From an optimization exercise on the open Yosys and OpenROAD flow, aimed at small area; shortcuts taken in it are not production practice. At most, simulation tests tie the RTL to the original design; equivalence was not proved. Not every run is shown, and edits may drop behaviour that the tests do not exercise. Function not checked in runs 2, 6 and 7: the RTL went through the layout flow alone.

--- config.mk ---
export PLATFORM = sky130hd
export DESIGN_NAME = NCO
export DESIGN_NICKNAME = NCO
export VERILOG_FILES = /design/flow/design.v
export SDC_FILE = /design/flow/constraint.sdc
export NUM_CORES = 8
export LEC_CHECK = 0
export CAP_MARGIN = 20
export CORE_MARGIN = 2
export CORE_UTILIZATION = 40
export SLEW_MARGIN = 20
--- run.sh ---
#!/bin/bash
# synth_recipe.tcl (not shown) runs the flow's synth.tcl, then flattens the netlist and writes it again
# the make line also repeats each setting of config.mk as NAME=value (left out here)
make -C /OpenROAD-flow-scripts/flow DESIGN_CONFIG=/design/flow/config.mk WORK_HOME=/design/flow/orfs CLKGATE_MAP_FILE= SYNTH_SCRIPT=/design/flow/synth_recipe.tcl finish
--- design.v ---
module NCO (clk, rst, step, out);
parameter STEP_SIZE = 16;
parameter ADDR_WIDTH = 8;
parameter LUT_WIDTH = 16; 
localparam FRACT_WIDTH = STEP_SIZE - ADDR_WIDTH;
input clk;
input rst;
input [STEP_SIZE - 1 : 0] step;
output reg [LUT_WIDTH - 1 : 0] out;
reg signed [LUT_WIDTH - 1 : 0] LUT [2 ** ADDR_WIDTH - 1 : 0];
reg [STEP_SIZE + FRACT_WIDTH - 1 : 0] ph_accum;
always @(posedge clk) begin
    if (rst)
        ph_accum <= 0;
    else
        ph_accum <= ph_accum + step;
end
initial begin
    $readmemh("nco_sine.hex", LUT);
end
wire dither;
assign dither = 0;
reg [ADDR_WIDTH - 1 : 0] addr;
always @(posedge clk) begin
    if (rst)
        addr <= 0;
    else
        addr <= ph_accum[ADDR_WIDTH + FRACT_WIDTH - 1 : FRACT_WIDTH];
end
always @ (posedge clk)
	begin
		out <= LUT[addr];
	end
endmodule
--- constraint.sdc ---
create_clock -name core_clock -period 4.0 [get_ports {clk}]
set_input_delay 0.8000 -clock core_clock [delete_from_list [all_inputs] [get_ports {clk}]]
set_output_delay 0.8000 -clock core_clock [all_outputs]
set_load 0.01 [all_outputs]
--- nco_sine.hex ---
0000
0192
0324
04b5
0646
07d6
0964
0af1
0c7c
0e06
0f8d
1112
1294
1413
1590
1709
187e
19ef
1b5d
1cc6
1e2b
1f8c
20e7
223d
238e
24da
2620
2760
289a
29ce
2afb
2c21
2d41
2e5a
2f6c
3076
3179
3274
3368
3453
3537
3612
36e5
37b0
3871
392b
39db
3a82
3b21
3bb6
3c42
3cc5
3d3f
3daf
3e15
3e72
3ec5
3f0f
3f4f
3f85
3fb1
3fd4
3fec
3ffb
4000
3ffb
3fec
3fd4
3fb1
3f85
3f4f
3f0f
3ec5
3e72
3e15
3daf
3d3f
3cc5
3c42
3bb6
3b21
3a82
39db
392b
3871
37b0
36e5
3612
3537
3453
3368
3274
3179
3076
2f6c
2e5a
2d41
2c21
2afb
29ce
289a
2760
2620
24da
238e
223d
20e7
1f8c
1e2b
1cc6
1b5d
19ef
187e
1709
1590
1413
1294
1112
0f8d
0e06
0c7c
0af1
0964
07d6
0646
04b5
0324
0192
0000
fe6e
fcdc
fb4b
f9ba
f82a
f69c
f50f
f384
f1fa
f073
eeee
ed6c
ebed
ea70
e8f7
e782
e611
e4a3
e33a
e1d5
e074
df19
ddc3
dc72
db26
d9e0
d8a0
d766
d632
d505
d3df
d2bf
d1a6
d094
cf8a
ce87
cd8c
cc98
cbad
cac9
c9ee
c91b
c850
c78f
c6d5
c625
c57e
c4df
c44a
c3be
c33b
c2c1
c251
c1eb
c18e
c13b
c0f1
c0b1
c07b
c04f
c02c
c014
c005
c000
c005
c014
c02c
c04f
c07b
c0b1
c0f1
c13b
c18e
c1eb
c251
c2c1
c33b
c3be
c44a
c4df
c57e
c625
c6d5
c78f
c850
c91b
c9ee
cac9
cbad
cc98
cd8c
ce87
cf8a
d094
d1a6
d2bf
d3df
d505
d632
d766
d8a0
d9e0
db26
dc72
ddc3
df19
e074
e1d5
e33a
e4a3
e611
e782
e8f7
ea70
ebed
ed6c
eeee
f073
f1fa
f384
f50f
f69c
f82a
f9ba
fb4b
fcdc
fe6e
==> metrics.md, run 1 <==
| Metric | Value |
|---|---|
| Shortest period the worst path allows | 3.35 ns |
| Worst R2R Start | addr[1]$_SDFF_PP0_ |
| Syn nets | 945 |
| Biggest cell delay along the critical path | 0.78 ns |
| Nonclk buf count | 65 |
| Critical-path top delay cell | nor4b_1 |
| Total gr overflow | 0 |
| Cts hold-fix bufs | 0 |
| Layout fillers | 1571 |
| Tapcell count | 188 |
| Worst hold path type | reg -> reg |
| Fmax | 0.298 GHz |
| Clock Network Area Fraction | 0.0258 |
| Final period utilization | 0.839 |
| Multiplexer share of the synthesized area | 0.0284 |
| Die ar. | 16200 sq um |
| Multi-input gate area | 4750 sq um |
| Post-DP HPWL | 18.7 mm |
| Final worst slack | 0.646 ns |
| Setup Total Neg Slack | 0 ns |
| Fraction of area in multi-input gates | 0.715 |
| R2R Path End | out[9]$_DFF_P_ |
| Mapped Cells | 896 |
| FF+latch area | 812 sq um |
| Slew Limit Fails | 0 |
| Mapped Area | 6070 sq um |
| Post-synthesis adder-cell area fraction | 0.0651 |
| Hold Crit Endpoint | addr[2]$_SDFF_PP0_ |
| Postcts setup bufs | 0 |
| Clk sink count | 40 |
| Chip Height | 127 microns |
| I/O pin count | 34 |
| Commonest non-fill, non-tap cell in the layout | o21ai_0 |
| N_diodes | 0 |
| Pin count of the biggest net entering global routing | 105 |
| Initial antenna violation count | 1 |
| Design Area, Final | 6640 sq um |
| Cts repair resizes | 0 |
| Placed Area | 6470 sq um |
| Critical Path RT | 4.17 ns |
| Vias per cell | 7.34 |
| Area grow syn2layout | 9.38% |
| Distinct cells, synth | 75 |
| Max_cap viols | 0 |
| Post-Synth Simple-Gate Area | 0.244 |
| Placed Cells incl. Taps | 1049 |
| DR DRC count | 0 |
| Synth Area in XOR/XNOR | 0.0159 |
| CP Capture Point | out[9]$_DFF_P_ |
| Top FF cell, synth | dfxtp_1 |
| Worst skew pair latency | 0.30 ns |
| Final non-clock buffer share | 0.0916 |
| Hold Crit Start | ph_accum[10]$_SDFF_PP0_ |
| Crit path cell chain | buf_4, ha_1, nand2_1, a41o_1, nor4b_1, a31oi_1, a2bb2oi_1 |
| Vias in the first global route | 7067 |
| DR WL/cell | 26.4 microns |
| FFs w/ async S/R, synth | 0 |
| Main combinational cell family by area after synthesis | compound AO/OA/AOI/OAI gates |
| Inverters | 17 |
| ANT nets after route | 0 |
| CP arrival | 3.52 ns |
| Clock root buffer | clkbuf_16 |
| Fin nets | 917 |
| H-tree Lvls | 2 |
| Comb_multi_in | 739 |
| Clock buf count | 5 |
| Sequential share of cell area | 0.122 |
| Outcome | timing/DRC/antenna clean |
| Share of layout cells above drive strength 1 | 0.0759 |
| Worst slew pin tran | 1.04 ns |
| Pre-antenna DRT Iters | 6 |
| First-pass GRT wire length | 42.8 mm |
| Layout Cells excl Fill | 1057 |
| Yosys warning total | 1 |
| Initial DRC Count | 1842 |
| Min Hold Slack | 0.461 ns |
| Setup-failing EPs final | 0 |
| Pre-CTS WS | 0.736 ns |
| RSZ-0062 raised after global routing | no |
| Die X | 127 microns |
| CP startpoint | addr[1]$_SDFF_PP0_ |
| Number of flops mapped to enable cells by yosys | 0 |
| Worst Setup End Kind | flop |
| Hold Crit Depth | 1 |
| Reg2reg path depth | 7 |
| Crit Path Max Fanout | 29 |
| Register bit count reported by yosys | 40 |
| Slew headroom | 0.303 |
| Startpoint Class | flop |
| CP Class | reg -> reg |
| Top cell category | multi-input gates |
| DR vias | 7759 |
| Row count | 45 |
| Synth Area in Compound Gates | 0.429 |
| Max Root-Sink Buffers | 2 |
| Avg Inst Size Synth | 6.77 sq um |
| Count of input and output buffers | 33 |
| Sequential-to-total area share from yosys stat | 0.132 |
| FF+latch count | 40 |
| CP top delay family | simple AND/OR/NAND/NOR gates |
| Total Routing Usage GR | 0.344 |
| Levels on crit path | 7 |
| Cts bufs inserted | 5 |
| Clock slew at reported path FFs | 0.07 ns |
| Skew final | 0.00300 ns |
| RePlAce Congestion | 1.08 |
| CTS tree | built |
| R2r setup slk | 0.65 ns |
| Worst path buffer plus inverter count | 1 |
| Most frequent cells in the layout | o21ai_0, a21oi_1, nand2_1 |
| Final Hold Viols | 0 |
==> run 1: registers in the layout, summed over array words and instances, names as in the netlist <==
| register | flops |
|---|---|
| ph_accum | 16 |
| addr | 8 |
| out | 16 |
==> run 1: Yosys cell counts (all sizes together), types with 6 or more instances <==
cell type	instances	area, sq um
a31oi	21	131
o21ai	81	405
a311oi	17	149
inv	15	56.3
o22ai	12	75.1
nor2	73	279
nor2b	33	209
o211ai	12	90.1
o31ai	7	52.6
o311ai	13	114
buf	55	287
and2	8	50.1
nand4	6	37.5
a221oi	12	105
a2111oi	7	61.3
nand2b	23	144
a21oi	79	395
a21o	10	75.1
mux2i	6	60.1
or2	8	50.1
nand2	72	270
nand3	23	115
ha	30	375
dfxtp	40	801
a211oi	39	293
xnor2	6	52.6
nor3	31	155
clkbuf	45	170
==> run 1: per-layer routing <==
layer / routed length (microns) / GRT usage
met5: 18 / 0
met4: 1950 / 0.184
met3: 4050 / 0.112
met2: 11500 / 0.508
met1: 10300 / 0.446
Run 1, wires after detailed routing:
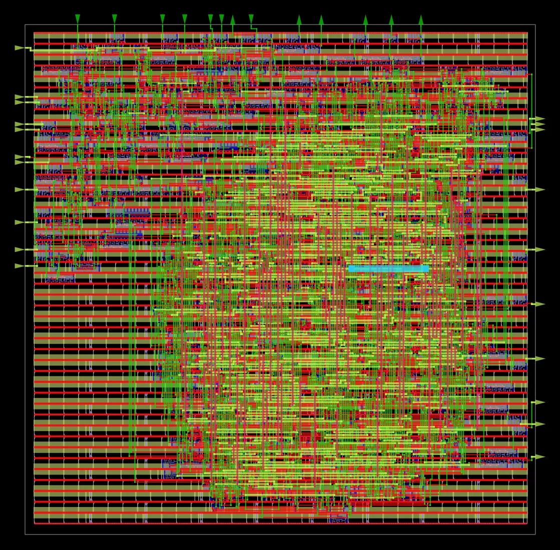
M1 WL: 10.3 mm
final wirelength: 27.9 mm

Run 1, wires at chosen ports, followed through buffers:
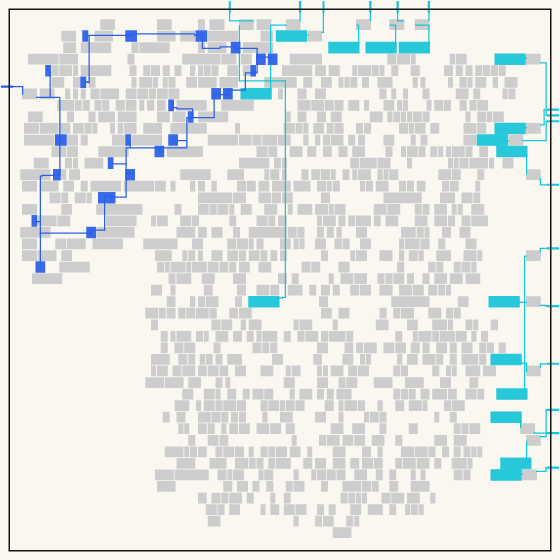
color	port	bits	direction	end cells	wire
blue	`rst`	1	input	25	237 microns
cyan	`out`	16	output	16	247 microns

Run 1, cell density map:
Bar = 50 microns. 13 x 13 tiles, from black (low) to pale yellow (high), 0 to 100% covered.
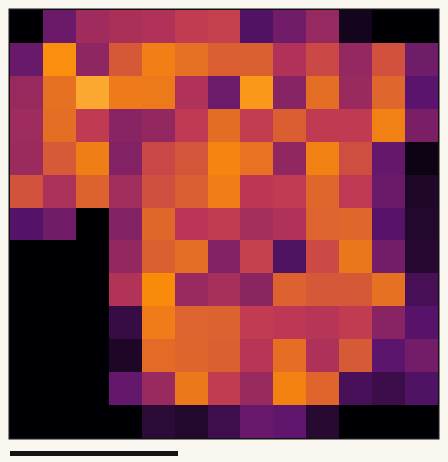
nearly empty tiles	15%
tiles over 75% full	1.8%
emptiest ninth of the die	south-west
fullest tile	81%
mean over tiles	40%
initial core utilization: 0.404
fin util: 0.442
Core Area: 15000 sq um

--- run 2 (changed files replaced; the others as in run 1) ---
removed: nco_sine.hex
==> design.v <==
module NCO (clk, rst, step, out);
input clk;
input rst;
input [15:0] step;
output [15:0] out;
reg [15:0] ph;
reg [7:0] addr;
wire [16:0] acc_c;
wire [15:0] acc_s;
assign acc_c[0] = 1'b0;
assign acc_s[0] = ph[0] ^ step[0] ^ acc_c[0];
assign acc_c[1] = (ph[0] & step[0]) | (acc_c[0] & (ph[0] ^ step[0]));
assign acc_s[1] = ph[1] ^ step[1] ^ acc_c[1];
assign acc_c[2] = (ph[1] & step[1]) | (acc_c[1] & (ph[1] ^ step[1]));
assign acc_s[2] = ph[2] ^ step[2] ^ acc_c[2];
assign acc_c[3] = (ph[2] & step[2]) | (acc_c[2] & (ph[2] ^ step[2]));
assign acc_s[3] = ph[3] ^ step[3] ^ acc_c[3];
assign acc_c[4] = (ph[3] & step[3]) | (acc_c[3] & (ph[3] ^ step[3]));
assign acc_s[4] = ph[4] ^ step[4] ^ acc_c[4];
assign acc_c[5] = (ph[4] & step[4]) | (acc_c[4] & (ph[4] ^ step[4]));
assign acc_s[5] = ph[5] ^ step[5] ^ acc_c[5];
assign acc_c[6] = (ph[5] & step[5]) | (acc_c[5] & (ph[5] ^ step[5]));
assign acc_s[6] = ph[6] ^ step[6] ^ acc_c[6];
assign acc_c[7] = (ph[6] & step[6]) | (acc_c[6] & (ph[6] ^ step[6]));
assign acc_s[7] = ph[7] ^ step[7] ^ acc_c[7];
assign acc_c[8] = (ph[7] & step[7]) | (acc_c[7] & (ph[7] ^ step[7]));
assign acc_s[8] = ph[8] ^ step[8] ^ acc_c[8];
assign acc_c[9] = (ph[8] & step[8]) | (acc_c[8] & (ph[8] ^ step[8]));
assign acc_s[9] = ph[9] ^ step[9] ^ acc_c[9];
assign acc_c[10] = (ph[9] & step[9]) | (acc_c[9] & (ph[9] ^ step[9]));
assign acc_s[10] = ph[10] ^ step[10] ^ acc_c[10];
assign acc_c[11] = (ph[10] & step[10]) | (acc_c[10] & (ph[10] ^ step[10]));
assign acc_s[11] = ph[11] ^ step[11] ^ acc_c[11];
assign acc_c[12] = (ph[11] & step[11]) | (acc_c[11] & (ph[11] ^ step[11]));
assign acc_s[12] = ph[12] ^ step[12] ^ acc_c[12];
assign acc_c[13] = (ph[12] & step[12]) | (acc_c[12] & (ph[12] ^ step[12]));
assign acc_s[13] = ph[13] ^ step[13] ^ acc_c[13];
assign acc_c[14] = (ph[13] & step[13]) | (acc_c[13] & (ph[13] ^ step[13]));
assign acc_s[14] = ph[14] ^ step[14] ^ acc_c[14];
assign acc_c[15] = (ph[14] & step[14]) | (acc_c[14] & (ph[14] ^ step[14]));
assign acc_s[15] = ph[15] ^ step[15] ^ acc_c[15];
assign acc_c[16] = (ph[15] & step[15]) | (acc_c[15] & (ph[15] ^ step[15]));
always @(posedge clk) begin
    if (rst) begin
        ph <= 16'd0;
        addr <= 8'd0;
    end else begin
        ph <= acc_s;
        addr <= ph[15:8];
    end
end
wire [5:0] k = addr[5:0];
wire kz = |k;
reg [5:0] bk;
reg bx, by;
always @(posedge clk) begin
    bk <= addr[6] ? 6'd0 - k : k;
    bx <= addr[7] & (addr[6] | kz);
    by <= addr[6] & ~kz;
end
wire [13:0] q;
nco_rom rom (.k(bk), .q(q));
wire xn = bx & (|bk);
wire [5:0] nz;
assign nz[0] = 1'b0;
assign nz[1] = q[0];
assign nz[2] = nz[1] | q[1];
assign nz[3] = nz[2] | q[2];
assign nz[4] = nz[3] | q[3];
assign nz[5] = nz[4] | q[4];
assign out[5:0] = q[5:0] ^ ({6{bx}} & nz);
assign out[13:6] = q[13:6] ^ {8{xn}};
assign out[14] = bx | by;
assign out[15] = bx;
endmodule
module nco_rom (k, q);
input [5:0] k;
output [13:0] q;
  wire new_n21, new_n22, new_n23, new_n24, new_n25, new_n26, new_n28,
    new_n29, new_n30, new_n31, new_n32, new_n33, new_n34, new_n35, new_n36,
    new_n37, new_n39, new_n40, new_n41, new_n42, new_n43, new_n44, new_n45,
    new_n46, new_n47, new_n48, new_n49, new_n50, new_n51, new_n52, new_n54,
    new_n55, new_n56, new_n57, new_n58, new_n59, new_n60, new_n61, new_n62,
    new_n63, new_n64, new_n65, new_n66, new_n67, new_n68, new_n69, new_n70,
    new_n71, new_n72, new_n73, new_n74, new_n75, new_n76, new_n77, new_n78,
    new_n79, new_n80, new_n81, new_n82, new_n83, new_n84, new_n85, new_n86,
    new_n87, new_n88, new_n89, new_n90, new_n92, new_n93, new_n94, new_n95,
    new_n96, new_n97, new_n98, new_n99, new_n100, new_n101, new_n102,
    new_n103, new_n104, new_n105, new_n106, new_n107, new_n108, new_n109,
    new_n110, new_n111, new_n112, new_n113, new_n114, new_n116, new_n117,
    new_n118, new_n119, new_n120, new_n121, new_n122, new_n123, new_n124,
    new_n125, new_n126, new_n127, new_n128, new_n129, new_n130, new_n131,
    new_n132, new_n133, new_n134, new_n135, new_n136, new_n137, new_n138,
    new_n139, new_n141, new_n142, new_n143, new_n144, new_n145, new_n146,
    new_n147, new_n148, new_n149, new_n150, new_n151, new_n152, new_n154,
    new_n155, new_n156, new_n157, new_n158, new_n159, new_n160, new_n161,
    new_n162, new_n163, new_n164, new_n165, new_n166, new_n167, new_n168,
    new_n169, new_n171, new_n172, new_n173, new_n174, new_n175, new_n176,
    new_n177, new_n178, new_n179, new_n180, new_n181, new_n182, new_n184,
    new_n185, new_n186, new_n187, new_n188, new_n189, new_n190, new_n191,
    new_n192, new_n193, new_n194, new_n195, new_n196, new_n197, new_n198,
    new_n199, new_n200, new_n202, new_n203, new_n204, new_n205, new_n206,
    new_n207, new_n208, new_n209, new_n210, new_n211, new_n212, new_n213,
    new_n214, new_n215, new_n216, new_n217, new_n218, new_n219, new_n220,
    new_n221, new_n222, new_n224, new_n225, new_n226, new_n227, new_n228,
    new_n229, new_n230, new_n231, new_n232, new_n233, new_n234, new_n236,
    new_n237, new_n238, new_n239, new_n240, new_n241, new_n242, new_n243,
    new_n244, new_n245, new_n246, new_n247, new_n248, new_n249, new_n250,
    new_n251, new_n253, new_n254, new_n255, new_n256, new_n257, new_n258,
    new_n259, new_n260, new_n261, new_n262, new_n263, new_n264, new_n265,
    new_n266, new_n267;
  assign new_n21 = ~k[5] & k[2];
  assign new_n22 = ~k[3] & k[1];
  assign new_n23 = new_n21 & new_n22;
  assign new_n24 = k[4] & new_n23;
  assign new_n25 = k[4] & k[3];
  assign new_n26 = ~k[5] & ~new_n25;
  assign q[13] = new_n24 | ~new_n26;
  assign new_n28 = ~k[4] & k[3];
  assign new_n29 = ~k[5] & ~new_n28;
  assign new_n30 = k[5] & k[3];
  assign new_n31 = k[1] & k[0];
  assign new_n32 = ~k[2] & ~new_n31;
  assign new_n33 = ~new_n30 & new_n32;
  assign new_n34 = ~new_n29 & ~new_n33;
  assign new_n35 = k[2] & k[1];
  assign new_n36 = k[4] & ~k[3];
  assign new_n37 = ~new_n35 & new_n36;
  assign q[12] = new_n34 | new_n37;
  assign new_n39 = k[5] & ~k[2];
  assign new_n40 = ~new_n21 & ~new_n39;
  assign new_n41 = new_n28 & ~new_n40;
  assign new_n42 = ~k[5] & new_n35;
  assign new_n43 = ~k[4] & ~k[3];
  assign new_n44 = ~new_n39 & new_n43;
  assign new_n45 = ~new_n42 & new_n44;
  assign new_n46 = ~new_n41 & ~new_n45;
  assign new_n47 = ~k[2] & new_n31;
  assign new_n48 = ~k[4] & new_n47;
  assign new_n49 = ~k[5] & ~k[2];
  assign new_n50 = new_n25 & new_n49;
  assign new_n51 = ~new_n24 & ~new_n50;
  assign new_n52 = ~new_n48 & new_n51;
  assign q[11] = new_n46 & new_n52;
  assign new_n54 = new_n46 & new_n48;
  assign new_n55 = k[4] & k[1];
  assign new_n56 = ~k[0] & new_n55;
  assign new_n57 = k[2] & new_n56;
  assign new_n58 = ~k[5] & new_n57;
  assign new_n59 = ~new_n54 & ~new_n58;
  assign new_n60 = k[4] & ~k[1];
  assign new_n61 = ~k[1] & ~k[0];
  assign new_n62 = ~new_n60 & ~new_n61;
  assign new_n63 = k[3] & new_n21;
  assign new_n64 = k[2] & new_n28;
  assign new_n65 = ~k[2] & new_n36;
  assign new_n66 = ~new_n64 & ~new_n65;
  assign new_n67 = ~new_n63 & new_n66;
  assign new_n68 = ~new_n62 & ~new_n67;
  assign new_n69 = ~k[4] & new_n30;
  assign new_n70 = new_n35 & new_n69;
  assign new_n71 = ~k[5] & ~k[3];
  assign new_n72 = ~k[2] & ~k[1];
  assign new_n73 = ~new_n35 & ~new_n72;
  assign new_n74 = new_n71 & ~new_n73;
  assign new_n75 = k[5] & ~k[1];
  assign new_n76 = k[2] & new_n75;
  assign new_n77 = ~k[4] & new_n76;
  assign new_n78 = ~new_n74 & ~new_n77;
  assign new_n79 = ~new_n70 & new_n78;
  assign new_n80 = k[2] & ~k[0];
  assign new_n81 = k[1] & new_n43;
  assign new_n82 = new_n80 & new_n81;
  assign new_n83 = ~k[5] & ~new_n31;
  assign new_n84 = ~k[2] & ~k[0];
  assign new_n85 = new_n60 & new_n84;
  assign new_n86 = ~new_n22 & ~new_n85;
  assign new_n87 = new_n83 & ~new_n86;
  assign new_n88 = ~new_n82 & ~new_n87;
  assign new_n89 = new_n79 & new_n88;
  assign new_n90 = ~new_n68 & new_n89;
  assign q[10] = new_n59 & new_n90;
  assign new_n92 = k[5] & new_n31;
  assign new_n93 = ~new_n28 & ~new_n36;
  assign new_n94 = ~new_n29 & ~new_n93;
  assign new_n95 = ~new_n92 & ~new_n94;
  assign new_n96 = k[4] & ~new_n73;
  assign new_n97 = ~new_n95 & ~new_n96;
  assign new_n98 = ~new_n47 & ~new_n97;
  assign new_n99 = ~k[3] & ~new_n98;
  assign new_n100 = ~new_n57 & ~new_n92;
  assign new_n101 = new_n25 & new_n100;
  assign new_n102 = new_n21 & new_n101;
  assign new_n103 = ~new_n61 & new_n64;
  assign new_n104 = ~new_n74 & ~new_n103;
  assign new_n105 = ~new_n31 & ~new_n104;
  assign new_n106 = ~k[4] & k[1];
  assign new_n107 = ~new_n60 & ~new_n106;
  assign new_n108 = k[0] & new_n49;
  assign new_n109 = ~new_n107 & new_n108;
  assign new_n110 = ~k[4] & new_n61;
  assign new_n111 = ~new_n21 & new_n110;
  assign new_n112 = ~new_n109 & ~new_n111;
  assign new_n113 = ~new_n105 & new_n112;
  assign new_n114 = ~new_n102 & new_n113;
  assign q[9] = ~new_n99 & new_n114;
  assign new_n116 = ~new_n79 & new_n80;
  assign new_n117 = ~new_n43 & ~new_n116;
  assign new_n118 = new_n76 & new_n117;
  assign new_n119 = ~new_n85 & ~new_n106;
  assign new_n120 = ~k[5] & ~new_n119;
  assign new_n121 = ~new_n47 & ~new_n120;
  assign new_n122 = k[3] & ~new_n121;
  assign new_n123 = k[4] & ~new_n49;
  assign new_n124 = k[1] & ~new_n123;
  assign new_n125 = ~new_n75 & ~new_n124;
  assign new_n126 = ~k[3] & ~k[0];
  assign new_n127 = ~new_n125 & new_n126;
  assign new_n128 = ~new_n71 & ~new_n123;
  assign new_n129 = ~k[1] & k[0];
  assign new_n130 = ~new_n128 & new_n129;
  assign new_n131 = new_n39 & new_n110;
  assign new_n132 = ~k[4] & new_n80;
  assign new_n133 = k[4] & new_n30;
  assign new_n134 = ~new_n132 & ~new_n133;
  assign new_n135 = k[1] & ~new_n134;
  assign new_n136 = ~new_n131 & ~new_n135;
  assign new_n137 = ~new_n130 & new_n136;
  assign new_n138 = ~new_n127 & new_n137;
  assign new_n139 = ~new_n122 & new_n138;
  assign q[8] = new_n118 | ~new_n139;
  assign new_n141 = k[3] & ~new_n75;
  assign new_n142 = new_n59 & ~new_n141;
  assign new_n143 = new_n80 & ~new_n142;
  assign new_n144 = ~k[0] & ~new_n107;
  assign new_n145 = ~new_n92 & ~new_n144;
  assign new_n146 = k[3] & ~new_n145;
  assign new_n147 = ~k[4] & new_n71;
  assign new_n148 = ~new_n39 & new_n60;
  assign new_n149 = ~new_n65 & ~new_n148;
  assign new_n150 = ~new_n147 & new_n149;
  assign new_n151 = k[0] & ~new_n150;
  assign new_n152 = ~new_n146 & ~new_n151;
  assign q[7] = new_n143 | ~new_n152;
  assign new_n154 = ~new_n49 & ~new_n117;
  assign new_n155 = ~new_n35 & ~new_n39;
  assign new_n156 = new_n25 & ~new_n155;
  assign new_n157 = ~k[1] & new_n28;
  assign new_n158 = new_n49 & new_n157;
  assign new_n159 = k[1] & new_n39;
  assign new_n160 = ~new_n158 & ~new_n159;
  assign new_n161 = ~new_n156 & new_n160;
  assign new_n162 = ~k[0] & ~new_n161;
  assign new_n163 = new_n65 & ~new_n75;
  assign new_n164 = ~new_n25 & ~new_n55;
  assign new_n165 = k[0] & ~new_n164;
  assign new_n166 = ~new_n39 & ~new_n42;
  assign new_n167 = new_n165 & new_n166;
  assign new_n168 = ~new_n163 & ~new_n167;
  assign new_n169 = ~new_n162 & new_n168;
  assign q[6] = new_n154 | ~new_n169;
  assign new_n171 = new_n76 & ~new_n165;
  assign new_n172 = new_n84 & new_n157;
  assign new_n173 = new_n39 & new_n106;
  assign new_n174 = ~new_n23 & ~new_n173;
  assign new_n175 = ~new_n172 & new_n174;
  assign new_n176 = k[2] & k[0];
  assign new_n177 = ~k[3] & ~new_n176;
  assign new_n178 = ~new_n107 & new_n177;
  assign new_n179 = ~new_n39 & new_n55;
  assign new_n180 = ~new_n177 & new_n179;
  assign new_n181 = ~new_n178 & ~new_n180;
  assign new_n182 = new_n175 & new_n181;
  assign q[5] = new_n171 | ~new_n182;
  assign new_n184 = k[2] & new_n94;
  assign new_n185 = ~k[0] & ~new_n76;
  assign new_n186 = new_n36 & new_n49;
  assign new_n187 = ~new_n63 & ~new_n157;
  assign new_n188 = ~new_n186 & new_n187;
  assign new_n189 = new_n185 & new_n188;
  assign new_n190 = ~new_n184 & new_n189;
  assign new_n191 = new_n26 & new_n107;
  assign new_n192 = ~new_n22 & ~new_n133;
  assign new_n193 = ~new_n191 & new_n192;
  assign new_n194 = k[2] & ~new_n193;
  assign new_n195 = ~new_n26 & new_n33;
  assign new_n196 = ~k[4] & ~new_n64;
  assign new_n197 = ~new_n158 & new_n196;
  assign new_n198 = k[0] & ~new_n197;
  assign new_n199 = ~new_n195 & new_n198;
  assign new_n200 = ~new_n194 & new_n199;
  assign q[4] = ~new_n190 & ~new_n200;
  assign new_n202 = new_n73 & ~new_n81;
  assign new_n203 = ~k[5] & k[1];
  assign new_n204 = k[0] & ~new_n21;
  assign new_n205 = ~new_n203 & new_n204;
  assign new_n206 = ~new_n202 & new_n205;
  assign new_n207 = ~k[3] & k[2];
  assign new_n208 = new_n61 & new_n207;
  assign new_n209 = ~new_n111 & new_n208;
  assign new_n210 = ~new_n56 & ~new_n157;
  assign new_n211 = new_n39 & ~new_n210;
  assign new_n212 = ~new_n209 & ~new_n211;
  assign new_n213 = ~new_n206 & new_n212;
  assign new_n214 = k[0] & new_n36;
  assign new_n215 = ~new_n110 & ~new_n214;
  assign new_n216 = new_n83 & ~new_n124;
  assign new_n217 = new_n215 & new_n216;
  assign new_n218 = new_n94 & new_n129;
  assign new_n219 = ~new_n93 & new_n108;
  assign new_n220 = ~new_n70 & ~new_n219;
  assign new_n221 = ~new_n218 & new_n220;
  assign new_n222 = ~new_n217 & new_n221;
  assign q[1] = ~new_n213 | ~new_n222;
  assign new_n224 = new_n101 & ~q[1];
  assign new_n225 = new_n83 & ~new_n84;
  assign new_n226 = ~new_n68 & ~new_n225;
  assign new_n227 = ~k[4] & ~new_n226;
  assign new_n228 = ~new_n39 & new_n100;
  assign new_n229 = ~new_n61 & new_n93;
  assign new_n230 = ~new_n228 & ~new_n229;
  assign new_n231 = new_n44 & ~new_n80;
  assign new_n232 = ~new_n47 & ~new_n231;
  assign new_n233 = ~new_n230 & new_n232;
  assign new_n234 = ~new_n227 & new_n233;
  assign q[3] = ~new_n224 & new_n234;
  assign new_n236 = ~new_n123 & ~new_n207;
  assign new_n237 = k[0] & ~new_n35;
  assign new_n238 = ~new_n236 & new_n237;
  assign new_n239 = ~k[5] & ~new_n84;
  assign new_n240 = ~new_n215 & new_n239;
  assign new_n241 = ~new_n87 & ~new_n240;
  assign new_n242 = ~new_n238 & new_n241;
  assign new_n243 = ~new_n57 & ~new_n208;
  assign new_n244 = ~new_n21 & ~new_n44;
  assign new_n245 = ~new_n243 & new_n244;
  assign new_n246 = ~k[3] & new_n47;
  assign new_n247 = ~new_n30 & ~new_n106;
  assign new_n248 = new_n84 & ~new_n247;
  assign new_n249 = ~new_n158 & ~new_n248;
  assign new_n250 = ~new_n246 & new_n249;
  assign new_n251 = ~new_n245 & new_n250;
  assign q[2] = ~new_n242 | ~new_n251;
  assign new_n253 = new_n203 & q[3];
  assign new_n254 = ~new_n80 & ~new_n109;
  assign new_n255 = ~new_n118 & new_n254;
  assign new_n256 = new_n36 & ~new_n255;
  assign new_n257 = k[4] & new_n39;
  assign new_n258 = new_n107 & new_n176;
  assign new_n259 = ~new_n257 & ~new_n258;
  assign new_n260 = k[3] & ~new_n259;
  assign new_n261 = new_n244 & ~new_n257;
  assign new_n262 = new_n31 & ~new_n261;
  assign new_n263 = ~new_n69 & ~new_n75;
  assign new_n264 = ~k[0] & ~new_n263;
  assign new_n265 = ~new_n262 & ~new_n264;
  assign new_n266 = ~new_n260 & new_n265;
  assign new_n267 = ~new_n256 & new_n266;
  assign q[0] = new_n253 | ~new_n267;
endmodule
==> config.mk <==
export PLATFORM = sky130hd
export DESIGN_NAME = NCO
export DESIGN_NICKNAME = NCO
export VERILOG_FILES = /design/flow/design.v
export SDC_FILE = /design/flow/constraint.sdc
export NUM_CORES = 8
export LEC_CHECK = 0
export ABC_AREA = 1
export CAP_MARGIN = 20
export CORE_MARGIN = 2
export CORE_UTILIZATION = 70
export SLEW_MARGIN = 20
Run 2, wires at chosen ports, followed through buffers:
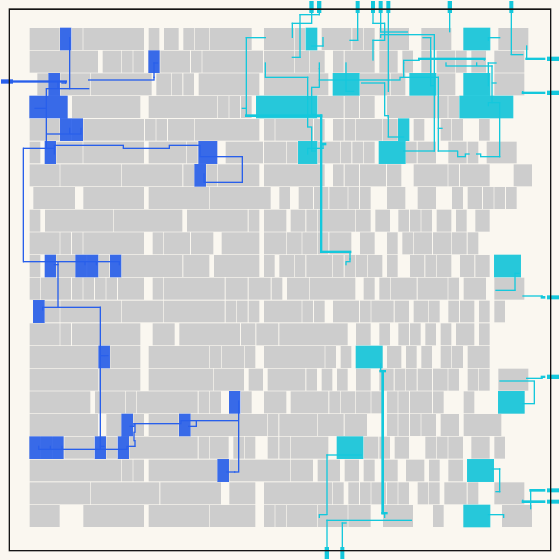
color	port	bits	direction	end cells	wire
cyan	`out`	16	output	16	323 microns
blue	`rst`	1	input	24	180 microns
count of input and output buffers: 33
I/O pin count: 34

Run 2, routed metal per tile:
13 x 13 tiles, from black (low) to pale yellow (high), scaled to the fullest tile. Values are wire area over tile area, all layers added.
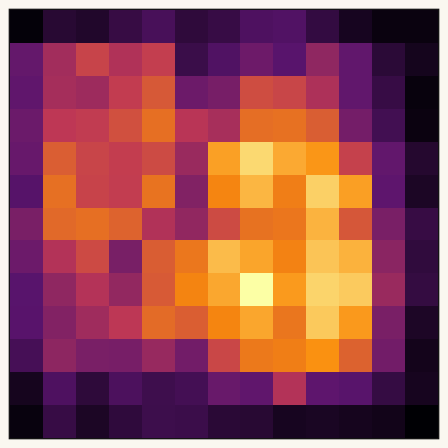
mean over tiles	0.47
nearly empty tiles	1.2%
densest ninth of the die	center
fullest tile	1.1

Run 2, cell sizes after repair:
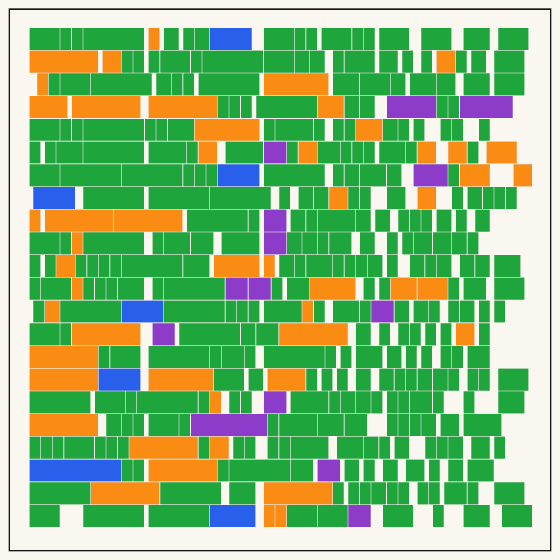
color	size	cells	share
blue	_6 and larger	7	1.7%
orange	_2 cells	50	12%
green	_0 and _1 cells	333	82%
purple	_3 and _4 cells	14	3.5%
area grow syn2layout: 22.9%
nonclk buf count: 43
Design Area, Final: 3170 sq um
final worst slack: -2.31 ns

==> run 2 against run 1 <==
Against the previous run: the layout now fails its checks (setup timing); routed wire length decreased by 64%; core utilization up 44 points; worst setup slack lost 3.0 ns; die area is 74% lower; clock-buffer cell count is 1 higher; first-iteration DRC count down 55%; via count fell by 61%; register-to-register slack worse by 2.7 ns; cell count down 57%; non-clock buffer count shrank 22; critical endpoint is now ph[14]$_SDFF_PP0_.
==> metrics.md, run 2 <==
| Metric | Value |
|---|---|
| Worst skew pair latency | 0.29 ns (was 0.30 ns) |
| Distinct cells, synth | 38 (was 75) |
| Top cells by area, synth | dfxtp_1, fa_1, nand2_1 (was dfxtp_1, o21ai_0, a21oi_1) |
| Crit-path most repeated cell | fa_2 |
| DR vias | 3057 (was 7759) |
| Largest register FFs | 16 |
| Total Routing Usage GR | 0.522 (was 0.344) |
| Pre-antenna DRT Iters | 15 (was 6) |
| Min Hold Slack | 0.390 ns (was 0.461 ns) |
| Fraction of area in multi-input gates | 0.547 (was 0.715) |
| Critical Path RT | 4.21 ns (was 4.17 ns) |
| Met2 routed WL | 4.32 mm (was 11.5 mm) |
| Met2 Use GR | 0.803 (was 0.508) |
| Area share of the largest cell type after synthesis | 0.249 (was 0.132) |
| Post-DP HPWL | 6.08 mm (was 18.7 mm) |
| FF+latch count | 32 (was 40) |
| ANT nets after route | 0 (unchanged) |
| Post-Synth Simple-Gate Area | 0.305 (was 0.244) |
| Worst hold path type | reg -> reg (unchanged) |
| N_diodes | 0 (unchanged) |
| Global Route met3 Usage | 0.193 (was 0.112) |
| First-pass GRT wire length | 16.0 mm (was 42.8 mm) |
| Comb_multi_in | 264 (was 739) |
| Clock root buffer | clkbuf_8 (was clkbuf_16) |
| Largest registers | ph: 16 flops, addr: 8 flops, bk: 6 flops (was out: 16 flops, ph_accum: 16 flops, addr: 8 flops) |
| Most common cell in the netlist | nand2_1 (was o21ai_0) |
| CP arrival | 6.53 ns (was 3.52 ns) |
| Crit Path Max Fanout | 1 (was 29) |
| Mapped Cells | 365 (was 896) |
| Cts repair resizes | 13 (was 0) |
| Top Metal Used | met4 (was met5) |
| Fin nets | 448 (was 917) |
| Worst slew pin tran | 0.877 ns (was 1.04 ns) |
| Inverters | 57 (was 17) |
| Postcts setup bufs | 0 (unchanged) |
| Slew headroom | 0.414 (was 0.303) |
| Final period utilization | 1.58 (was 0.839) |
| Mapped Area | 2580 sq um (was 6070 sq um) |
| Core Area | 3610 sq um (was 15000 sq um) |
| Synth area leader | dfxtp_1 (unchanged) |
| Skew final | 0.00807 ns (was 0.00300 ns) |
| Initial DRC Count | 821 (was 1842) |
| Multi-input gate area | 1730 sq um (was 4750 sq um) |
| Top Usage Layer GRT | met2 (unchanged) |
| CTS tree | built (unchanged) |
| Layout fillers | 189 (was 1571) |
| Max_cap viols | 0 (unchanged) |
| Met3 WL post-DR | 1.33 mm (was 4.05 mm) |
| Outcome | finished with violations (was timing/DRC/antenna clean) |
| Avg Inst Size Synth | 7.06 sq um (was 6.77 sq um) |
| Most frequent cells in the layout | nand2_1, nor2_1, inv_1 (was o21ai_0, a21oi_1, nand2_1) |
| Top FF cell, synth | dfxtp_1 (unchanged) |
| Final worst slack | -2.31 ns (was 0.646 ns) |
| Die ar. | 4180 sq um (was 16200 sq um) |
| DR WL/cell | 22.4 microns (was 26.4 microns) |
| DR DRC count | 0 (unchanged) |
| RePlAce Congestion | 1.14 (was 1.08) |
| Worst path buffer plus inverter count | 2 (was 1) |
| Yosys warning total | 1 (unchanged) |
| Slew Limit Fails | 0 (unchanged) |
| Row count | 22 (was 45) |
| Clock buf count | 6 (was 5) |
| Vias in the first global route | 3092 (was 7067) |
| Tapcell count | 48 (was 188) |
| CP Class | in -> reg (was reg -> reg) |
| Number of flops mapped to enable cells by yosys | 0 (unchanged) |
| Critical-path top delay cell | fa_2 (was nor4b_1) |
| Placed Area | 3020 sq um (was 6470 sq um) |
| Register bit count reported by yosys | 32 (was 40) |
| Syn nets | 410 (was 945) |
| Post-synthesis adder-cell area fraction | 0.172 (was 0.0651) |
| Fail Reasons | setup timing |
| Final wirelength | 10.1 mm (was 27.9 mm) |
| Synth cell count leaders | nand2_1, nor2_1, inv_1, dfxtp_1, nand3_1 (was o21ai_0, a21oi_1, nand2_1, nor2_1, clkbuf_1) |
| Final non-clock buffer share | 0.129 (was 0.0916) |
| Cts hold-fix bufs | 0 (unchanged) |
| Total gr overflow | 0 (unchanged) |
| Met1 Use GR | 0.543 (was 0.446) |
| Chip Height | 64.7 microns (was 127 microns) |
| Commonest non-fill, non-tap cell in the layout | nand2_1 (was o21ai_0) |
| Main combinational cell family by area after synthesis | simple AND/OR/NAND/NOR gates (was compound AO/OA/AOI/OAI gates) |
| Largest register by flop count | ph |
| Fmax | 0.158 GHz (was 0.298 GHz) |
| FFs w/ async S/R, synth | 0 (unchanged) |
| Fin util | 0.878 (was 0.442) |
| Clock Network Area Fraction | 0.0340 (was 0.0258) |
| H-tree Lvls | 2 (unchanged) |
| Crit path cell chain | buf_8, ha_4, fa_2, fa_2, fa_2, fa_2, fa_2, fa_2, fa_2, fa_2, fa_2, fa_2, fa_2, fa_2, fa_2, fa_2, inv_2, nor2_2 (was buf_4, ha_1, nand2_1, a41o_1, nor4b_1, a31oi_1, a2bb2oi_1) |
| Top cell category | multi-input gates (unchanged) |
| Share of layout cells above drive strength 1 | 0.176 (was 0.0759) |
| RSZ-0062 raised after global routing | yes (was no) |
| Cts bufs inserted | 5 (unchanged) |
| CP top delay family | adder cells (was simple AND/OR/NAND/NOR gates) |
| Final Hold Viols | 0 (unchanged) |
| Worst Setup End Kind | flop (unchanged) |
| Startpoint Class | input pin (was flop) |
| Shortest period the worst path allows | 6.31 ns (was 3.35 ns) |
| Clock slew at reported path FFs | 0.07 ns (about the same) |
| M1 WL | 3.07 mm (was 10.3 mm) |
| Sequential share of cell area | 0.204 (was 0.122) |
| Multiplexer share of the synthesized area | 0 (was 0.0284) |
| Initial core utilization | 0.714 (was 0.404) |
| Pin count of the biggest net entering global routing | 25 (was 105) |
| Max Root-Sink Buffers | 2 (unchanged) |
| Biggest cell delay along the critical path | 0.55 ns (was 0.78 ns) |
| Pre-CTS WS | -2.68 ns (was 0.736 ns) |
| Synth Area in XOR/XNOR | 0.0544 (was 0.0159) |
| Setup-failing EPs final | 8 (was 0) |
| Die X | 64.7 microns (was 127 microns) |
| Sequential-to-total area share from yosys stat | 0.249 (was 0.132) |
| Vias per cell | 6.76 (was 7.34) |
| Synth Area in Compound Gates | 0.109 (was 0.429) |
| Initial antenna violation count | 0 (was 1) |
| FF+latch area | 644 sq um (was 812 sq um) |
| Clk sink count | 32 (was 40) |
[run 2: worst register-to-register path: cells and delay by family, from the launching register on]
kind / cells / cell delay [ns]
fa+ha+maj: 15 / 5.50
buf+inv: 1 / 0.05
flops: 1 / 0.34
simple gates: 1 / 0.09
[run 2: path summary, 6_finish.rpt]
path | slack, ns | startpoint | cells past startpoint | end
max | -2.31 | step[0] | 18 | ph[14]$_SDFF_PP0_
min | 0.39 | addr[0]$_SDFF_PP0_ | 0 | bk[0]$_DFF_P_
max reg2reg | -2.05 | ph[0]$_SDFF_PP0_ | 17 | ph[14]$_SDFF_PP0_
min reg2reg | 0.39 | addr[0]$_SDFF_PP0_ | 0 | bk[0]$_DFF_P_
[run 2: per-stage QoR]
stage | TNS [ns] | std cells
global route | -11.50 | 452
floorplan | -8.91 | 365
detailed placement | -14.25 | 444
finish | -11.05 | 452
CTS | -10.81 | 452
global placement | -13.46 | 444
## Run 3: what changed since run 2
--- a/design.v
+++ b/design.v
@@ -4,48 +4,57 @@
 input [15:0] step;
 output [15:0] out;
-reg [15:0] ph;
+reg [7:0] pl;
+reg cy;
+reg [7:0] sh;
 reg [7:0] addr;
-wire [16:0] acc_c;
-wire [15:0] acc_s;
-assign acc_c[0] = 1'b0;
-assign acc_s[0] = ph[0] ^ step[0] ^ acc_c[0];
-assign acc_c[1] = (ph[0] & step[0]) | (acc_c[0] & (ph[0] ^ step[0]));
-assign acc_s[1] = ph[1] ^ step[1] ^ acc_c[1];
-assign acc_c[2] = (ph[1] & step[1]) | (acc_c[1] & (ph[1] ^ step[1]));
-assign acc_s[2] = ph[2] ^ step[2] ^ acc_c[2];
-assign acc_c[3] = (ph[2] & step[2]) | (acc_c[2] & (ph[2] ^ step[2]));
-assign acc_s[3] = ph[3] ^ step[3] ^ acc_c[3];
-assign acc_c[4] = (ph[3] & step[3]) | (acc_c[3] & (ph[3] ^ step[3]));
-assign acc_s[4] = ph[4] ^ step[4] ^ acc_c[4];
-assign acc_c[5] = (ph[4] & step[4]) | (acc_c[4] & (ph[4] ^ step[4]));
-assign acc_s[5] = ph[5] ^ step[5] ^ acc_c[5];
-assign acc_c[6] = (ph[5] & step[5]) | (acc_c[5] & (ph[5] ^ step[5]));
-assign acc_s[6] = ph[6] ^ step[6] ^ acc_c[6];
-assign acc_c[7] = (ph[6] & step[6]) | (acc_c[6] & (ph[6] ^ step[6]));
-assign acc_s[7] = ph[7] ^ step[7] ^ acc_c[7];
-assign acc_c[8] = (ph[7] & step[7]) | (acc_c[7] & (ph[7] ^ step[7]));
-assign acc_s[8] = ph[8] ^ step[8] ^ acc_c[8];
-assign acc_c[9] = (ph[8] & step[8]) | (acc_c[8] & (ph[8] ^ step[8]));
-assign acc_s[9] = ph[9] ^ step[9] ^ acc_c[9];
-assign acc_c[10] = (ph[9] & step[9]) | (acc_c[9] & (ph[9] ^ step[9]));
-assign acc_s[10] = ph[10] ^ step[10] ^ acc_c[10];
-assign acc_c[11] = (ph[10] & step[10]) | (acc_c[10] & (ph[10] ^ step[10]));
-assign acc_s[11] = ph[11] ^ step[11] ^ acc_c[11];
-assign acc_c[12] = (ph[11] & step[11]) | (acc_c[11] & (ph[11] ^ step[11]));
-assign acc_s[12] = ph[12] ^ step[12] ^ acc_c[12];
-assign acc_c[13] = (ph[12] & step[12]) | (acc_c[12] & (ph[12] ^ step[12]));
-assign acc_s[13] = ph[13] ^ step[13] ^ acc_c[13];
-assign acc_c[14] = (ph[13] & step[13]) | (acc_c[13] & (ph[13] ^ step[13]));
-assign acc_s[14] = ph[14] ^ step[14] ^ acc_c[14];
-assign acc_c[15] = (ph[14] & step[14]) | (acc_c[14] & (ph[14] ^ step[14]));
-assign acc_s[15] = ph[15] ^ step[15] ^ acc_c[15];
-assign acc_c[16] = (ph[15] & step[15]) | (acc_c[15] & (ph[15] ^ step[15]));
+wire [8:0] lo_c;
+wire [7:0] lo_s;
+assign lo_c[0] = 1'b0;
+assign lo_s[0] = pl[0] ^ step[0] ^ lo_c[0];
+assign lo_c[1] = (pl[0] & step[0]) | (lo_c[0] & (pl[0] ^ step[0]));
+assign lo_s[1] = pl[1] ^ step[1] ^ lo_c[1];
+assign lo_c[2] = (pl[1] & step[1]) | (lo_c[1] & (pl[1] ^ step[1]));
+assign lo_s[2] = pl[2] ^ step[2] ^ lo_c[2];
+assign lo_c[3] = (pl[2] & step[2]) | (lo_c[2] & (pl[2] ^ step[2]));
+assign lo_s[3] = pl[3] ^ step[3] ^ lo_c[3];
+assign lo_c[4] = (pl[3] & step[3]) | (lo_c[3] & (pl[3] ^ step[3]));
+assign lo_s[4] = pl[4] ^ step[4] ^ lo_c[4];
+assign lo_c[5] = (pl[4] & step[4]) | (lo_c[4] & (pl[4] ^ step[4]));
+assign lo_s[5] = pl[5] ^ step[5] ^ lo_c[5];
+assign lo_c[6] = (pl[5] & step[5]) | (lo_c[5] & (pl[5] ^ step[5]));
+assign lo_s[6] = pl[6] ^ step[6] ^ lo_c[6];
+assign lo_c[7] = (pl[6] & step[6]) | (lo_c[6] & (pl[6] ^ step[6]));
+assign lo_s[7] = pl[7] ^ step[7] ^ lo_c[7];
+assign lo_c[8] = (pl[7] & step[7]) | (lo_c[7] & (pl[7] ^ step[7]));
+wire [8:0] hi_c;
+wire [7:0] hi_s;
+assign hi_c[0] = cy;
+assign hi_s[0] = addr[0] ^ sh[0] ^ hi_c[0];
+assign hi_c[1] = (addr[0] & sh[0]) | (hi_c[0] & (addr[0] ^ sh[0]));
+assign hi_s[1] = addr[1] ^ sh[1] ^ hi_c[1];
+assign hi_c[2] = (addr[1] & sh[1]) | (hi_c[1] & (addr[1] ^ sh[1]));
+assign hi_s[2] = addr[2] ^ sh[2] ^ hi_c[2];
+assign hi_c[3] = (addr[2] & sh[2]) | (hi_c[2] & (addr[2] ^ sh[2]));
+assign hi_s[3] = addr[3] ^ sh[3] ^ hi_c[3];
+assign hi_c[4] = (addr[3] & sh[3]) | (hi_c[3] & (addr[3] ^ sh[3]));
+assign hi_s[4] = addr[4] ^ sh[4] ^ hi_c[4];
+assign hi_c[5] = (addr[4] & sh[4]) | (hi_c[4] & (addr[4] ^ sh[4]));
+assign hi_s[5] = addr[5] ^ sh[5] ^ hi_c[5];
+assign hi_c[6] = (addr[5] & sh[5]) | (hi_c[5] & (addr[5] ^ sh[5]));
+assign hi_s[6] = addr[6] ^ sh[6] ^ hi_c[6];
+assign hi_c[7] = (addr[6] & sh[6]) | (hi_c[6] & (addr[6] ^ sh[6]));
+assign hi_s[7] = addr[7] ^ sh[7] ^ hi_c[7];
+assign hi_c[8] = (addr[7] & sh[7]) | (hi_c[7] & (addr[7] ^ sh[7]));
 always @(posedge clk) begin
     if (rst) begin
-        ph <= 16'd0;
+        pl <= 8'd0;
+        cy <= 1'b0;
+        sh <= 8'd0;
         addr <= 8'd0;
     end else begin
-        ph <= acc_s;
-        addr <= ph[15:8];
+        pl <= lo_s;
+        cy <= lo_c[8];
+        sh <= step[15:8];
+        addr <= hi_s;
     end
 end
Run 3, routed metal per tile:
13 x 13 tiles, from black (low) to pale yellow (high), scaled to the fullest tile. Values are wire area over tile area, all layers added.
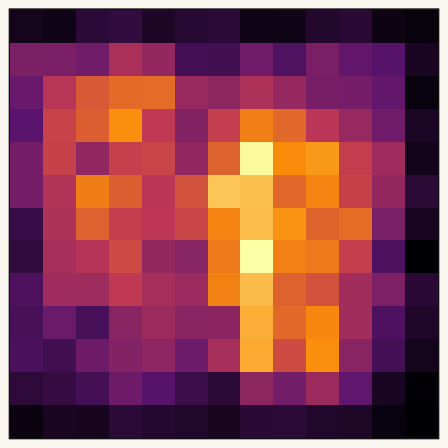
tiles over half the peak	30%
nearly empty tiles	2.4%
mean over tiles	0.33
fullest tile	0.89
DR vias: 2803
final wirelength: 8.61 mm
DR WL/cell: 18.6 microns

Run 3, wires after detailed routing:
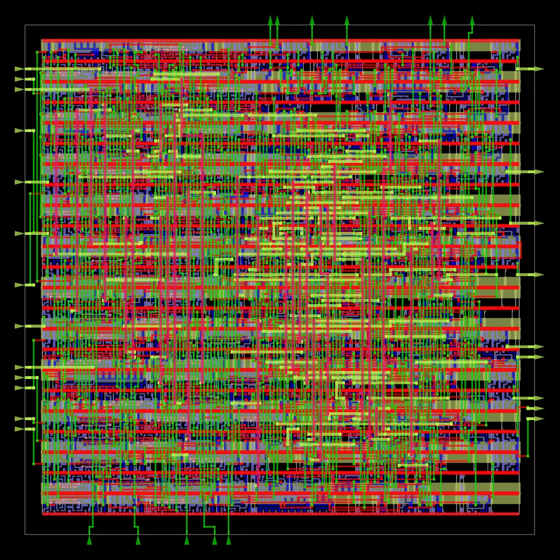
met2 routed WL: 4.29 mm
M1 WL: 2.97 mm
Total Routing Usage GR: 0.421
met3 WL post-DR: 711 microns

Run 3, wires at chosen ports, followed through buffers:
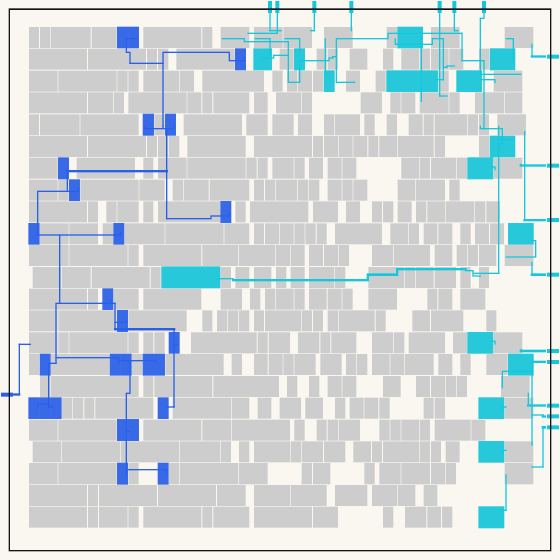
color	port	bits	direction	end cells	wire
blue	`rst`	1	input	25	190 microns
cyan	`out`	16	output	16	282 microns

==> run 3 against run 2 <==
Against the previous run: global-route usage down 10 points; largest cell class unchanged; non-clock buffer count stayed put; now clean on timing, DRC and antenna; critical path type unchanged; highest routed layer unchanged.
==> metrics.md, run 3 <==
| Metric | Value |
|---|---|
| Most frequent cells in the layout | nand2_1, inv_1, nor2_1 (was nand2_1, nor2_1, inv_1) |
| Hold Crit Endpoint | bk[0]$_DFF_P_ (unchanged) |
| Setup-failing EPs final | 0 (was 8) |
| DR DRC count | 0 (unchanged) |
| Syn nets | 421 (was 410) |
| Design Area, Final | 3290 sq um (was 3170 sq um) |
| Area share of the largest cell type after synthesis | 0.235 (was 0.249) |
| Fin nets | 458 (was 448) |
| Cts hold-fix bufs | 0 (unchanged) |
| Register bit count reported by yosys | 33 (was 32) |
| Worst hold path type | reg -> reg (unchanged) |
| CTS tree | built (unchanged) |
| Vias in the first global route | 2761 (was 3092) |
| Placed Area | 3170 sq um (was 3020 sq um) |
| Top Metal Used | met4 (unchanged) |
| Final period utilization | 0.962 (was 1.58) |
| Commonest non-fill, non-tap cell in the layout | nand2_1 (unchanged) |
| Main combinational cell family by area after synthesis | simple AND/OR/NAND/NOR gates (unchanged) |
| Clock root buffer | clkbuf_8 (unchanged) |
| Number of flops mapped to enable cells by yosys | 0 (unchanged) |
| CP top delay family | adder cells (unchanged) |
| Total gr overflow | 0 (unchanged) |
| Biggest cell delay along the critical path | 0.41 ns (was 0.55 ns) |
| Met1 Use GR | 0.452 (was 0.543) |
| Crit path cell chain | clkdlybuf4s50_1, ha_1, fa_2, fa_2, fa_1, fa_1, fa_1, inv_1, fa_1, fa_1, nor2_1 (was buf_8, ha_4, fa_2, fa_2, fa_2, fa_2, fa_2, fa_2, fa_2, fa_2, fa_2, fa_2, fa_2, fa_2, fa_2, fa_2, inv_2, nor2_2) |
| FFs w/ async S/R, synth | 0 (unchanged) |
| Outcome | timing/DRC/antenna clean (was finished with violations) |
| Pre-antenna DRT Iters | 5 (was 15) |
| Worst path buffer plus inverter count | 2 (unchanged) |
| Synth Area in XOR/XNOR | 0.0499 (was 0.0544) |
| Crit Path Max Fanout | 1 (unchanged) |
| Crit-path most repeated cell | fa_1 (was fa_2) |
| Global Route met3 Usage | 0.103 (was 0.193) |
| CP Class | in -> reg (unchanged) |
| Mapped Area | 2810 sq um (was 2580 sq um) |
| Placed Cells incl. Taps | 454 (was 444) |
| Distinct cells, synth | 49 (was 38) |
| Pin count of the biggest net entering global routing | 26 (was 25) |
| Yosys warning total | 1 (unchanged) |
| Die ar. | 4540 sq um (was 4180 sq um) |
| Mapped Cells | 374 (was 365) |
| Critical Path RT | 4.21 ns (about the same) |
| Postcts setup bufs | 0 (unchanged) |
| Top Usage Layer GRT | met2 (unchanged) |
| Chip Height | 67.3 microns (was 64.7 microns) |
| Worst Setup End Kind | flop (unchanged) |
| Slew Limit Fails | 0 (unchanged) |
| Top cells by area, synth | dfxtp_1, fa_1, nand2_1 (unchanged) |
| Startpoint Class | input pin (unchanged) |
| Reg2reg path depth | 12 (was 17) |
| Synth Area in Compound Gates | 0.112 (was 0.109) |
| First-pass GRT wire length | 13.7 mm (was 16.0 mm) |
| Vias per cell | 6.07 (was 6.76) |
| Post-synthesis adder-cell area fraction | 0.167 (was 0.172) |
| I/O pin count | 34 (unchanged) |
| N_diodes | 0 (unchanged) |
| Setup Total Neg Slack | 0 ns (was -11.05 ns) |
| CP arrival | 4.06 ns (was 6.53 ns) |
| Initial DRC Count | 463 (was 821) |
| Post-DP HPWL | 5.95 mm (was 6.08 mm) |
| Shortest period the worst path allows | 3.85 ns (was 6.31 ns) |
| Fmax | 0.260 GHz (was 0.158 GHz) |
| Worst slew pin tran | 0.892 ns (was 0.877 ns) |
| Worst R2R Start | addr[0]$_SDFF_PP0_ (was ph[0]$_SDFF_PP0_) |
| Layout Cells excl Fill | 462 (was 452) |
| Die X | 67.3 microns (was 64.7 microns) |
| Initial antenna violation count | 0 (unchanged) |
| Sequential-to-total area share from yosys stat | 0.235 (was 0.249) |
| R2R Path End | addr[7]$_SDFF_PP0_ (was ph[14]$_SDFF_PP0_) |
| Fin util | 0.834 (was 0.878) |
| RePlAce Congestion | 1.07 (was 1.14) |
| Count of input and output buffers | 33 (unchanged) |
| Cts bufs inserted | 5 (unchanged) |
| Initial core utilization | 0.712 (was 0.714) |
| Critical-path top delay cell | clkdlybuf4s50_1 (was fa_2) |
| R2r setup slk | 0.17 ns (was -2.05 ns) |
| Core Area | 3940 sq um (was 3610 sq um) |
| Post-Synth Simple-Gate Area | 0.312 (was 0.305) |
| Slew headroom | 0.404 (was 0.414) |
| Row count | 23 (was 22) |
| Multiplexer share of the synthesized area | 0 (unchanged) |
| CP startpoint | step[0] (unchanged) |
| Avg Inst Size Synth | 7.51 sq um (was 7.06 sq um) |
| Skew final | 0.00722 ns (was 0.00807 ns) |
| Synth area leader | dfxtp_1 (unchanged) |
| Levels on crit path | 11 (was 18) |
| Worst skew pair latency | 0.29 ns (about the same) |
| Area grow syn2layout | 17.1% (was 22.9%) |
| Most common cell in the netlist | nand2_1 (unchanged) |
| Top FF cell, synth | dfxtp_1 (unchanged) |
| Final Hold Viols | 0 (unchanged) |
| Largest registers | addr: 8 flops, pl: 8 flops, sh: 8 flops (was ph: 16 flops, addr: 8 flops, bk: 6 flops) |
| Met2 Use GR | 0.722 (was 0.803) |
| CP Capture Point | pl[7]$_SDFF_PP0_ (was ph[14]$_SDFF_PP0_) |
| Clock slew at reported path FFs | 0.07 ns (about the same) |
| Layout fillers | 231 (was 189) |
| H-tree Lvls | 2 (unchanged) |
| Synth cell count leaders | nand2_1, inv_1, nor2_1, dfxtp_1, nand3_1 (was nand2_1, nor2_1, inv_1, dfxtp_1, nand3_1) |
-- run 3: changes by cell type after synthesis, sizes merged, moves of 2 or more --
cell,change
a221oi,+2
a21oi,+2
o21ai,+2
a211oi,-2
o22ai,+2
nor2,-2
inv,+3
ha,+2
-- run 3: timing repair --
| action | CTS | global route |
|---|---|---|
| resized for setup | 0 | 4 |
| setup endpoints to repair | 0 | 4 |
| endpoints found under the hold margin | 0 | 0 |
-- run 3: area by class of cell --
cell class	count	area (sq um)	area share
multi-input cells	268	1800	0.548
flip-flops and latches	33	663	0.202
clock inverters	1	30.0	0.00913
well taps	50	62.6	0.0190
clock buffers	7	86.3	0.0262
repair buffers	43	405	0.123
inverters	60	238	0.0723
-- run 3: through the flow --
step	hold slack [ns]	setup slack, ns
2_1_floorplan	0.351	0.361
3_3_place_gp	0.362	-0.123
3_5_place_dp	0.377	-0.211
4_1_cts	0.383	0.0371
5_1_grt	0.383	-0.0133
6_report	0.380	0.153
## Run 4: what changed since run 3
--- a/design.v
+++ b/design.v
@@ -8,4 +8,5 @@
 reg [7:0] sh;
 reg [7:0] addr;
+reg r1;
 wire [8:0] lo_c;
 wire [7:0] lo_s;
@@ -47,15 +48,15 @@
 assign hi_c[8] = (addr[7] & sh[7]) | (hi_c[7] & (addr[7] ^ sh[7]));
 always @(posedge clk) begin
-    if (rst) begin
+    r1 <= rst;
+    cy <= lo_c[8];
+    sh <= step[15:8];
+    if (rst)
         pl <= 8'd0;
-        cy <= 1'b0;
-        sh <= 8'd0;
-        addr <= 8'd0;
-    end else begin
+    else
         pl <= lo_s;
-        cy <= lo_c[8];
-        sh <= step[15:8];
+    if (rst | r1)
+        addr <= 8'd0;
+    else
         addr <= hi_s;
-    end
 end
 wire [5:0] k = addr[5:0];
==> flow/run.sh (new file) <==
#!/bin/bash
# Own layout flow: the standard synthesis, then the combinational logic is
# re-mapped for area (flip-flops kept as synthesized), then the standard
# floorplan-to-finish with 1x port buffers. Each tool's output goes to a log here.
set -euo pipefail
HERE=$(pwd)
R=$HERE/orfs/results/$FLOW_PLATFORM/NCO/base
LIBF=$FLOW_HOME/platforms/$FLOW_PLATFORM/lib/sky130_fd_sc_hd__tt_025C_1v80.lib
export BUFFER_PORTS_ARGS="-buffer_cell sky130_fd_sc_hd__buf_1"

bash standard.sh synth > log_1_standard_synth.txt 2>&1
cp $R/1_2_yosys.v $HERE/synth_standard.v
LIB=$LIBF IN=$HERE/synth_standard.v OUT=$HERE/synth_reopt.v TOP=$FLOW_TOP \
  ABCSCRIPT=$HERE/flow/opt.abc yosys -c $HERE/flow/reopt.tcl > log_2_reopt.txt 2>&1
cp $HERE/synth_reopt.v $R/1_2_yosys.v
touch $R/1_2_yosys.v
bash standard.sh finish > log_3_standard_finish.txt 2>&1
==> flow/opt.abc (new file) <==
strash
dc2
&get -n
&deepsyn -T 60
&put
dch
amap
==> flow/reopt.tcl (new file) <==
# Re-map the combinational logic of a mapped netlist; flip-flop instances are kept as they are.
yosys -import
set lib $::env(LIB)
read_liberty -ignore_miss_func $lib
read_verilog $::env(IN)
hierarchy -top $::env(TOP)
# keep sequential cells as black boxes
foreach m [list sky130_fd_sc_hd__dfxtp_1 sky130_fd_sc_hd__dfxtp_2 sky130_fd_sc_hd__dfxtp_4 sky130_fd_sc_hd__conb_1] { catch { blackbox $m } }
flatten
opt_clean -purge
stat
# cells ABC may not use: the platform's don't-use cells and clock/delay cells
set dont_use {}
set fh [open $lib r]
foreach line [split [read $fh] "\n"] {
  if {[regexp {^\s*cell\s*\(\s*"?(sky130_fd_sc_hd__[A-Za-z0-9_]+)"?\s*\)} $line -> c]} {
    if {[regexp {lpflow|probe|clk|dly|buf_|bufinv|bufbuf|conb|decap|fill|tap|diode|ebuf|einv|mux4} $c]} { lappend dont_use -dont_use $c }
  }
}
close $fh
abc -script $::env(ABCSCRIPT) -liberty $lib {*}$dont_use
opt_clean -purge
hilomap -singleton -hicell sky130_fd_sc_hd__conb_1 HI -locell sky130_fd_sc_hd__conb_1 LO
insbuf -buf sky130_fd_sc_hd__buf_4 A X
splitnets
opt_clean -purge
tee -o $::env(OUT).stat stat -liberty $lib
write_verilog -noattr -nohex -nodec $::env(OUT)
==> standard.sh (new file) <==
#!/bin/bash
# synth_recipe.tcl (not shown) runs the flow's synth.tcl, then flattens the netlist and writes it again
# the make line also repeats each setting of config.mk as NAME=value (left out here)
make -C /OpenROAD-flow-scripts/flow DESIGN_CONFIG=/design/flow/config.mk WORK_HOME=/design/flow/orfs CLKGATE_MAP_FILE= SYNTH_SCRIPT=/design/flow/synth_recipe.tcl "${@:-finish}"
--- a/config.mk
+++ b/config.mk
@@ -6,7 +6,7 @@
 export NUM_CORES = 8
 export LEC_CHECK = 0
-export ABC_AREA = 1
-export CAP_MARGIN = 20
+export CAP_MARGIN = 0
 export CORE_MARGIN = 2
-export CORE_UTILIZATION = 70
-export SLEW_MARGIN = 20
+export CORE_UTILIZATION = 40
+export GPL_TIMING_DRIVEN = 0
+export SLEW_MARGIN = 0
removed: run.sh
Run 4, routed metal per tile:
16 x 16 tiles, from black (low) to pale yellow (high), scaled to the fullest tile. Values are wire area over tile area, all layers added.
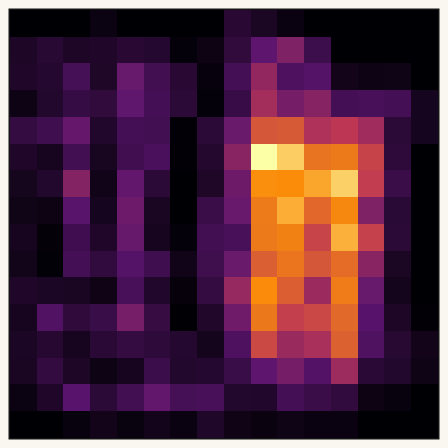
densest ninth of the die	east
tiles over half the peak	13%
nearly empty tiles	16%
mean over tiles	0.20
fullest tile	1.0

Run 4, wires after detailed routing:
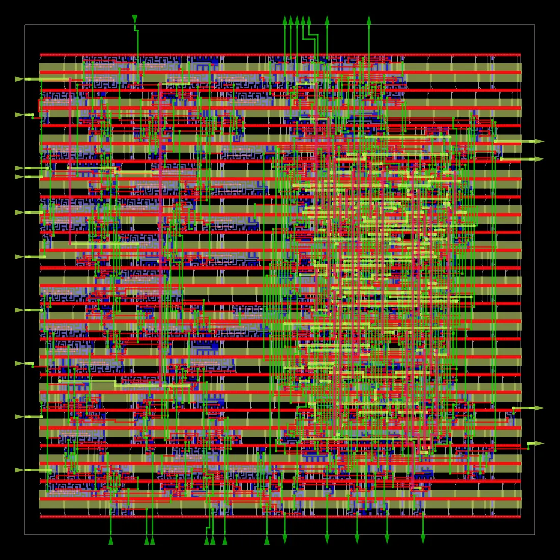
met3 WL post-DR: 568 microns
met2 routed WL: 3.28 mm
DR WL/cell: 14.7 microns
final wirelength: 7.02 mm
M1 WL: 2.69 mm

Run 4, cell sizes after repair:
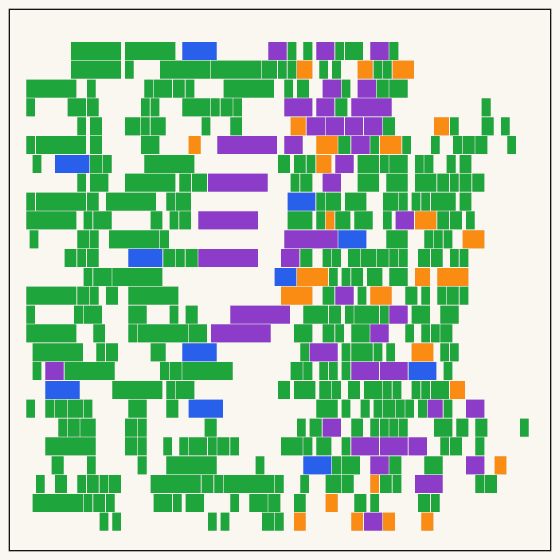
color	size	cells	share
orange	_2 cells	26	6.4%
green	_0 and _1 cells	327	81%
blue	_6 and larger	11	2.7%
purple	_3 and _4 cells	42	10%
Design Area, Final: 2890 sq um
area grow syn2layout: 31.8%

==> run 4 against run 3 <==
Against the previous run: via count down 0.50%; hold slack improved by 0.0017 ns; sequential share of layout area is 4.2 points higher; die area increased by 34%; clock skew is 0.0019 ns higher; routed wire length fell by 19%; critical path type is now reg -> out; first-iteration DRC count is 7.8% lower; register-to-register slack better by 1.4 ns; critical endpoint is now out[10]; non-clock buffer count grew 14; maximum frequency shrank 2.3%.
==> metrics.md, run 4 <==
| Metric | Value |
|---|---|
| Worst slew pin tran | 0.630 ns (was 0.892 ns) |
| CP top delay family | simple AND/OR/NAND/NOR gates (was adder cells) |
| Met2 Use GR | 0.380 (was 0.722) |
| DR vias | 2789 (was 2803) |
| Placed Cells incl. Taps | 443 (was 454) |
| Mapped Cells | 340 (was 374) |
| Crit Path Max Fanout | 5 (was 1) |
| Max_cap viols | 0 (unchanged) |
| DR DRC count | 0 (unchanged) |
| Worst Setup End Kind | output port (was flop) |
| CP Class | reg -> out (was in -> reg) |
| First-pass GRT wire length | 11.0 mm (was 13.7 mm) |
| Total Routing Usage GR | 0.229 (was 0.421) |
| Layout fillers | 508 (was 231) |
| Fin nets | 423 (was 458) |
| Final period utilization | 0.984 (was 0.962) |
| Final Hold Viols | 0 (unchanged) |
| Syn nets | 358 (was 421) |
| Top Metal Used | met4 (unchanged) |
| RePlAce Congestion | 1.03 (was 1.07) |
| Worst hold path type | reg -> reg (unchanged) |
| Crit path cell chain | clkinvlp_4, nor2_4, nor2_4, a222oi_1, o311ai_1, or4_4, nor2_4, nor2_2, o21ai_2, nand2_1, nand2_2, o21ai_4, buf_4, o22ai_1, clkbuf_2 (was clkdlybuf4s50_1, ha_1, fa_2, fa_2, fa_1, fa_1, fa_1, inv_1, fa_1, fa_1, nor2_1) |
| Multi-input gate area | 1530 sq um (was 1800 sq um) |
| Row count | 26 (was 23) |
| ANT nets after route | 0 (unchanged) |
| Chip Height | 78.0 microns (was 67.3 microns) |
| Hold Crit Depth | 0 (unchanged) |
| Shortest period the worst path allows | 3.94 ns (was 3.85 ns) |
| Avg Inst Size Synth | 6.44 sq um (was 7.51 sq um) |
| CP startpoint | bk[3]$_DFF_P_ (was step[0]) |
| CP Capture Point | out[10] (was pl[7]$_SDFF_PP0_) |
| Fmax | 0.254 GHz (was 0.260 GHz) |
| Met1 Use GR | 0.259 (was 0.452) |
| R2r setup slk | 1.53 ns (was 0.17 ns) |
| Yosys warning total | 1 (unchanged) |
| Post-DP HPWL | 4.63 mm (was 5.95 mm) |
| Worst R2R Start | cy$_DFF_P_ (was addr[0]$_SDFF_PP0_) |
| Initial DRC Count | 427 (was 463) |
| Critical-path top delay cell | or4_4 (was clkdlybuf4s50_1) |
| Hold Crit Start | addr[0]$_SDFF_PP0_ (unchanged) |
| Reg2reg path depth | 15 (was 12) |
| Biggest cell delay along the critical path | 0.54 ns (was 0.41 ns) |
| Setup-failing EPs final | 0 (unchanged) |
| Initial antenna violation count | 0 (unchanged) |
| CP arrival | 3.14 ns (was 4.06 ns) |
| N_diodes | 0 (unchanged) |
| Commonest non-fill, non-tap cell in the layout | nor2_1 (was nand2_1) |
| Setup Total Neg Slack | 0 ns (unchanged) |
| Cts repair resizes | 43 (was 0) |
| I/O pin count | 34 (unchanged) |
| Cts bufs inserted | 5 (unchanged) |
| Most frequent cells in the layout | nor2_1, a21oi_1, nand2_1, dfxtp_1 (was nand2_1, inv_1, nor2_1) |
| Crit-path most repeated cell | nor2_4 (was fa_1) |
| CTS tree | built (unchanged) |
| Initial core utilization | 0.421 (was 0.712) |
| Layout Cells excl Fill | 476 (was 462) |
| Clock root buffer | clkbuf_8 (unchanged) |
| Mapped Area | 2190 sq um (was 2810 sq um) |
| R2R Path End | addr[7]$_SDFF_PP0_ (unchanged) |
| Cts hold-fix bufs | 0 (unchanged) |
| Total gr overflow | 0 (unchanged) |
| Slew headroom | 0.569 (was 0.404) |
| Pin count of the biggest net entering global routing | 17 (was 26) |
| Slew Limit Fails | 0 (unchanged) |
| FF+latch area | 703 sq um (was 663 sq um) |
| Global Route met3 Usage | 0.0384 (was 0.103) |
| Core Area | 5200 sq um (was 3940 sq um) |
| Levels on crit path | 15 (was 11) |
| Postcts setup bufs | 12 (was 0) |
| Die X | 78.0 microns (was 67.3 microns) |
| Clock slew at reported path FFs | 0.07 ns (about the same) |
| Worst skew pair latency | 0.29 ns (about the same) |
| Critical Path RT | 3.20 ns (was 4.21 ns) |
| Pre-antenna DRT Iters | 6 (was 5) |
| Die ar. | 6080 sq um (was 4540 sq um) |
| Hold Crit Endpoint | bk[0]$_DFF_P_ (unchanged) |
| Share of layout cells above drive strength 1 | 0.195 (was 0.146) |
| Startpoint Class | flop (was input pin) |
| Clk sink count | 34 (was 33) |
| Outcome | timing/DRC/antenna clean (unchanged) |
| Top Usage Layer GRT | met2 (unchanged) |
| Vias per cell | 5.86 (was 6.07) |
| Max Root-Sink Buffers | 2 (unchanged) |
| Skew final | 0.00912 ns (was 0.00722 ns) |
| RSZ-0062 raised after global routing | yes |
| Vias in the first global route | 2425 (was 2761) |
| Count of input and output buffers | 33 (unchanged) |
| H-tree Lvls | 2 (unchanged) |
| Largest registers | addr: 8 flops, pl: 8 flops, sh: 8 flops (unchanged) |
| Worst path buffer plus inverter count | 3 (was 2) |
[run 4: cell types whose count changed in the layout (fill, tap and decap cells not counted), moves of 12 or more]
cell,before,now
ha_1,15,0
clkdlybuf4s50_1,33,0
inv_1,54,22
a21oi_1,11,33
nand2_1,63,28
xor2_1,14,0
nor3_1,4,17
buf_1,0,27
nor2_1,49,79
fa_1,12,0
a211oi_1,2,14
nand3_1,19,4
[run 4: cell type report]
class	instances	share of cell area
Buffer	1	0.00260
Clock buffer	6	0.0286
Clock inverter	2	0.00433
Inverter	30	0.0481
Multi-Input combinational cell	276	0.531
Sequential cell	34	0.244
Tap cell	70	0.0303
Timing Repair Buffer	56	0.109
Timing Repair inverter	1	0.00260
[run 4: per-stage QoR]
stage | area [sq um] | utilization | setup WS (ns) | hold slack (ns)
detailed placement | 2400 | 0.462 | -0.715 | 0.379
finish | 2890 | 0.555 | 0.0636 | 0.381
floorplan | 2190 | - | 0.117 | 0.360
CTS | 2690 | 0.517 | 0.0259 | 0.386
global route | 2890 | 0.555 | -0.118 | 0.393
global placement | 2400 | 0.462 | -0.789 | 0.373
## Run 5: what changed since run 4
--- a/flow/run.sh
+++ b/flow/run.sh
@@ -8,4 +8,5 @@
 LIBF=$FLOW_HOME/platforms/$FLOW_PLATFORM/lib/sky130_fd_sc_hd__tt_025C_1v80.lib
 export BUFFER_PORTS_ARGS="-buffer_cell sky130_fd_sc_hd__buf_1"
+export CTS_ARGS="-sink_clustering_enable -repair_clock_nets -dont_use_dummy_load"
 
 bash standard.sh synth > log_1_standard_synth.txt 2>&1
==> flow/opt.abc (replaced) <==
strash
dc2
&get -n
&deepsyn -T 60
&put
dch
map -D 1500
--- a/config.mk
+++ b/config.mk
@@ -8,5 +8,5 @@
 export CAP_MARGIN = 0
 export CORE_MARGIN = 2
-export CORE_UTILIZATION = 40
+export CORE_UTILIZATION = 70
 export GPL_TIMING_DRIVEN = 0
 export SLEW_MARGIN = 0
Run 5, wires after detailed routing:
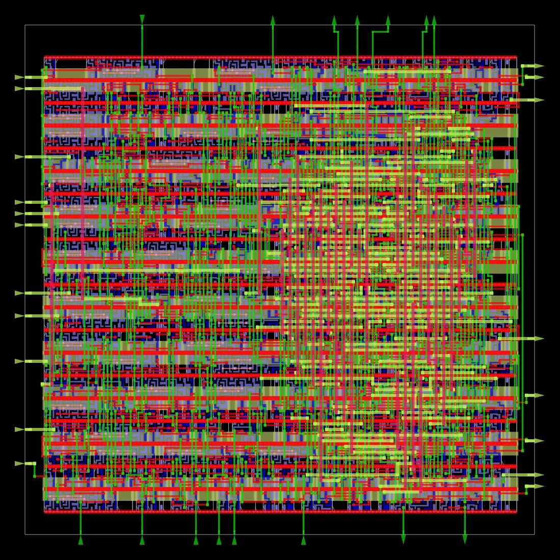
met3 WL post-DR: 839 microns
final wirelength: 6.84 mm
DR vias: 2746

Run 5, wires at chosen ports, followed through buffers:
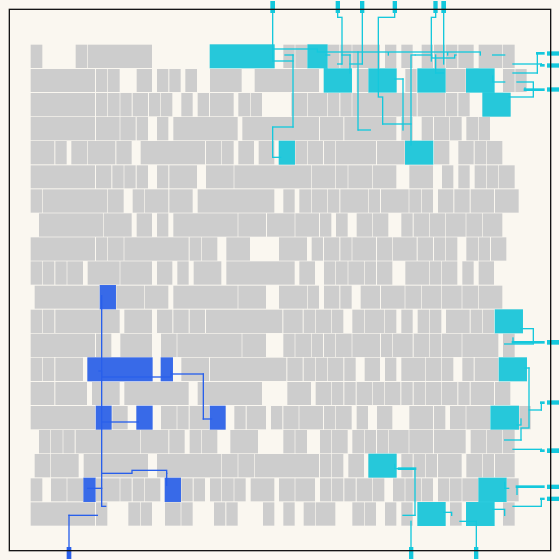
color	port	bits	direction	end cells	wire
blue	`rst`	1	input	8	65.1 microns
cyan	`out`	16	output	16	211 microns

Run 5, cell density map:
Bar = 20 microns. 6 x 6 tiles, from black (low) to pale yellow (high), 0 to 100% covered.
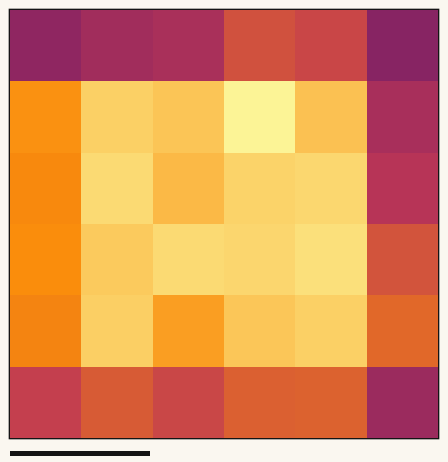
densest ninth of the die	center
fullest tile	98%
tiles over 75% full	50%

==> run 5 against run 4 <==
Against the previous run: non-clock buffer count fell by 9; die area fell by 39%; core utilization rose by 32 points; first-iteration DRC count rose by 110%; via count fell by 1.5%; routed wire length fell by 2.6%; maximum frequency rose by 1.7%; critical path depth fell by 2; hold slack improved by 0.058 ns; still clean; synthesized cell count rose by 2.4%.
==> metrics.md, run 5 <==
| Metric | Value |
|---|---|
| Max_cap viols | 0 (unchanged) |
| Critical-path top delay cell | dfxtp_2 (was or4_4) |
| DR WL/cell | 15.4 microns (was 14.7 microns) |
| Total gr overflow | 0 (unchanged) |
| Fin nets | 421 (was 423) |
| Cts bufs inserted | 5 (unchanged) |
| CP top delay family | compound AO/OA/AOI/OAI gates (was simple AND/OR/NAND/NOR gates) |
| Crit path cell chain | inv_1, nor2_2, nor2_1, a21oi_1, o21ai_0, o2111ai_1, a21oi_1, nor2_1, a21oi_2, a21oi_4, buf_12, xor2_1, buf_1 (was clkinvlp_4, nor2_4, nor2_4, a222oi_1, o311ai_1, or4_4, nor2_4, nor2_2, o21ai_2, nand2_1, nand2_2, o21ai_4, buf_4, o22ai_1, clkbuf_2) |
| Mapped Cells | 348 (was 340) |
| Initial core utilization | 0.739 (was 0.421) |
| Final worst slack | 0.129 ns (was 0.0636 ns) |
| Pin count of the biggest net entering global routing | 18 (was 17) |
| Commonest non-fill, non-tap cell in the layout | nand2_1 (was nor2_1) |
| Hold Crit Start | addr[0]$_SDFF_PP0_ (unchanged) |
| Hold Crit Endpoint | bk[0]$_DFF_P_ (unchanged) |
| Row count | 20 (was 26) |
| Core Area | 3080 sq um (was 5200 sq um) |
| Placed Area | 2450 sq um (was 2400 sq um) |
| Clk sink count | 34 (unchanged) |
| Worst slew pin tran | 0.541 ns (was 0.630 ns) |
| Postcts setup bufs | 1 (was 12) |
| Max Root-Sink Buffers | 2 (unchanged) |
| Worst hold path type | reg -> reg (unchanged) |
| Critical Path RT | 3.20 ns (about the same) |
| Area grow syn2layout | 18.4% (was 31.8%) |
| Mapped Area | 2270 sq um (was 2190 sq um) |
| Worst Setup End Kind | output port (unchanged) |
| Die ar. | 3720 sq um (was 6080 sq um) |
| Vias in the first global route | 2270 (was 2425) |
| Count of input and output buffers | 33 (unchanged) |
| DR DRC count | 0 (unchanged) |
| Shortest period the worst path allows | 3.87 ns (was 3.94 ns) |
| Post-DP HPWL | 4.36 mm (was 4.63 mm) |
| Syn nets | 366 (was 358) |
| Min Hold Slack | 0.439 ns (was 0.381 ns) |
| Setup-failing EPs final | 0 (unchanged) |
| Initial antenna violation count | 0 (unchanged) |
| Skew final | 0.0109 ns (was 0.00912 ns) |
| Worst skew pair latency | 0.32 ns (was 0.29 ns) |
| Most frequent cells in the layout | nand2_1, nor2_1, inv_1 (was nor2_1, a21oi_1, nand2_1, dfxtp_1) |
| Final period utilization | 0.968 (was 0.984) |
| Outcome | timing/DRC/antenna clean (unchanged) |
| I/O pin count | 34 (unchanged) |
| Biggest cell delay along the critical path | 0.53 ns (was 0.54 ns) |
| H-tree Lvls | 2 (unchanged) |
| Vias per cell | 6.17 (was 5.86) |
| Initial DRC Count | 916 (was 427) |
| Reg2reg path depth | 10 (was 15) |
| Slew headroom | 0.639 (was 0.569) |
| Share of layout cells above drive strength 1 | 0.125 (was 0.195) |
| Avg Inst Size Synth | 6.54 sq um (was 6.44 sq um) |
| Hold Crit Depth | 0 (unchanged) |
| CP arrival | 3.07 ns (was 3.14 ns) |
| N_diodes | 0 (unchanged) |
| Fin util | 0.875 (was 0.555) |
| R2r setup slk | 1.36 ns (was 1.53 ns) |
| Die X | 61.0 microns (was 78.0 microns) |
| Cts repair resizes | 7 (was 43) |
| Chip Height | 61.0 microns (was 78.0 microns) |
| RePlAce Congestion | 1.23 (was 1.03) |
| Clock root buffer | clkbuf_4 (was clkbuf_8) |
| Final Hold Viols | 0 (unchanged) |
| Worst path buffer plus inverter count | 3 (unchanged) |
| CTS tree | built (unchanged) |
| Startpoint Class | flop (unchanged) |
| First-pass GRT wire length | 10.1 mm (was 11.0 mm) |
| R2R Path End | addr[7]$_SDFF_PP0_ (unchanged) |
| Worst R2R Start | addr[0]$_SDFF_PP0_ (was cy$_DFF_P_) |
| Slew Limit Fails | 0 (unchanged) |
| Pre-CTS WS | -0.382 ns (was -0.715 ns) |
| Yosys warning total | 1 (unchanged) |
| CP Class | reg -> out (unchanged) |
| Crit Path Max Fanout | 15 (was 5) |
| ANT nets after route | 0 (unchanged) |
| Cts hold-fix bufs | 0 (unchanged) |
| Pre-antenna DRT Iters | 13 (was 6) |
| Design Area, Final | 2690 sq um (was 2890 sq um) |
| Clock slew at reported path FFs | 0.09 ns (was 0.07 ns) |
| Fmax | 0.258 GHz (was 0.254 GHz) |
| Largest registers | addr: 8 flops, pl: 8 flops, sh: 8 flops (unchanged) |
| Total Routing Usage GR | 0.373 (was 0.229) |
[run 5: metrics by stage]
step / TNS (ns) / std cells
after floorplan: 0 / 348
final: 0 / 445
after global routing: -0.0787 / 445
after detailed placement: -2.38 / 425
after global placement: -2.18 / 425
after CTS: 0 / 431
[run 5: area by class of cell]
class,count,area [sq um]
inverter,46,184
timing repair buffer,47,239
buffer,1,7.51
fill,176,385
multi-input combinational,267,1460
tap,44,55.1
clock buffer,5,37.5
timing repair inverter,1,7.51
sequential,34,701
[run 5: worst max-delay path by stage]
stage / from / end / slack [ns] / cells after the start
after floorplan: bk[4]$_DFF_P_ / out[5] / 0.34 / 14
after global placement: bk[4]$_DFF_P_ / out[5] / -0.37 / 16
after detailed placement: bk[4]$_DFF_P_ / out[5] / -0.38 / 16
after CTS: bk[0]$_DFF_P_ / out[10] / 0.008 / 14
after global routing: bk[5]$_DFF_P_ / out[9] / -0.04 / 14
final: bk[2]$_DFF_P_ / out[11] / 0.13 / 13
[run 5: layer usage]
layer | global-route usage | part of all wire
met2 | 0.605 | 0.45
met3 | 0.139 | 0.12
met5 | 0 | 0
met1 | 0.422 | 0.35
met4 | 0.208 | 0.084
## Run 6: what changed since run 5
--- a/design.v
+++ b/design.v
@@ -60,16 +60,13 @@
         addr <= hi_s;
 end
-wire [5:0] k = addr[5:0];
-wire kz = |k;
-reg [5:0] bk;
-reg bx, by;
-always @(posedge clk) begin
-    bk <= addr[6] ? 6'd0 - k : k;
-    bx <= addr[7] & (addr[6] | kz);
-    by <= addr[6] & ~kz;
-end
+wire m = addr[6];
+wire sg = addr[7];
+wire kz = |addr[5:0];
+wire [5:0] k = m ? 6'd0 - addr[5:0] : addr[5:0];
+wire pk = m & ~kz;                
+wire neg = sg & (m | kz);         
 wire [13:0] q;
-nco_rom rom (.k(bk), .q(q));
-wire xn = bx & (|bk);
+nco_rom rom (.k(k), .q(q));
+wire xn = neg & kz;
 wire [5:0] nz;
 assign nz[0] = 1'b0;
@@ -79,8 +76,11 @@
 assign nz[4] = nz[3] | q[3];
 assign nz[5] = nz[4] | q[4];
-assign out[5:0] = q[5:0] ^ ({6{bx}} & nz);
-assign out[13:6] = q[13:6] ^ {8{xn}};
-assign out[14] = bx | by;
-assign out[15] = bx;
+reg [15:0] out;
+always @(posedge clk) begin
+    out[5:0] <= q[5:0] ^ ({6{neg}} & nz);
+    out[13:6] <= q[13:6] ^ {8{xn}};
+    out[14] <= neg | pk;
+    out[15] <= neg;
+end
 endmodule
 module nco_rom (k, q);
==> flow/opt.abc (replaced) <==
strash
dc2
&get -n
&deepsyn -T 60
&put
dch
amap
Run 6, cell sizes after repair:
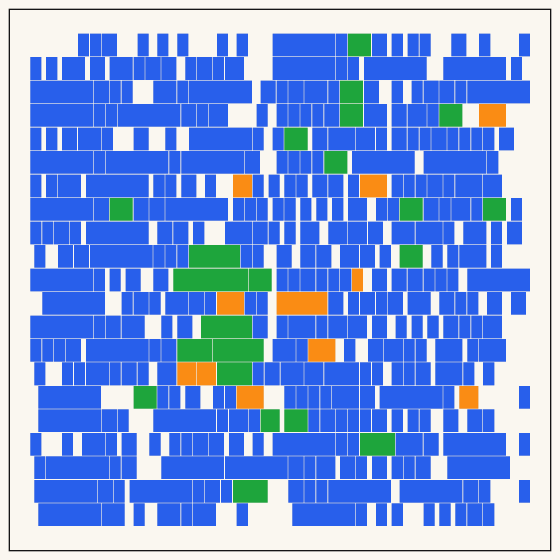
color	size	cells	share
blue	_0 and _1 cells	387	92%
orange	_2 cells	11	2.6%
green	_3 and _4 cells	22	5.2%

Run 6, wires at chosen ports, followed through buffers:
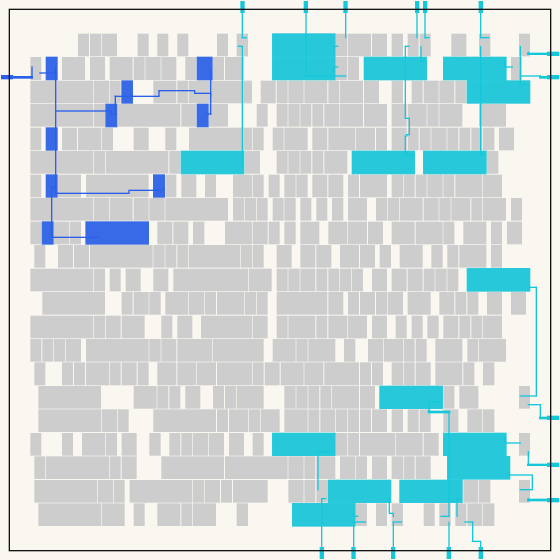
color	port	bits	direction	end cells	wire
cyan	`out`	16	output	16	173 microns
blue	`rst`	1	input	10	72.1 microns

Run 6, cell density map:
Bar = 20 microns. 6 x 6 tiles, from black (low) to pale yellow (high), 0 to 100% covered.
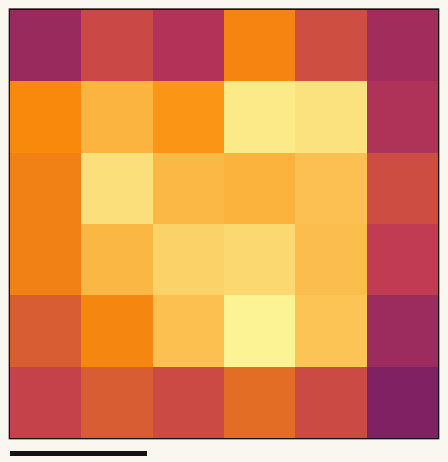
fullest tile	97%
tiles over 75% full	42%
mean over tiles	70%
densest ninth of the die	center

==> run 6 against run 5 <==
Against the previous run: routed wire length is 0.69% higher; core utilization down 3.5 points; synthesized cell count is 7.5% higher; hold slack better by 0.069 ns; cell area rose by 3.3%; clock-buffer cell count unchanged; cell count increased by 4.7%; maximum frequency is 2.6% higher; first-iteration DRC count shrank 22%; critical endpoint is now out[8]$_DFF_P_; largest cell class unchanged.
==> metrics.md, run 6 <==
| Metric | Value |
|---|---|
| Startpoint Class | flop (unchanged) |
| Worst skew pair latency | 0.36 ns (was 0.32 ns) |
| Crit path cell chain | nor2_4, inv_1, nor2_4, nand2_2, or3_4, o21ai_4, inv_4, nor2_4, inv_1, nor2_1, nor3_1, a21oi_2, o21ai_1, o2111a_1, o21ai_2, o21ai_1, inv_1, nor2_1, nand2_1, o21ai_0, a21oi_2, o21ai_0 (was inv_1, nor2_2, nor2_1, a21oi_1, o21ai_0, o2111ai_1, a21oi_1, nor2_1, a21oi_2, a21oi_4, buf_12, xor2_1, buf_1) |
| Met3 WL post-DR | 816 microns (was 839 microns) |
| Clock slew at reported path FFs | 0.12 ns (was 0.09 ns) |
| Final worst slack | 0.226 ns (was 0.129 ns) |
| Design Area, Final | 2780 sq um (was 2690 sq um) |
| ANT nets after route | 0 (unchanged) |
| Share of layout cells above drive strength 1 | 0.0786 (was 0.125) |
| Met1 Use GR | 0.408 (was 0.422) |
| Shortest period the worst path allows | 3.77 ns (was 3.87 ns) |
| Global Route met3 Usage | 0.101 (was 0.139) |
| Initial DRC Count | 714 (was 916) |
| Initial antenna violation count | 0 (unchanged) |
| Cts bufs inserted | 5 (unchanged) |
| Die X | 62.5 microns (was 61.0 microns) |
| CP Class | reg -> reg (was reg -> out) |
| Critical Path RT | 4.22 ns (was 3.20 ns) |
| Setup-failing EPs final | 0 (unchanged) |
| Slew Limit Fails | 0 (unchanged) |
| Worst hold path type | reg -> reg (unchanged) |
| Syn nets | 392 (was 366) |
| Critical-path top delay cell | dfxtp_4 (was dfxtp_2) |
| Core Area | 3310 sq um (was 3080 sq um) |
| First-pass GRT wire length | 11.1 mm (was 10.1 mm) |
| Largest register by flop count | out |
| Area grow syn2layout | 16.0% (was 18.4%) |
| Fin nets | 440 (was 421) |
| DR DRC count | 0 (unchanged) |
| Top Usage Layer GRT | met2 (unchanged) |
| H-tree Lvls | 2 (unchanged) |
| N_diodes | 0 (unchanged) |
| Biggest cell delay along the critical path | 0.43 ns (was 0.53 ns) |
| Placed Area | 2580 sq um (was 2450 sq um) |
| DR vias | 2950 (was 2746) |
| Skew final | 0.0170 ns (was 0.0109 ns) |
| Layout fillers | 225 (was 176) |
| Vias per cell | 6.33 (was 6.17) |
| CP arrival | 4.00 ns (was 3.07 ns) |
| Chip Height | 62.5 microns (was 61.0 microns) |
| Placed Cells incl. Taps | 453 (was 425) |
| Yosys warning total | 1 (unchanged) |
| Max Root-Sink Buffers | 2 (unchanged) |
| Final Hold Viols | 0 (unchanged) |
| Clock root buffer | clkbuf_4 (unchanged) |
| Fmax | 0.265 GHz (was 0.258 GHz) |
| Count of input and output buffers | 33 (unchanged) |
| Outcome | timing/DRC/antenna clean (unchanged) |
| Row count | 21 (was 20) |
| Top Metal Used | met4 (unchanged) |
| Most frequent cells in the layout | nor2_1, dfxtp_1, nand2_1 (was nand2_1, nor2_1, inv_1) |
| Slew headroom | 0.557 (was 0.639) |
| Mapped Area | 2400 sq um (was 2270 sq um) |
| Crit Path Max Fanout | 15 (unchanged) |
| Mapped Cells | 374 (was 348) |
| M1 WL | 2.47 mm (was 2.38 mm) |
| Avg Inst Size Synth | 6.41 sq um (was 6.54 sq um) |
| Commonest non-fill, non-tap cell in the layout | nor2_1 (was nand2_1) |
| Min Hold Slack | 0.508 ns (was 0.439 ns) |
| Worst slew pin tran | 0.656 ns (was 0.541 ns) |
| Worst Setup End Kind | flop (was output port) |
| Initial core utilization | 0.724 (was 0.739) |
| Post-DP HPWL | 4.84 mm (was 4.36 mm) |
| Pre-antenna DRT Iters | 8 (was 13) |
| CTS tree | built (unchanged) |
| Met2 routed WL | 3.15 mm (was 3.05 mm) |
| Final period utilization | 0.943 (was 0.968) |
| RePlAce Congestion | 1.10 (was 1.23) |
| Layout Cells excl Fill | 466 (was 445) |
| Setup Total Neg Slack | 0 ns (unchanged) |
## run 6: changes by cell type in the layout (fill, tap and decap cells not counted), sizes merged, moves of 8 or more
cell	previous run	this run
xnor2	10	0
xor2	16	0
nor2	48	107
dfxtp	34	42
inv	43	35
nand2	58	40
o21ai	26	45
o21a	1	14
nand3	14	0
## run 6: repair_timing
item	CTS	global route
setup endpoints to repair	10	5
hold buffers	0	0
resized for setup	18	18
hold endpoints to repair	0	0
buffers inserted	0	8
pin swaps	1	2
## run 6: cell type report
class,count,area share
Tap cell,46,0.0207
Clock buffer,5,0.0135
Inverter,35,0.0481
Sequential cell,42,0.304
Multi-Input combinational cell,297,0.548
Timing Repair Buffer,41,0.0661
## run 6: path summary, 6_finish.rpt
check	to	cells past startpoint	slack, ns	from
setup / recovery	out[8]$_DFF_P_	22	0.23	addr[0]$_SDFF_PP0_
hold / removal	pl[0]$_SDFF_PP0_	2	0.51	pl[0]$_SDFF_PP0_
setup reg to reg	out[8]$_DFF_P_	22	0.23	addr[0]$_SDFF_PP0_
hold reg to reg	pl[0]$_SDFF_PP0_	2	0.51	pl[0]$_SDFF_PP0_
## Run 7: what changed since run 6
--- a/flow/run.sh
+++ b/flow/run.sh
@@ -8,5 +8,4 @@
 LIBF=$FLOW_HOME/platforms/$FLOW_PLATFORM/lib/sky130_fd_sc_hd__tt_025C_1v80.lib
 export BUFFER_PORTS_ARGS="-buffer_cell sky130_fd_sc_hd__buf_1"
-export CTS_ARGS="-sink_clustering_enable -repair_clock_nets -dont_use_dummy_load"
 
 bash standard.sh synth > log_1_standard_synth.txt 2>&1
--- a/config.mk
+++ b/config.mk
@@ -8,5 +8,5 @@
 export CAP_MARGIN = 0
 export CORE_MARGIN = 2
-export CORE_UTILIZATION = 70
+export CORE_UTILIZATION = 40
 export GPL_TIMING_DRIVEN = 0
 export SLEW_MARGIN = 0
Run 7, wires after detailed routing:
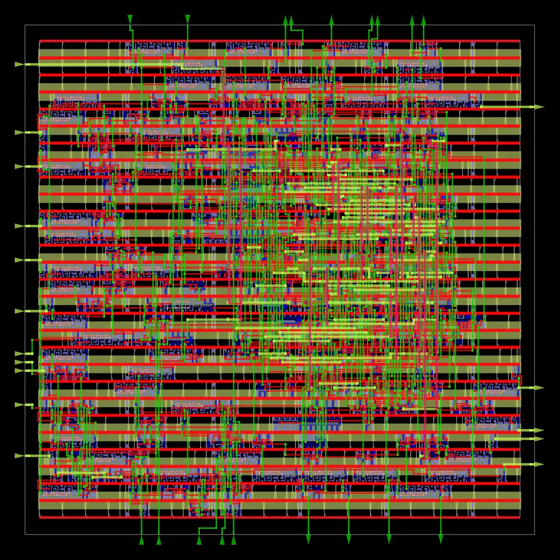
Top Metal Used: met4
met3 WL post-DR: 562 microns

Run 7, cell sizes after repair:
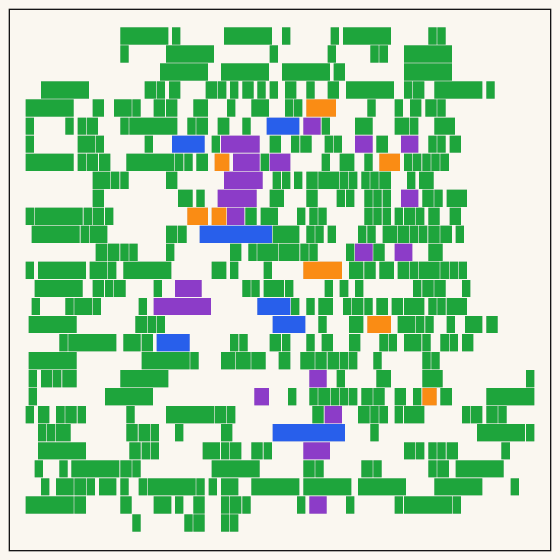
color	size	cells	share
blue	_6 and larger	7	1.7%
orange	_2 cells	8	1.9%
purple	_3 and _4 cells	19	4.5%
green	_0 and _1 cells	390	92%

Run 7, routed metal per tile:
16 x 16 tiles, from black (low) to pale yellow (high), scaled to the fullest tile. Values are wire area over tile area, all layers added.
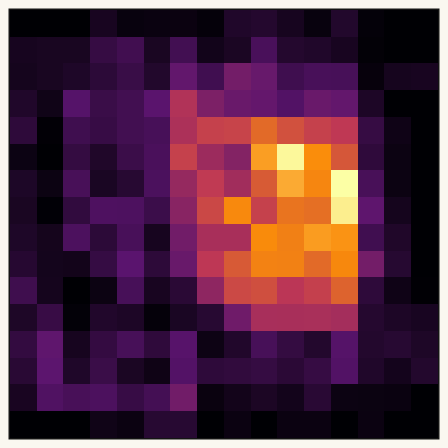
nearly empty tiles	14%
tiles over half the peak	14%
mean over tiles	0.18
DR vias: 2717
final wirelength: 6.85 mm
DR WL/cell: 13.7 microns

==> run 7 against run 6 <==
Against the previous run: critical path depth stayed put; cell count up 7.1%; clock-buffer cell count stayed put; maximum frequency grew 2.8%; sequential share of layout area is 1.4 points lower; largest cell class unchanged.
==> metrics.md, run 7 <==
| Metric | Value |
|---|---|
| Setup-failing EPs final | 0 (unchanged) |
| Final worst slack | 0.330 ns (was 0.226 ns) |
| Biggest cell delay along the critical path | 0.42 ns (was 0.43 ns) |
| Fin nets | 441 (was 440) |
| Comb_multi_in | 297 (unchanged) |
| Crit-path most repeated cell | o21ai_1 |
| Clk sink count | 42 (unchanged) |
| Shortest period the worst path allows | 3.67 ns (was 3.77 ns) |
| Cts hold-fix bufs | 0 (unchanged) |
| Area grow syn2layout | 21.8% (was 16.0%) |
| CP top delay family | simple AND/OR/NAND/NOR gates (unchanged) |
| Fmax | 0.272 GHz (was 0.265 GHz) |
| Clock Network Area Fraction | 0.0471 (was 0.0135) |
| Max Root-Sink Buffers | 2 (unchanged) |
| Met1 Use GR | 0.270 (was 0.408) |
| Commonest non-fill, non-tap cell in the layout | nor2_1 (unchanged) |
| M1 WL | 2.84 mm (was 2.47 mm) |
| Startpoint Class | flop (unchanged) |
| Mapped Cells | 374 (unchanged) |
| Clock slew at reported path FFs | 0.09 ns (was 0.12 ns) |
| Worst hold path type | reg -> reg (unchanged) |
| Die ar. | 6630 sq um (was 3910 sq um) |
| Outcome | timing/DRC/antenna clean (unchanged) |
| Postcts setup bufs | 1 (was 0) |
| Largest register FFs | 16 (unchanged) |
| R2r setup slk | 0.33 ns (was 0.23 ns) |
| CP arrival | 3.86 ns (was 4.00 ns) |
| Nonclk buf count | 42 (was 41) |
| Yosys warning total | 1 (unchanged) |
| Slew Limit Fails | 0 (unchanged) |
| Clock buf count | 5 (unchanged) |
| Mapped Area | 2400 sq um (unchanged) |
| Met2 routed WL | 3.14 mm (was 3.15 mm) |
| Final non-clock buffer share | 0.0656 (was 0.0661) |
| Placed Area | 2620 sq um (was 2580 sq um) |
| Vias per cell | 5.44 (was 6.33) |
| Crit path cell chain | nor2_4, inv_1, nor2_4, nand2_2, nor2_2, a21oi_4, buf_4, nand2_1, nor2_1, nor3_1, a21oi_2, o21ai_1, o2111a_1, o21ai_1, o21ai_1, inv_1, nor2_1, nand2_1, o21ai_1, a21oi_1, nand2_1, o21ai_0 (was nor2_4, inv_1, nor2_4, nand2_2, or3_4, o21ai_4, inv_4, nor2_4, inv_1, nor2_1, nor3_1, a21oi_2, o21ai_1, o2111a_1, o21ai_2, o21ai_1, inv_1, nor2_1, nand2_1, o21ai_0, a21oi_2, o21ai_0) |
| CP Capture Point | out[8]$_DFF_P_ (unchanged) |
| Skew final | 0.00836 ns (was 0.0170 ns) |
| Total gr overflow | 0 (unchanged) |
| ANT nets after route | 0 (unchanged) |
| Most frequent cells in the layout | nor2_1, dfxtp_1, nand2_1 (unchanged) |
| Critical-path top delay cell | dfxtp_4 (unchanged) |
| CP startpoint | addr[0]$_SDFF_PP0_ (unchanged) |
| Cts bufs inserted | 5 (unchanged) |
| Sequential share of cell area | 0.289 (was 0.304) |
| Count of input and output buffers | 33 (unchanged) |
| Pre-CTS WS | -1.24 ns (was -1.00 ns) |
| Top Usage Layer GRT | met2 (unchanged) |
| Design Area, Final | 2920 sq um (was 2780 sq um) |
| Pin count of the biggest net entering global routing | 16 (unchanged) |
| Tapcell count | 75 (was 46) |
| Syn nets | 392 (unchanged) |
| H-tree Lvls | 2 (unchanged) |
| Row count | 28 (was 21) |
| Final Hold Viols | 0 (unchanged) |
| Largest register by flop count | out (unchanged) |
| Avg Inst Size Synth | 6.41 sq um (unchanged) |
| Global Route met3 Usage | 0.0418 (was 0.101) |
| Max_cap viols | 0 (unchanged) |
| Worst slew pin tran | 0.641 ns (was 0.656 ns) |
| FF+latch area | 845 sq um (unchanged) |
| Initial antenna violation count | 0 (unchanged) |
| Top cell category | multi-input gates (unchanged) |
| Share of layout cells above drive strength 1 | 0.0802 (was 0.0786) |
| Worst path buffer plus inverter count | 3 (was 4) |
| CTS tree | built (unchanged) |
| R2R Path End | out[8]$_DFF_P_ (unchanged) |
| Worst R2R Start | addr[0]$_SDFF_PP0_ (unchanged) |
| Cts repair resizes | 21 (was 18) |
| Total Routing Usage GR | 0.217 (was 0.349) |
| Crit Path Max Fanout | 15 (unchanged) |
| N_diodes | 0 (unchanged) |
| Initial core utilization | 0.410 (was 0.724) |
| DR DRC count | 0 (unchanged) |
run 7: how the worst min path moves through the flow:
stage,startpoint,to,slack (ns),cells after the start
floorplan,r1$_DFF_P_,addr[7]$_SDFF_PP0_,0.47,3
global placement,pl[0]$_SDFF_PP0_,pl[0]$_SDFF_PP0_,0.48,2
detailed placement,pl[0]$_SDFF_PP0_,pl[0]$_SDFF_PP0_,0.48,2
CTS,pl[0]$_SDFF_PP0_,pl[0]$_SDFF_PP0_,0.50,2
global route,pl[0]$_SDFF_PP0_,pl[0]$_SDFF_PP0_,0.56,2
finish,pl[0]$_SDFF_PP0_,pl[0]$_SDFF_PP0_,0.49,2
run 7: metrics by stage:
step / hold WS, ns / cells / setup TNS [ns] / util
after CTS: 0.498 / 492 / 0 / 0.482
final: 0.494 / 499 / 0 / 0.499
after floorplan: 0.467 / 374 / 0 / -
after global placement: 0.480 / 482 / -9.02 / 0.447
after global routing: 0.561 / 499 / -0.0198 / 0.499
after detailed placement: 0.484 / 483 / -6.55 / 0.448

[separate check: timing with driven ports]
The results above use ideal ports. As a check the final layouts listed here were re-extracted and re-timed, cells and wires unchanged. Step 1, drivers: a clkbuf_16 drives clk and a buf_2 each remaining input, both assumed. Step 2 times the ports against the registers' clock, not the clock port: input delays grow and output delays shrink by t, the midpoint of the rising clock arrivals with the driver on. Three values: no drivers, after step 1, after step 2; two values: the first two.
run | shift t [ns] | setup WS [ns] | clock arrival spread, ns
run 1 | 0.341 | 0.646 / 0.646 / 0.646 | 0.004 / 0.004
run 2 | 0.311 | -2.313 / -2.325 / -2.636 | 0.008 / 0.008
run 3 | 0.308 | 0.153 / 0.148 / -0.161 | 0.007 / 0.007
run 4 | 0.306 | 0.064 / 0.040 / 0.347 | 0.009 / 0.009
run 5 | 0.334 | 0.129 / 0.107 / 0.441 | 0.011 / 0.011
run 6 | 0.369 | 0.226 / 0.226 / 0.226 | 0.024 / 0.025
run 7 | 0.326 | 0.330 / 0.330 / 0.330 | 0.008 / 0.009
Met with ideal ports but missed after step 2: setup timing in run 3. The setup slack of run 2, which loses most, moves by -0.012 ns with the drivers and by -0.323 ns with both steps.
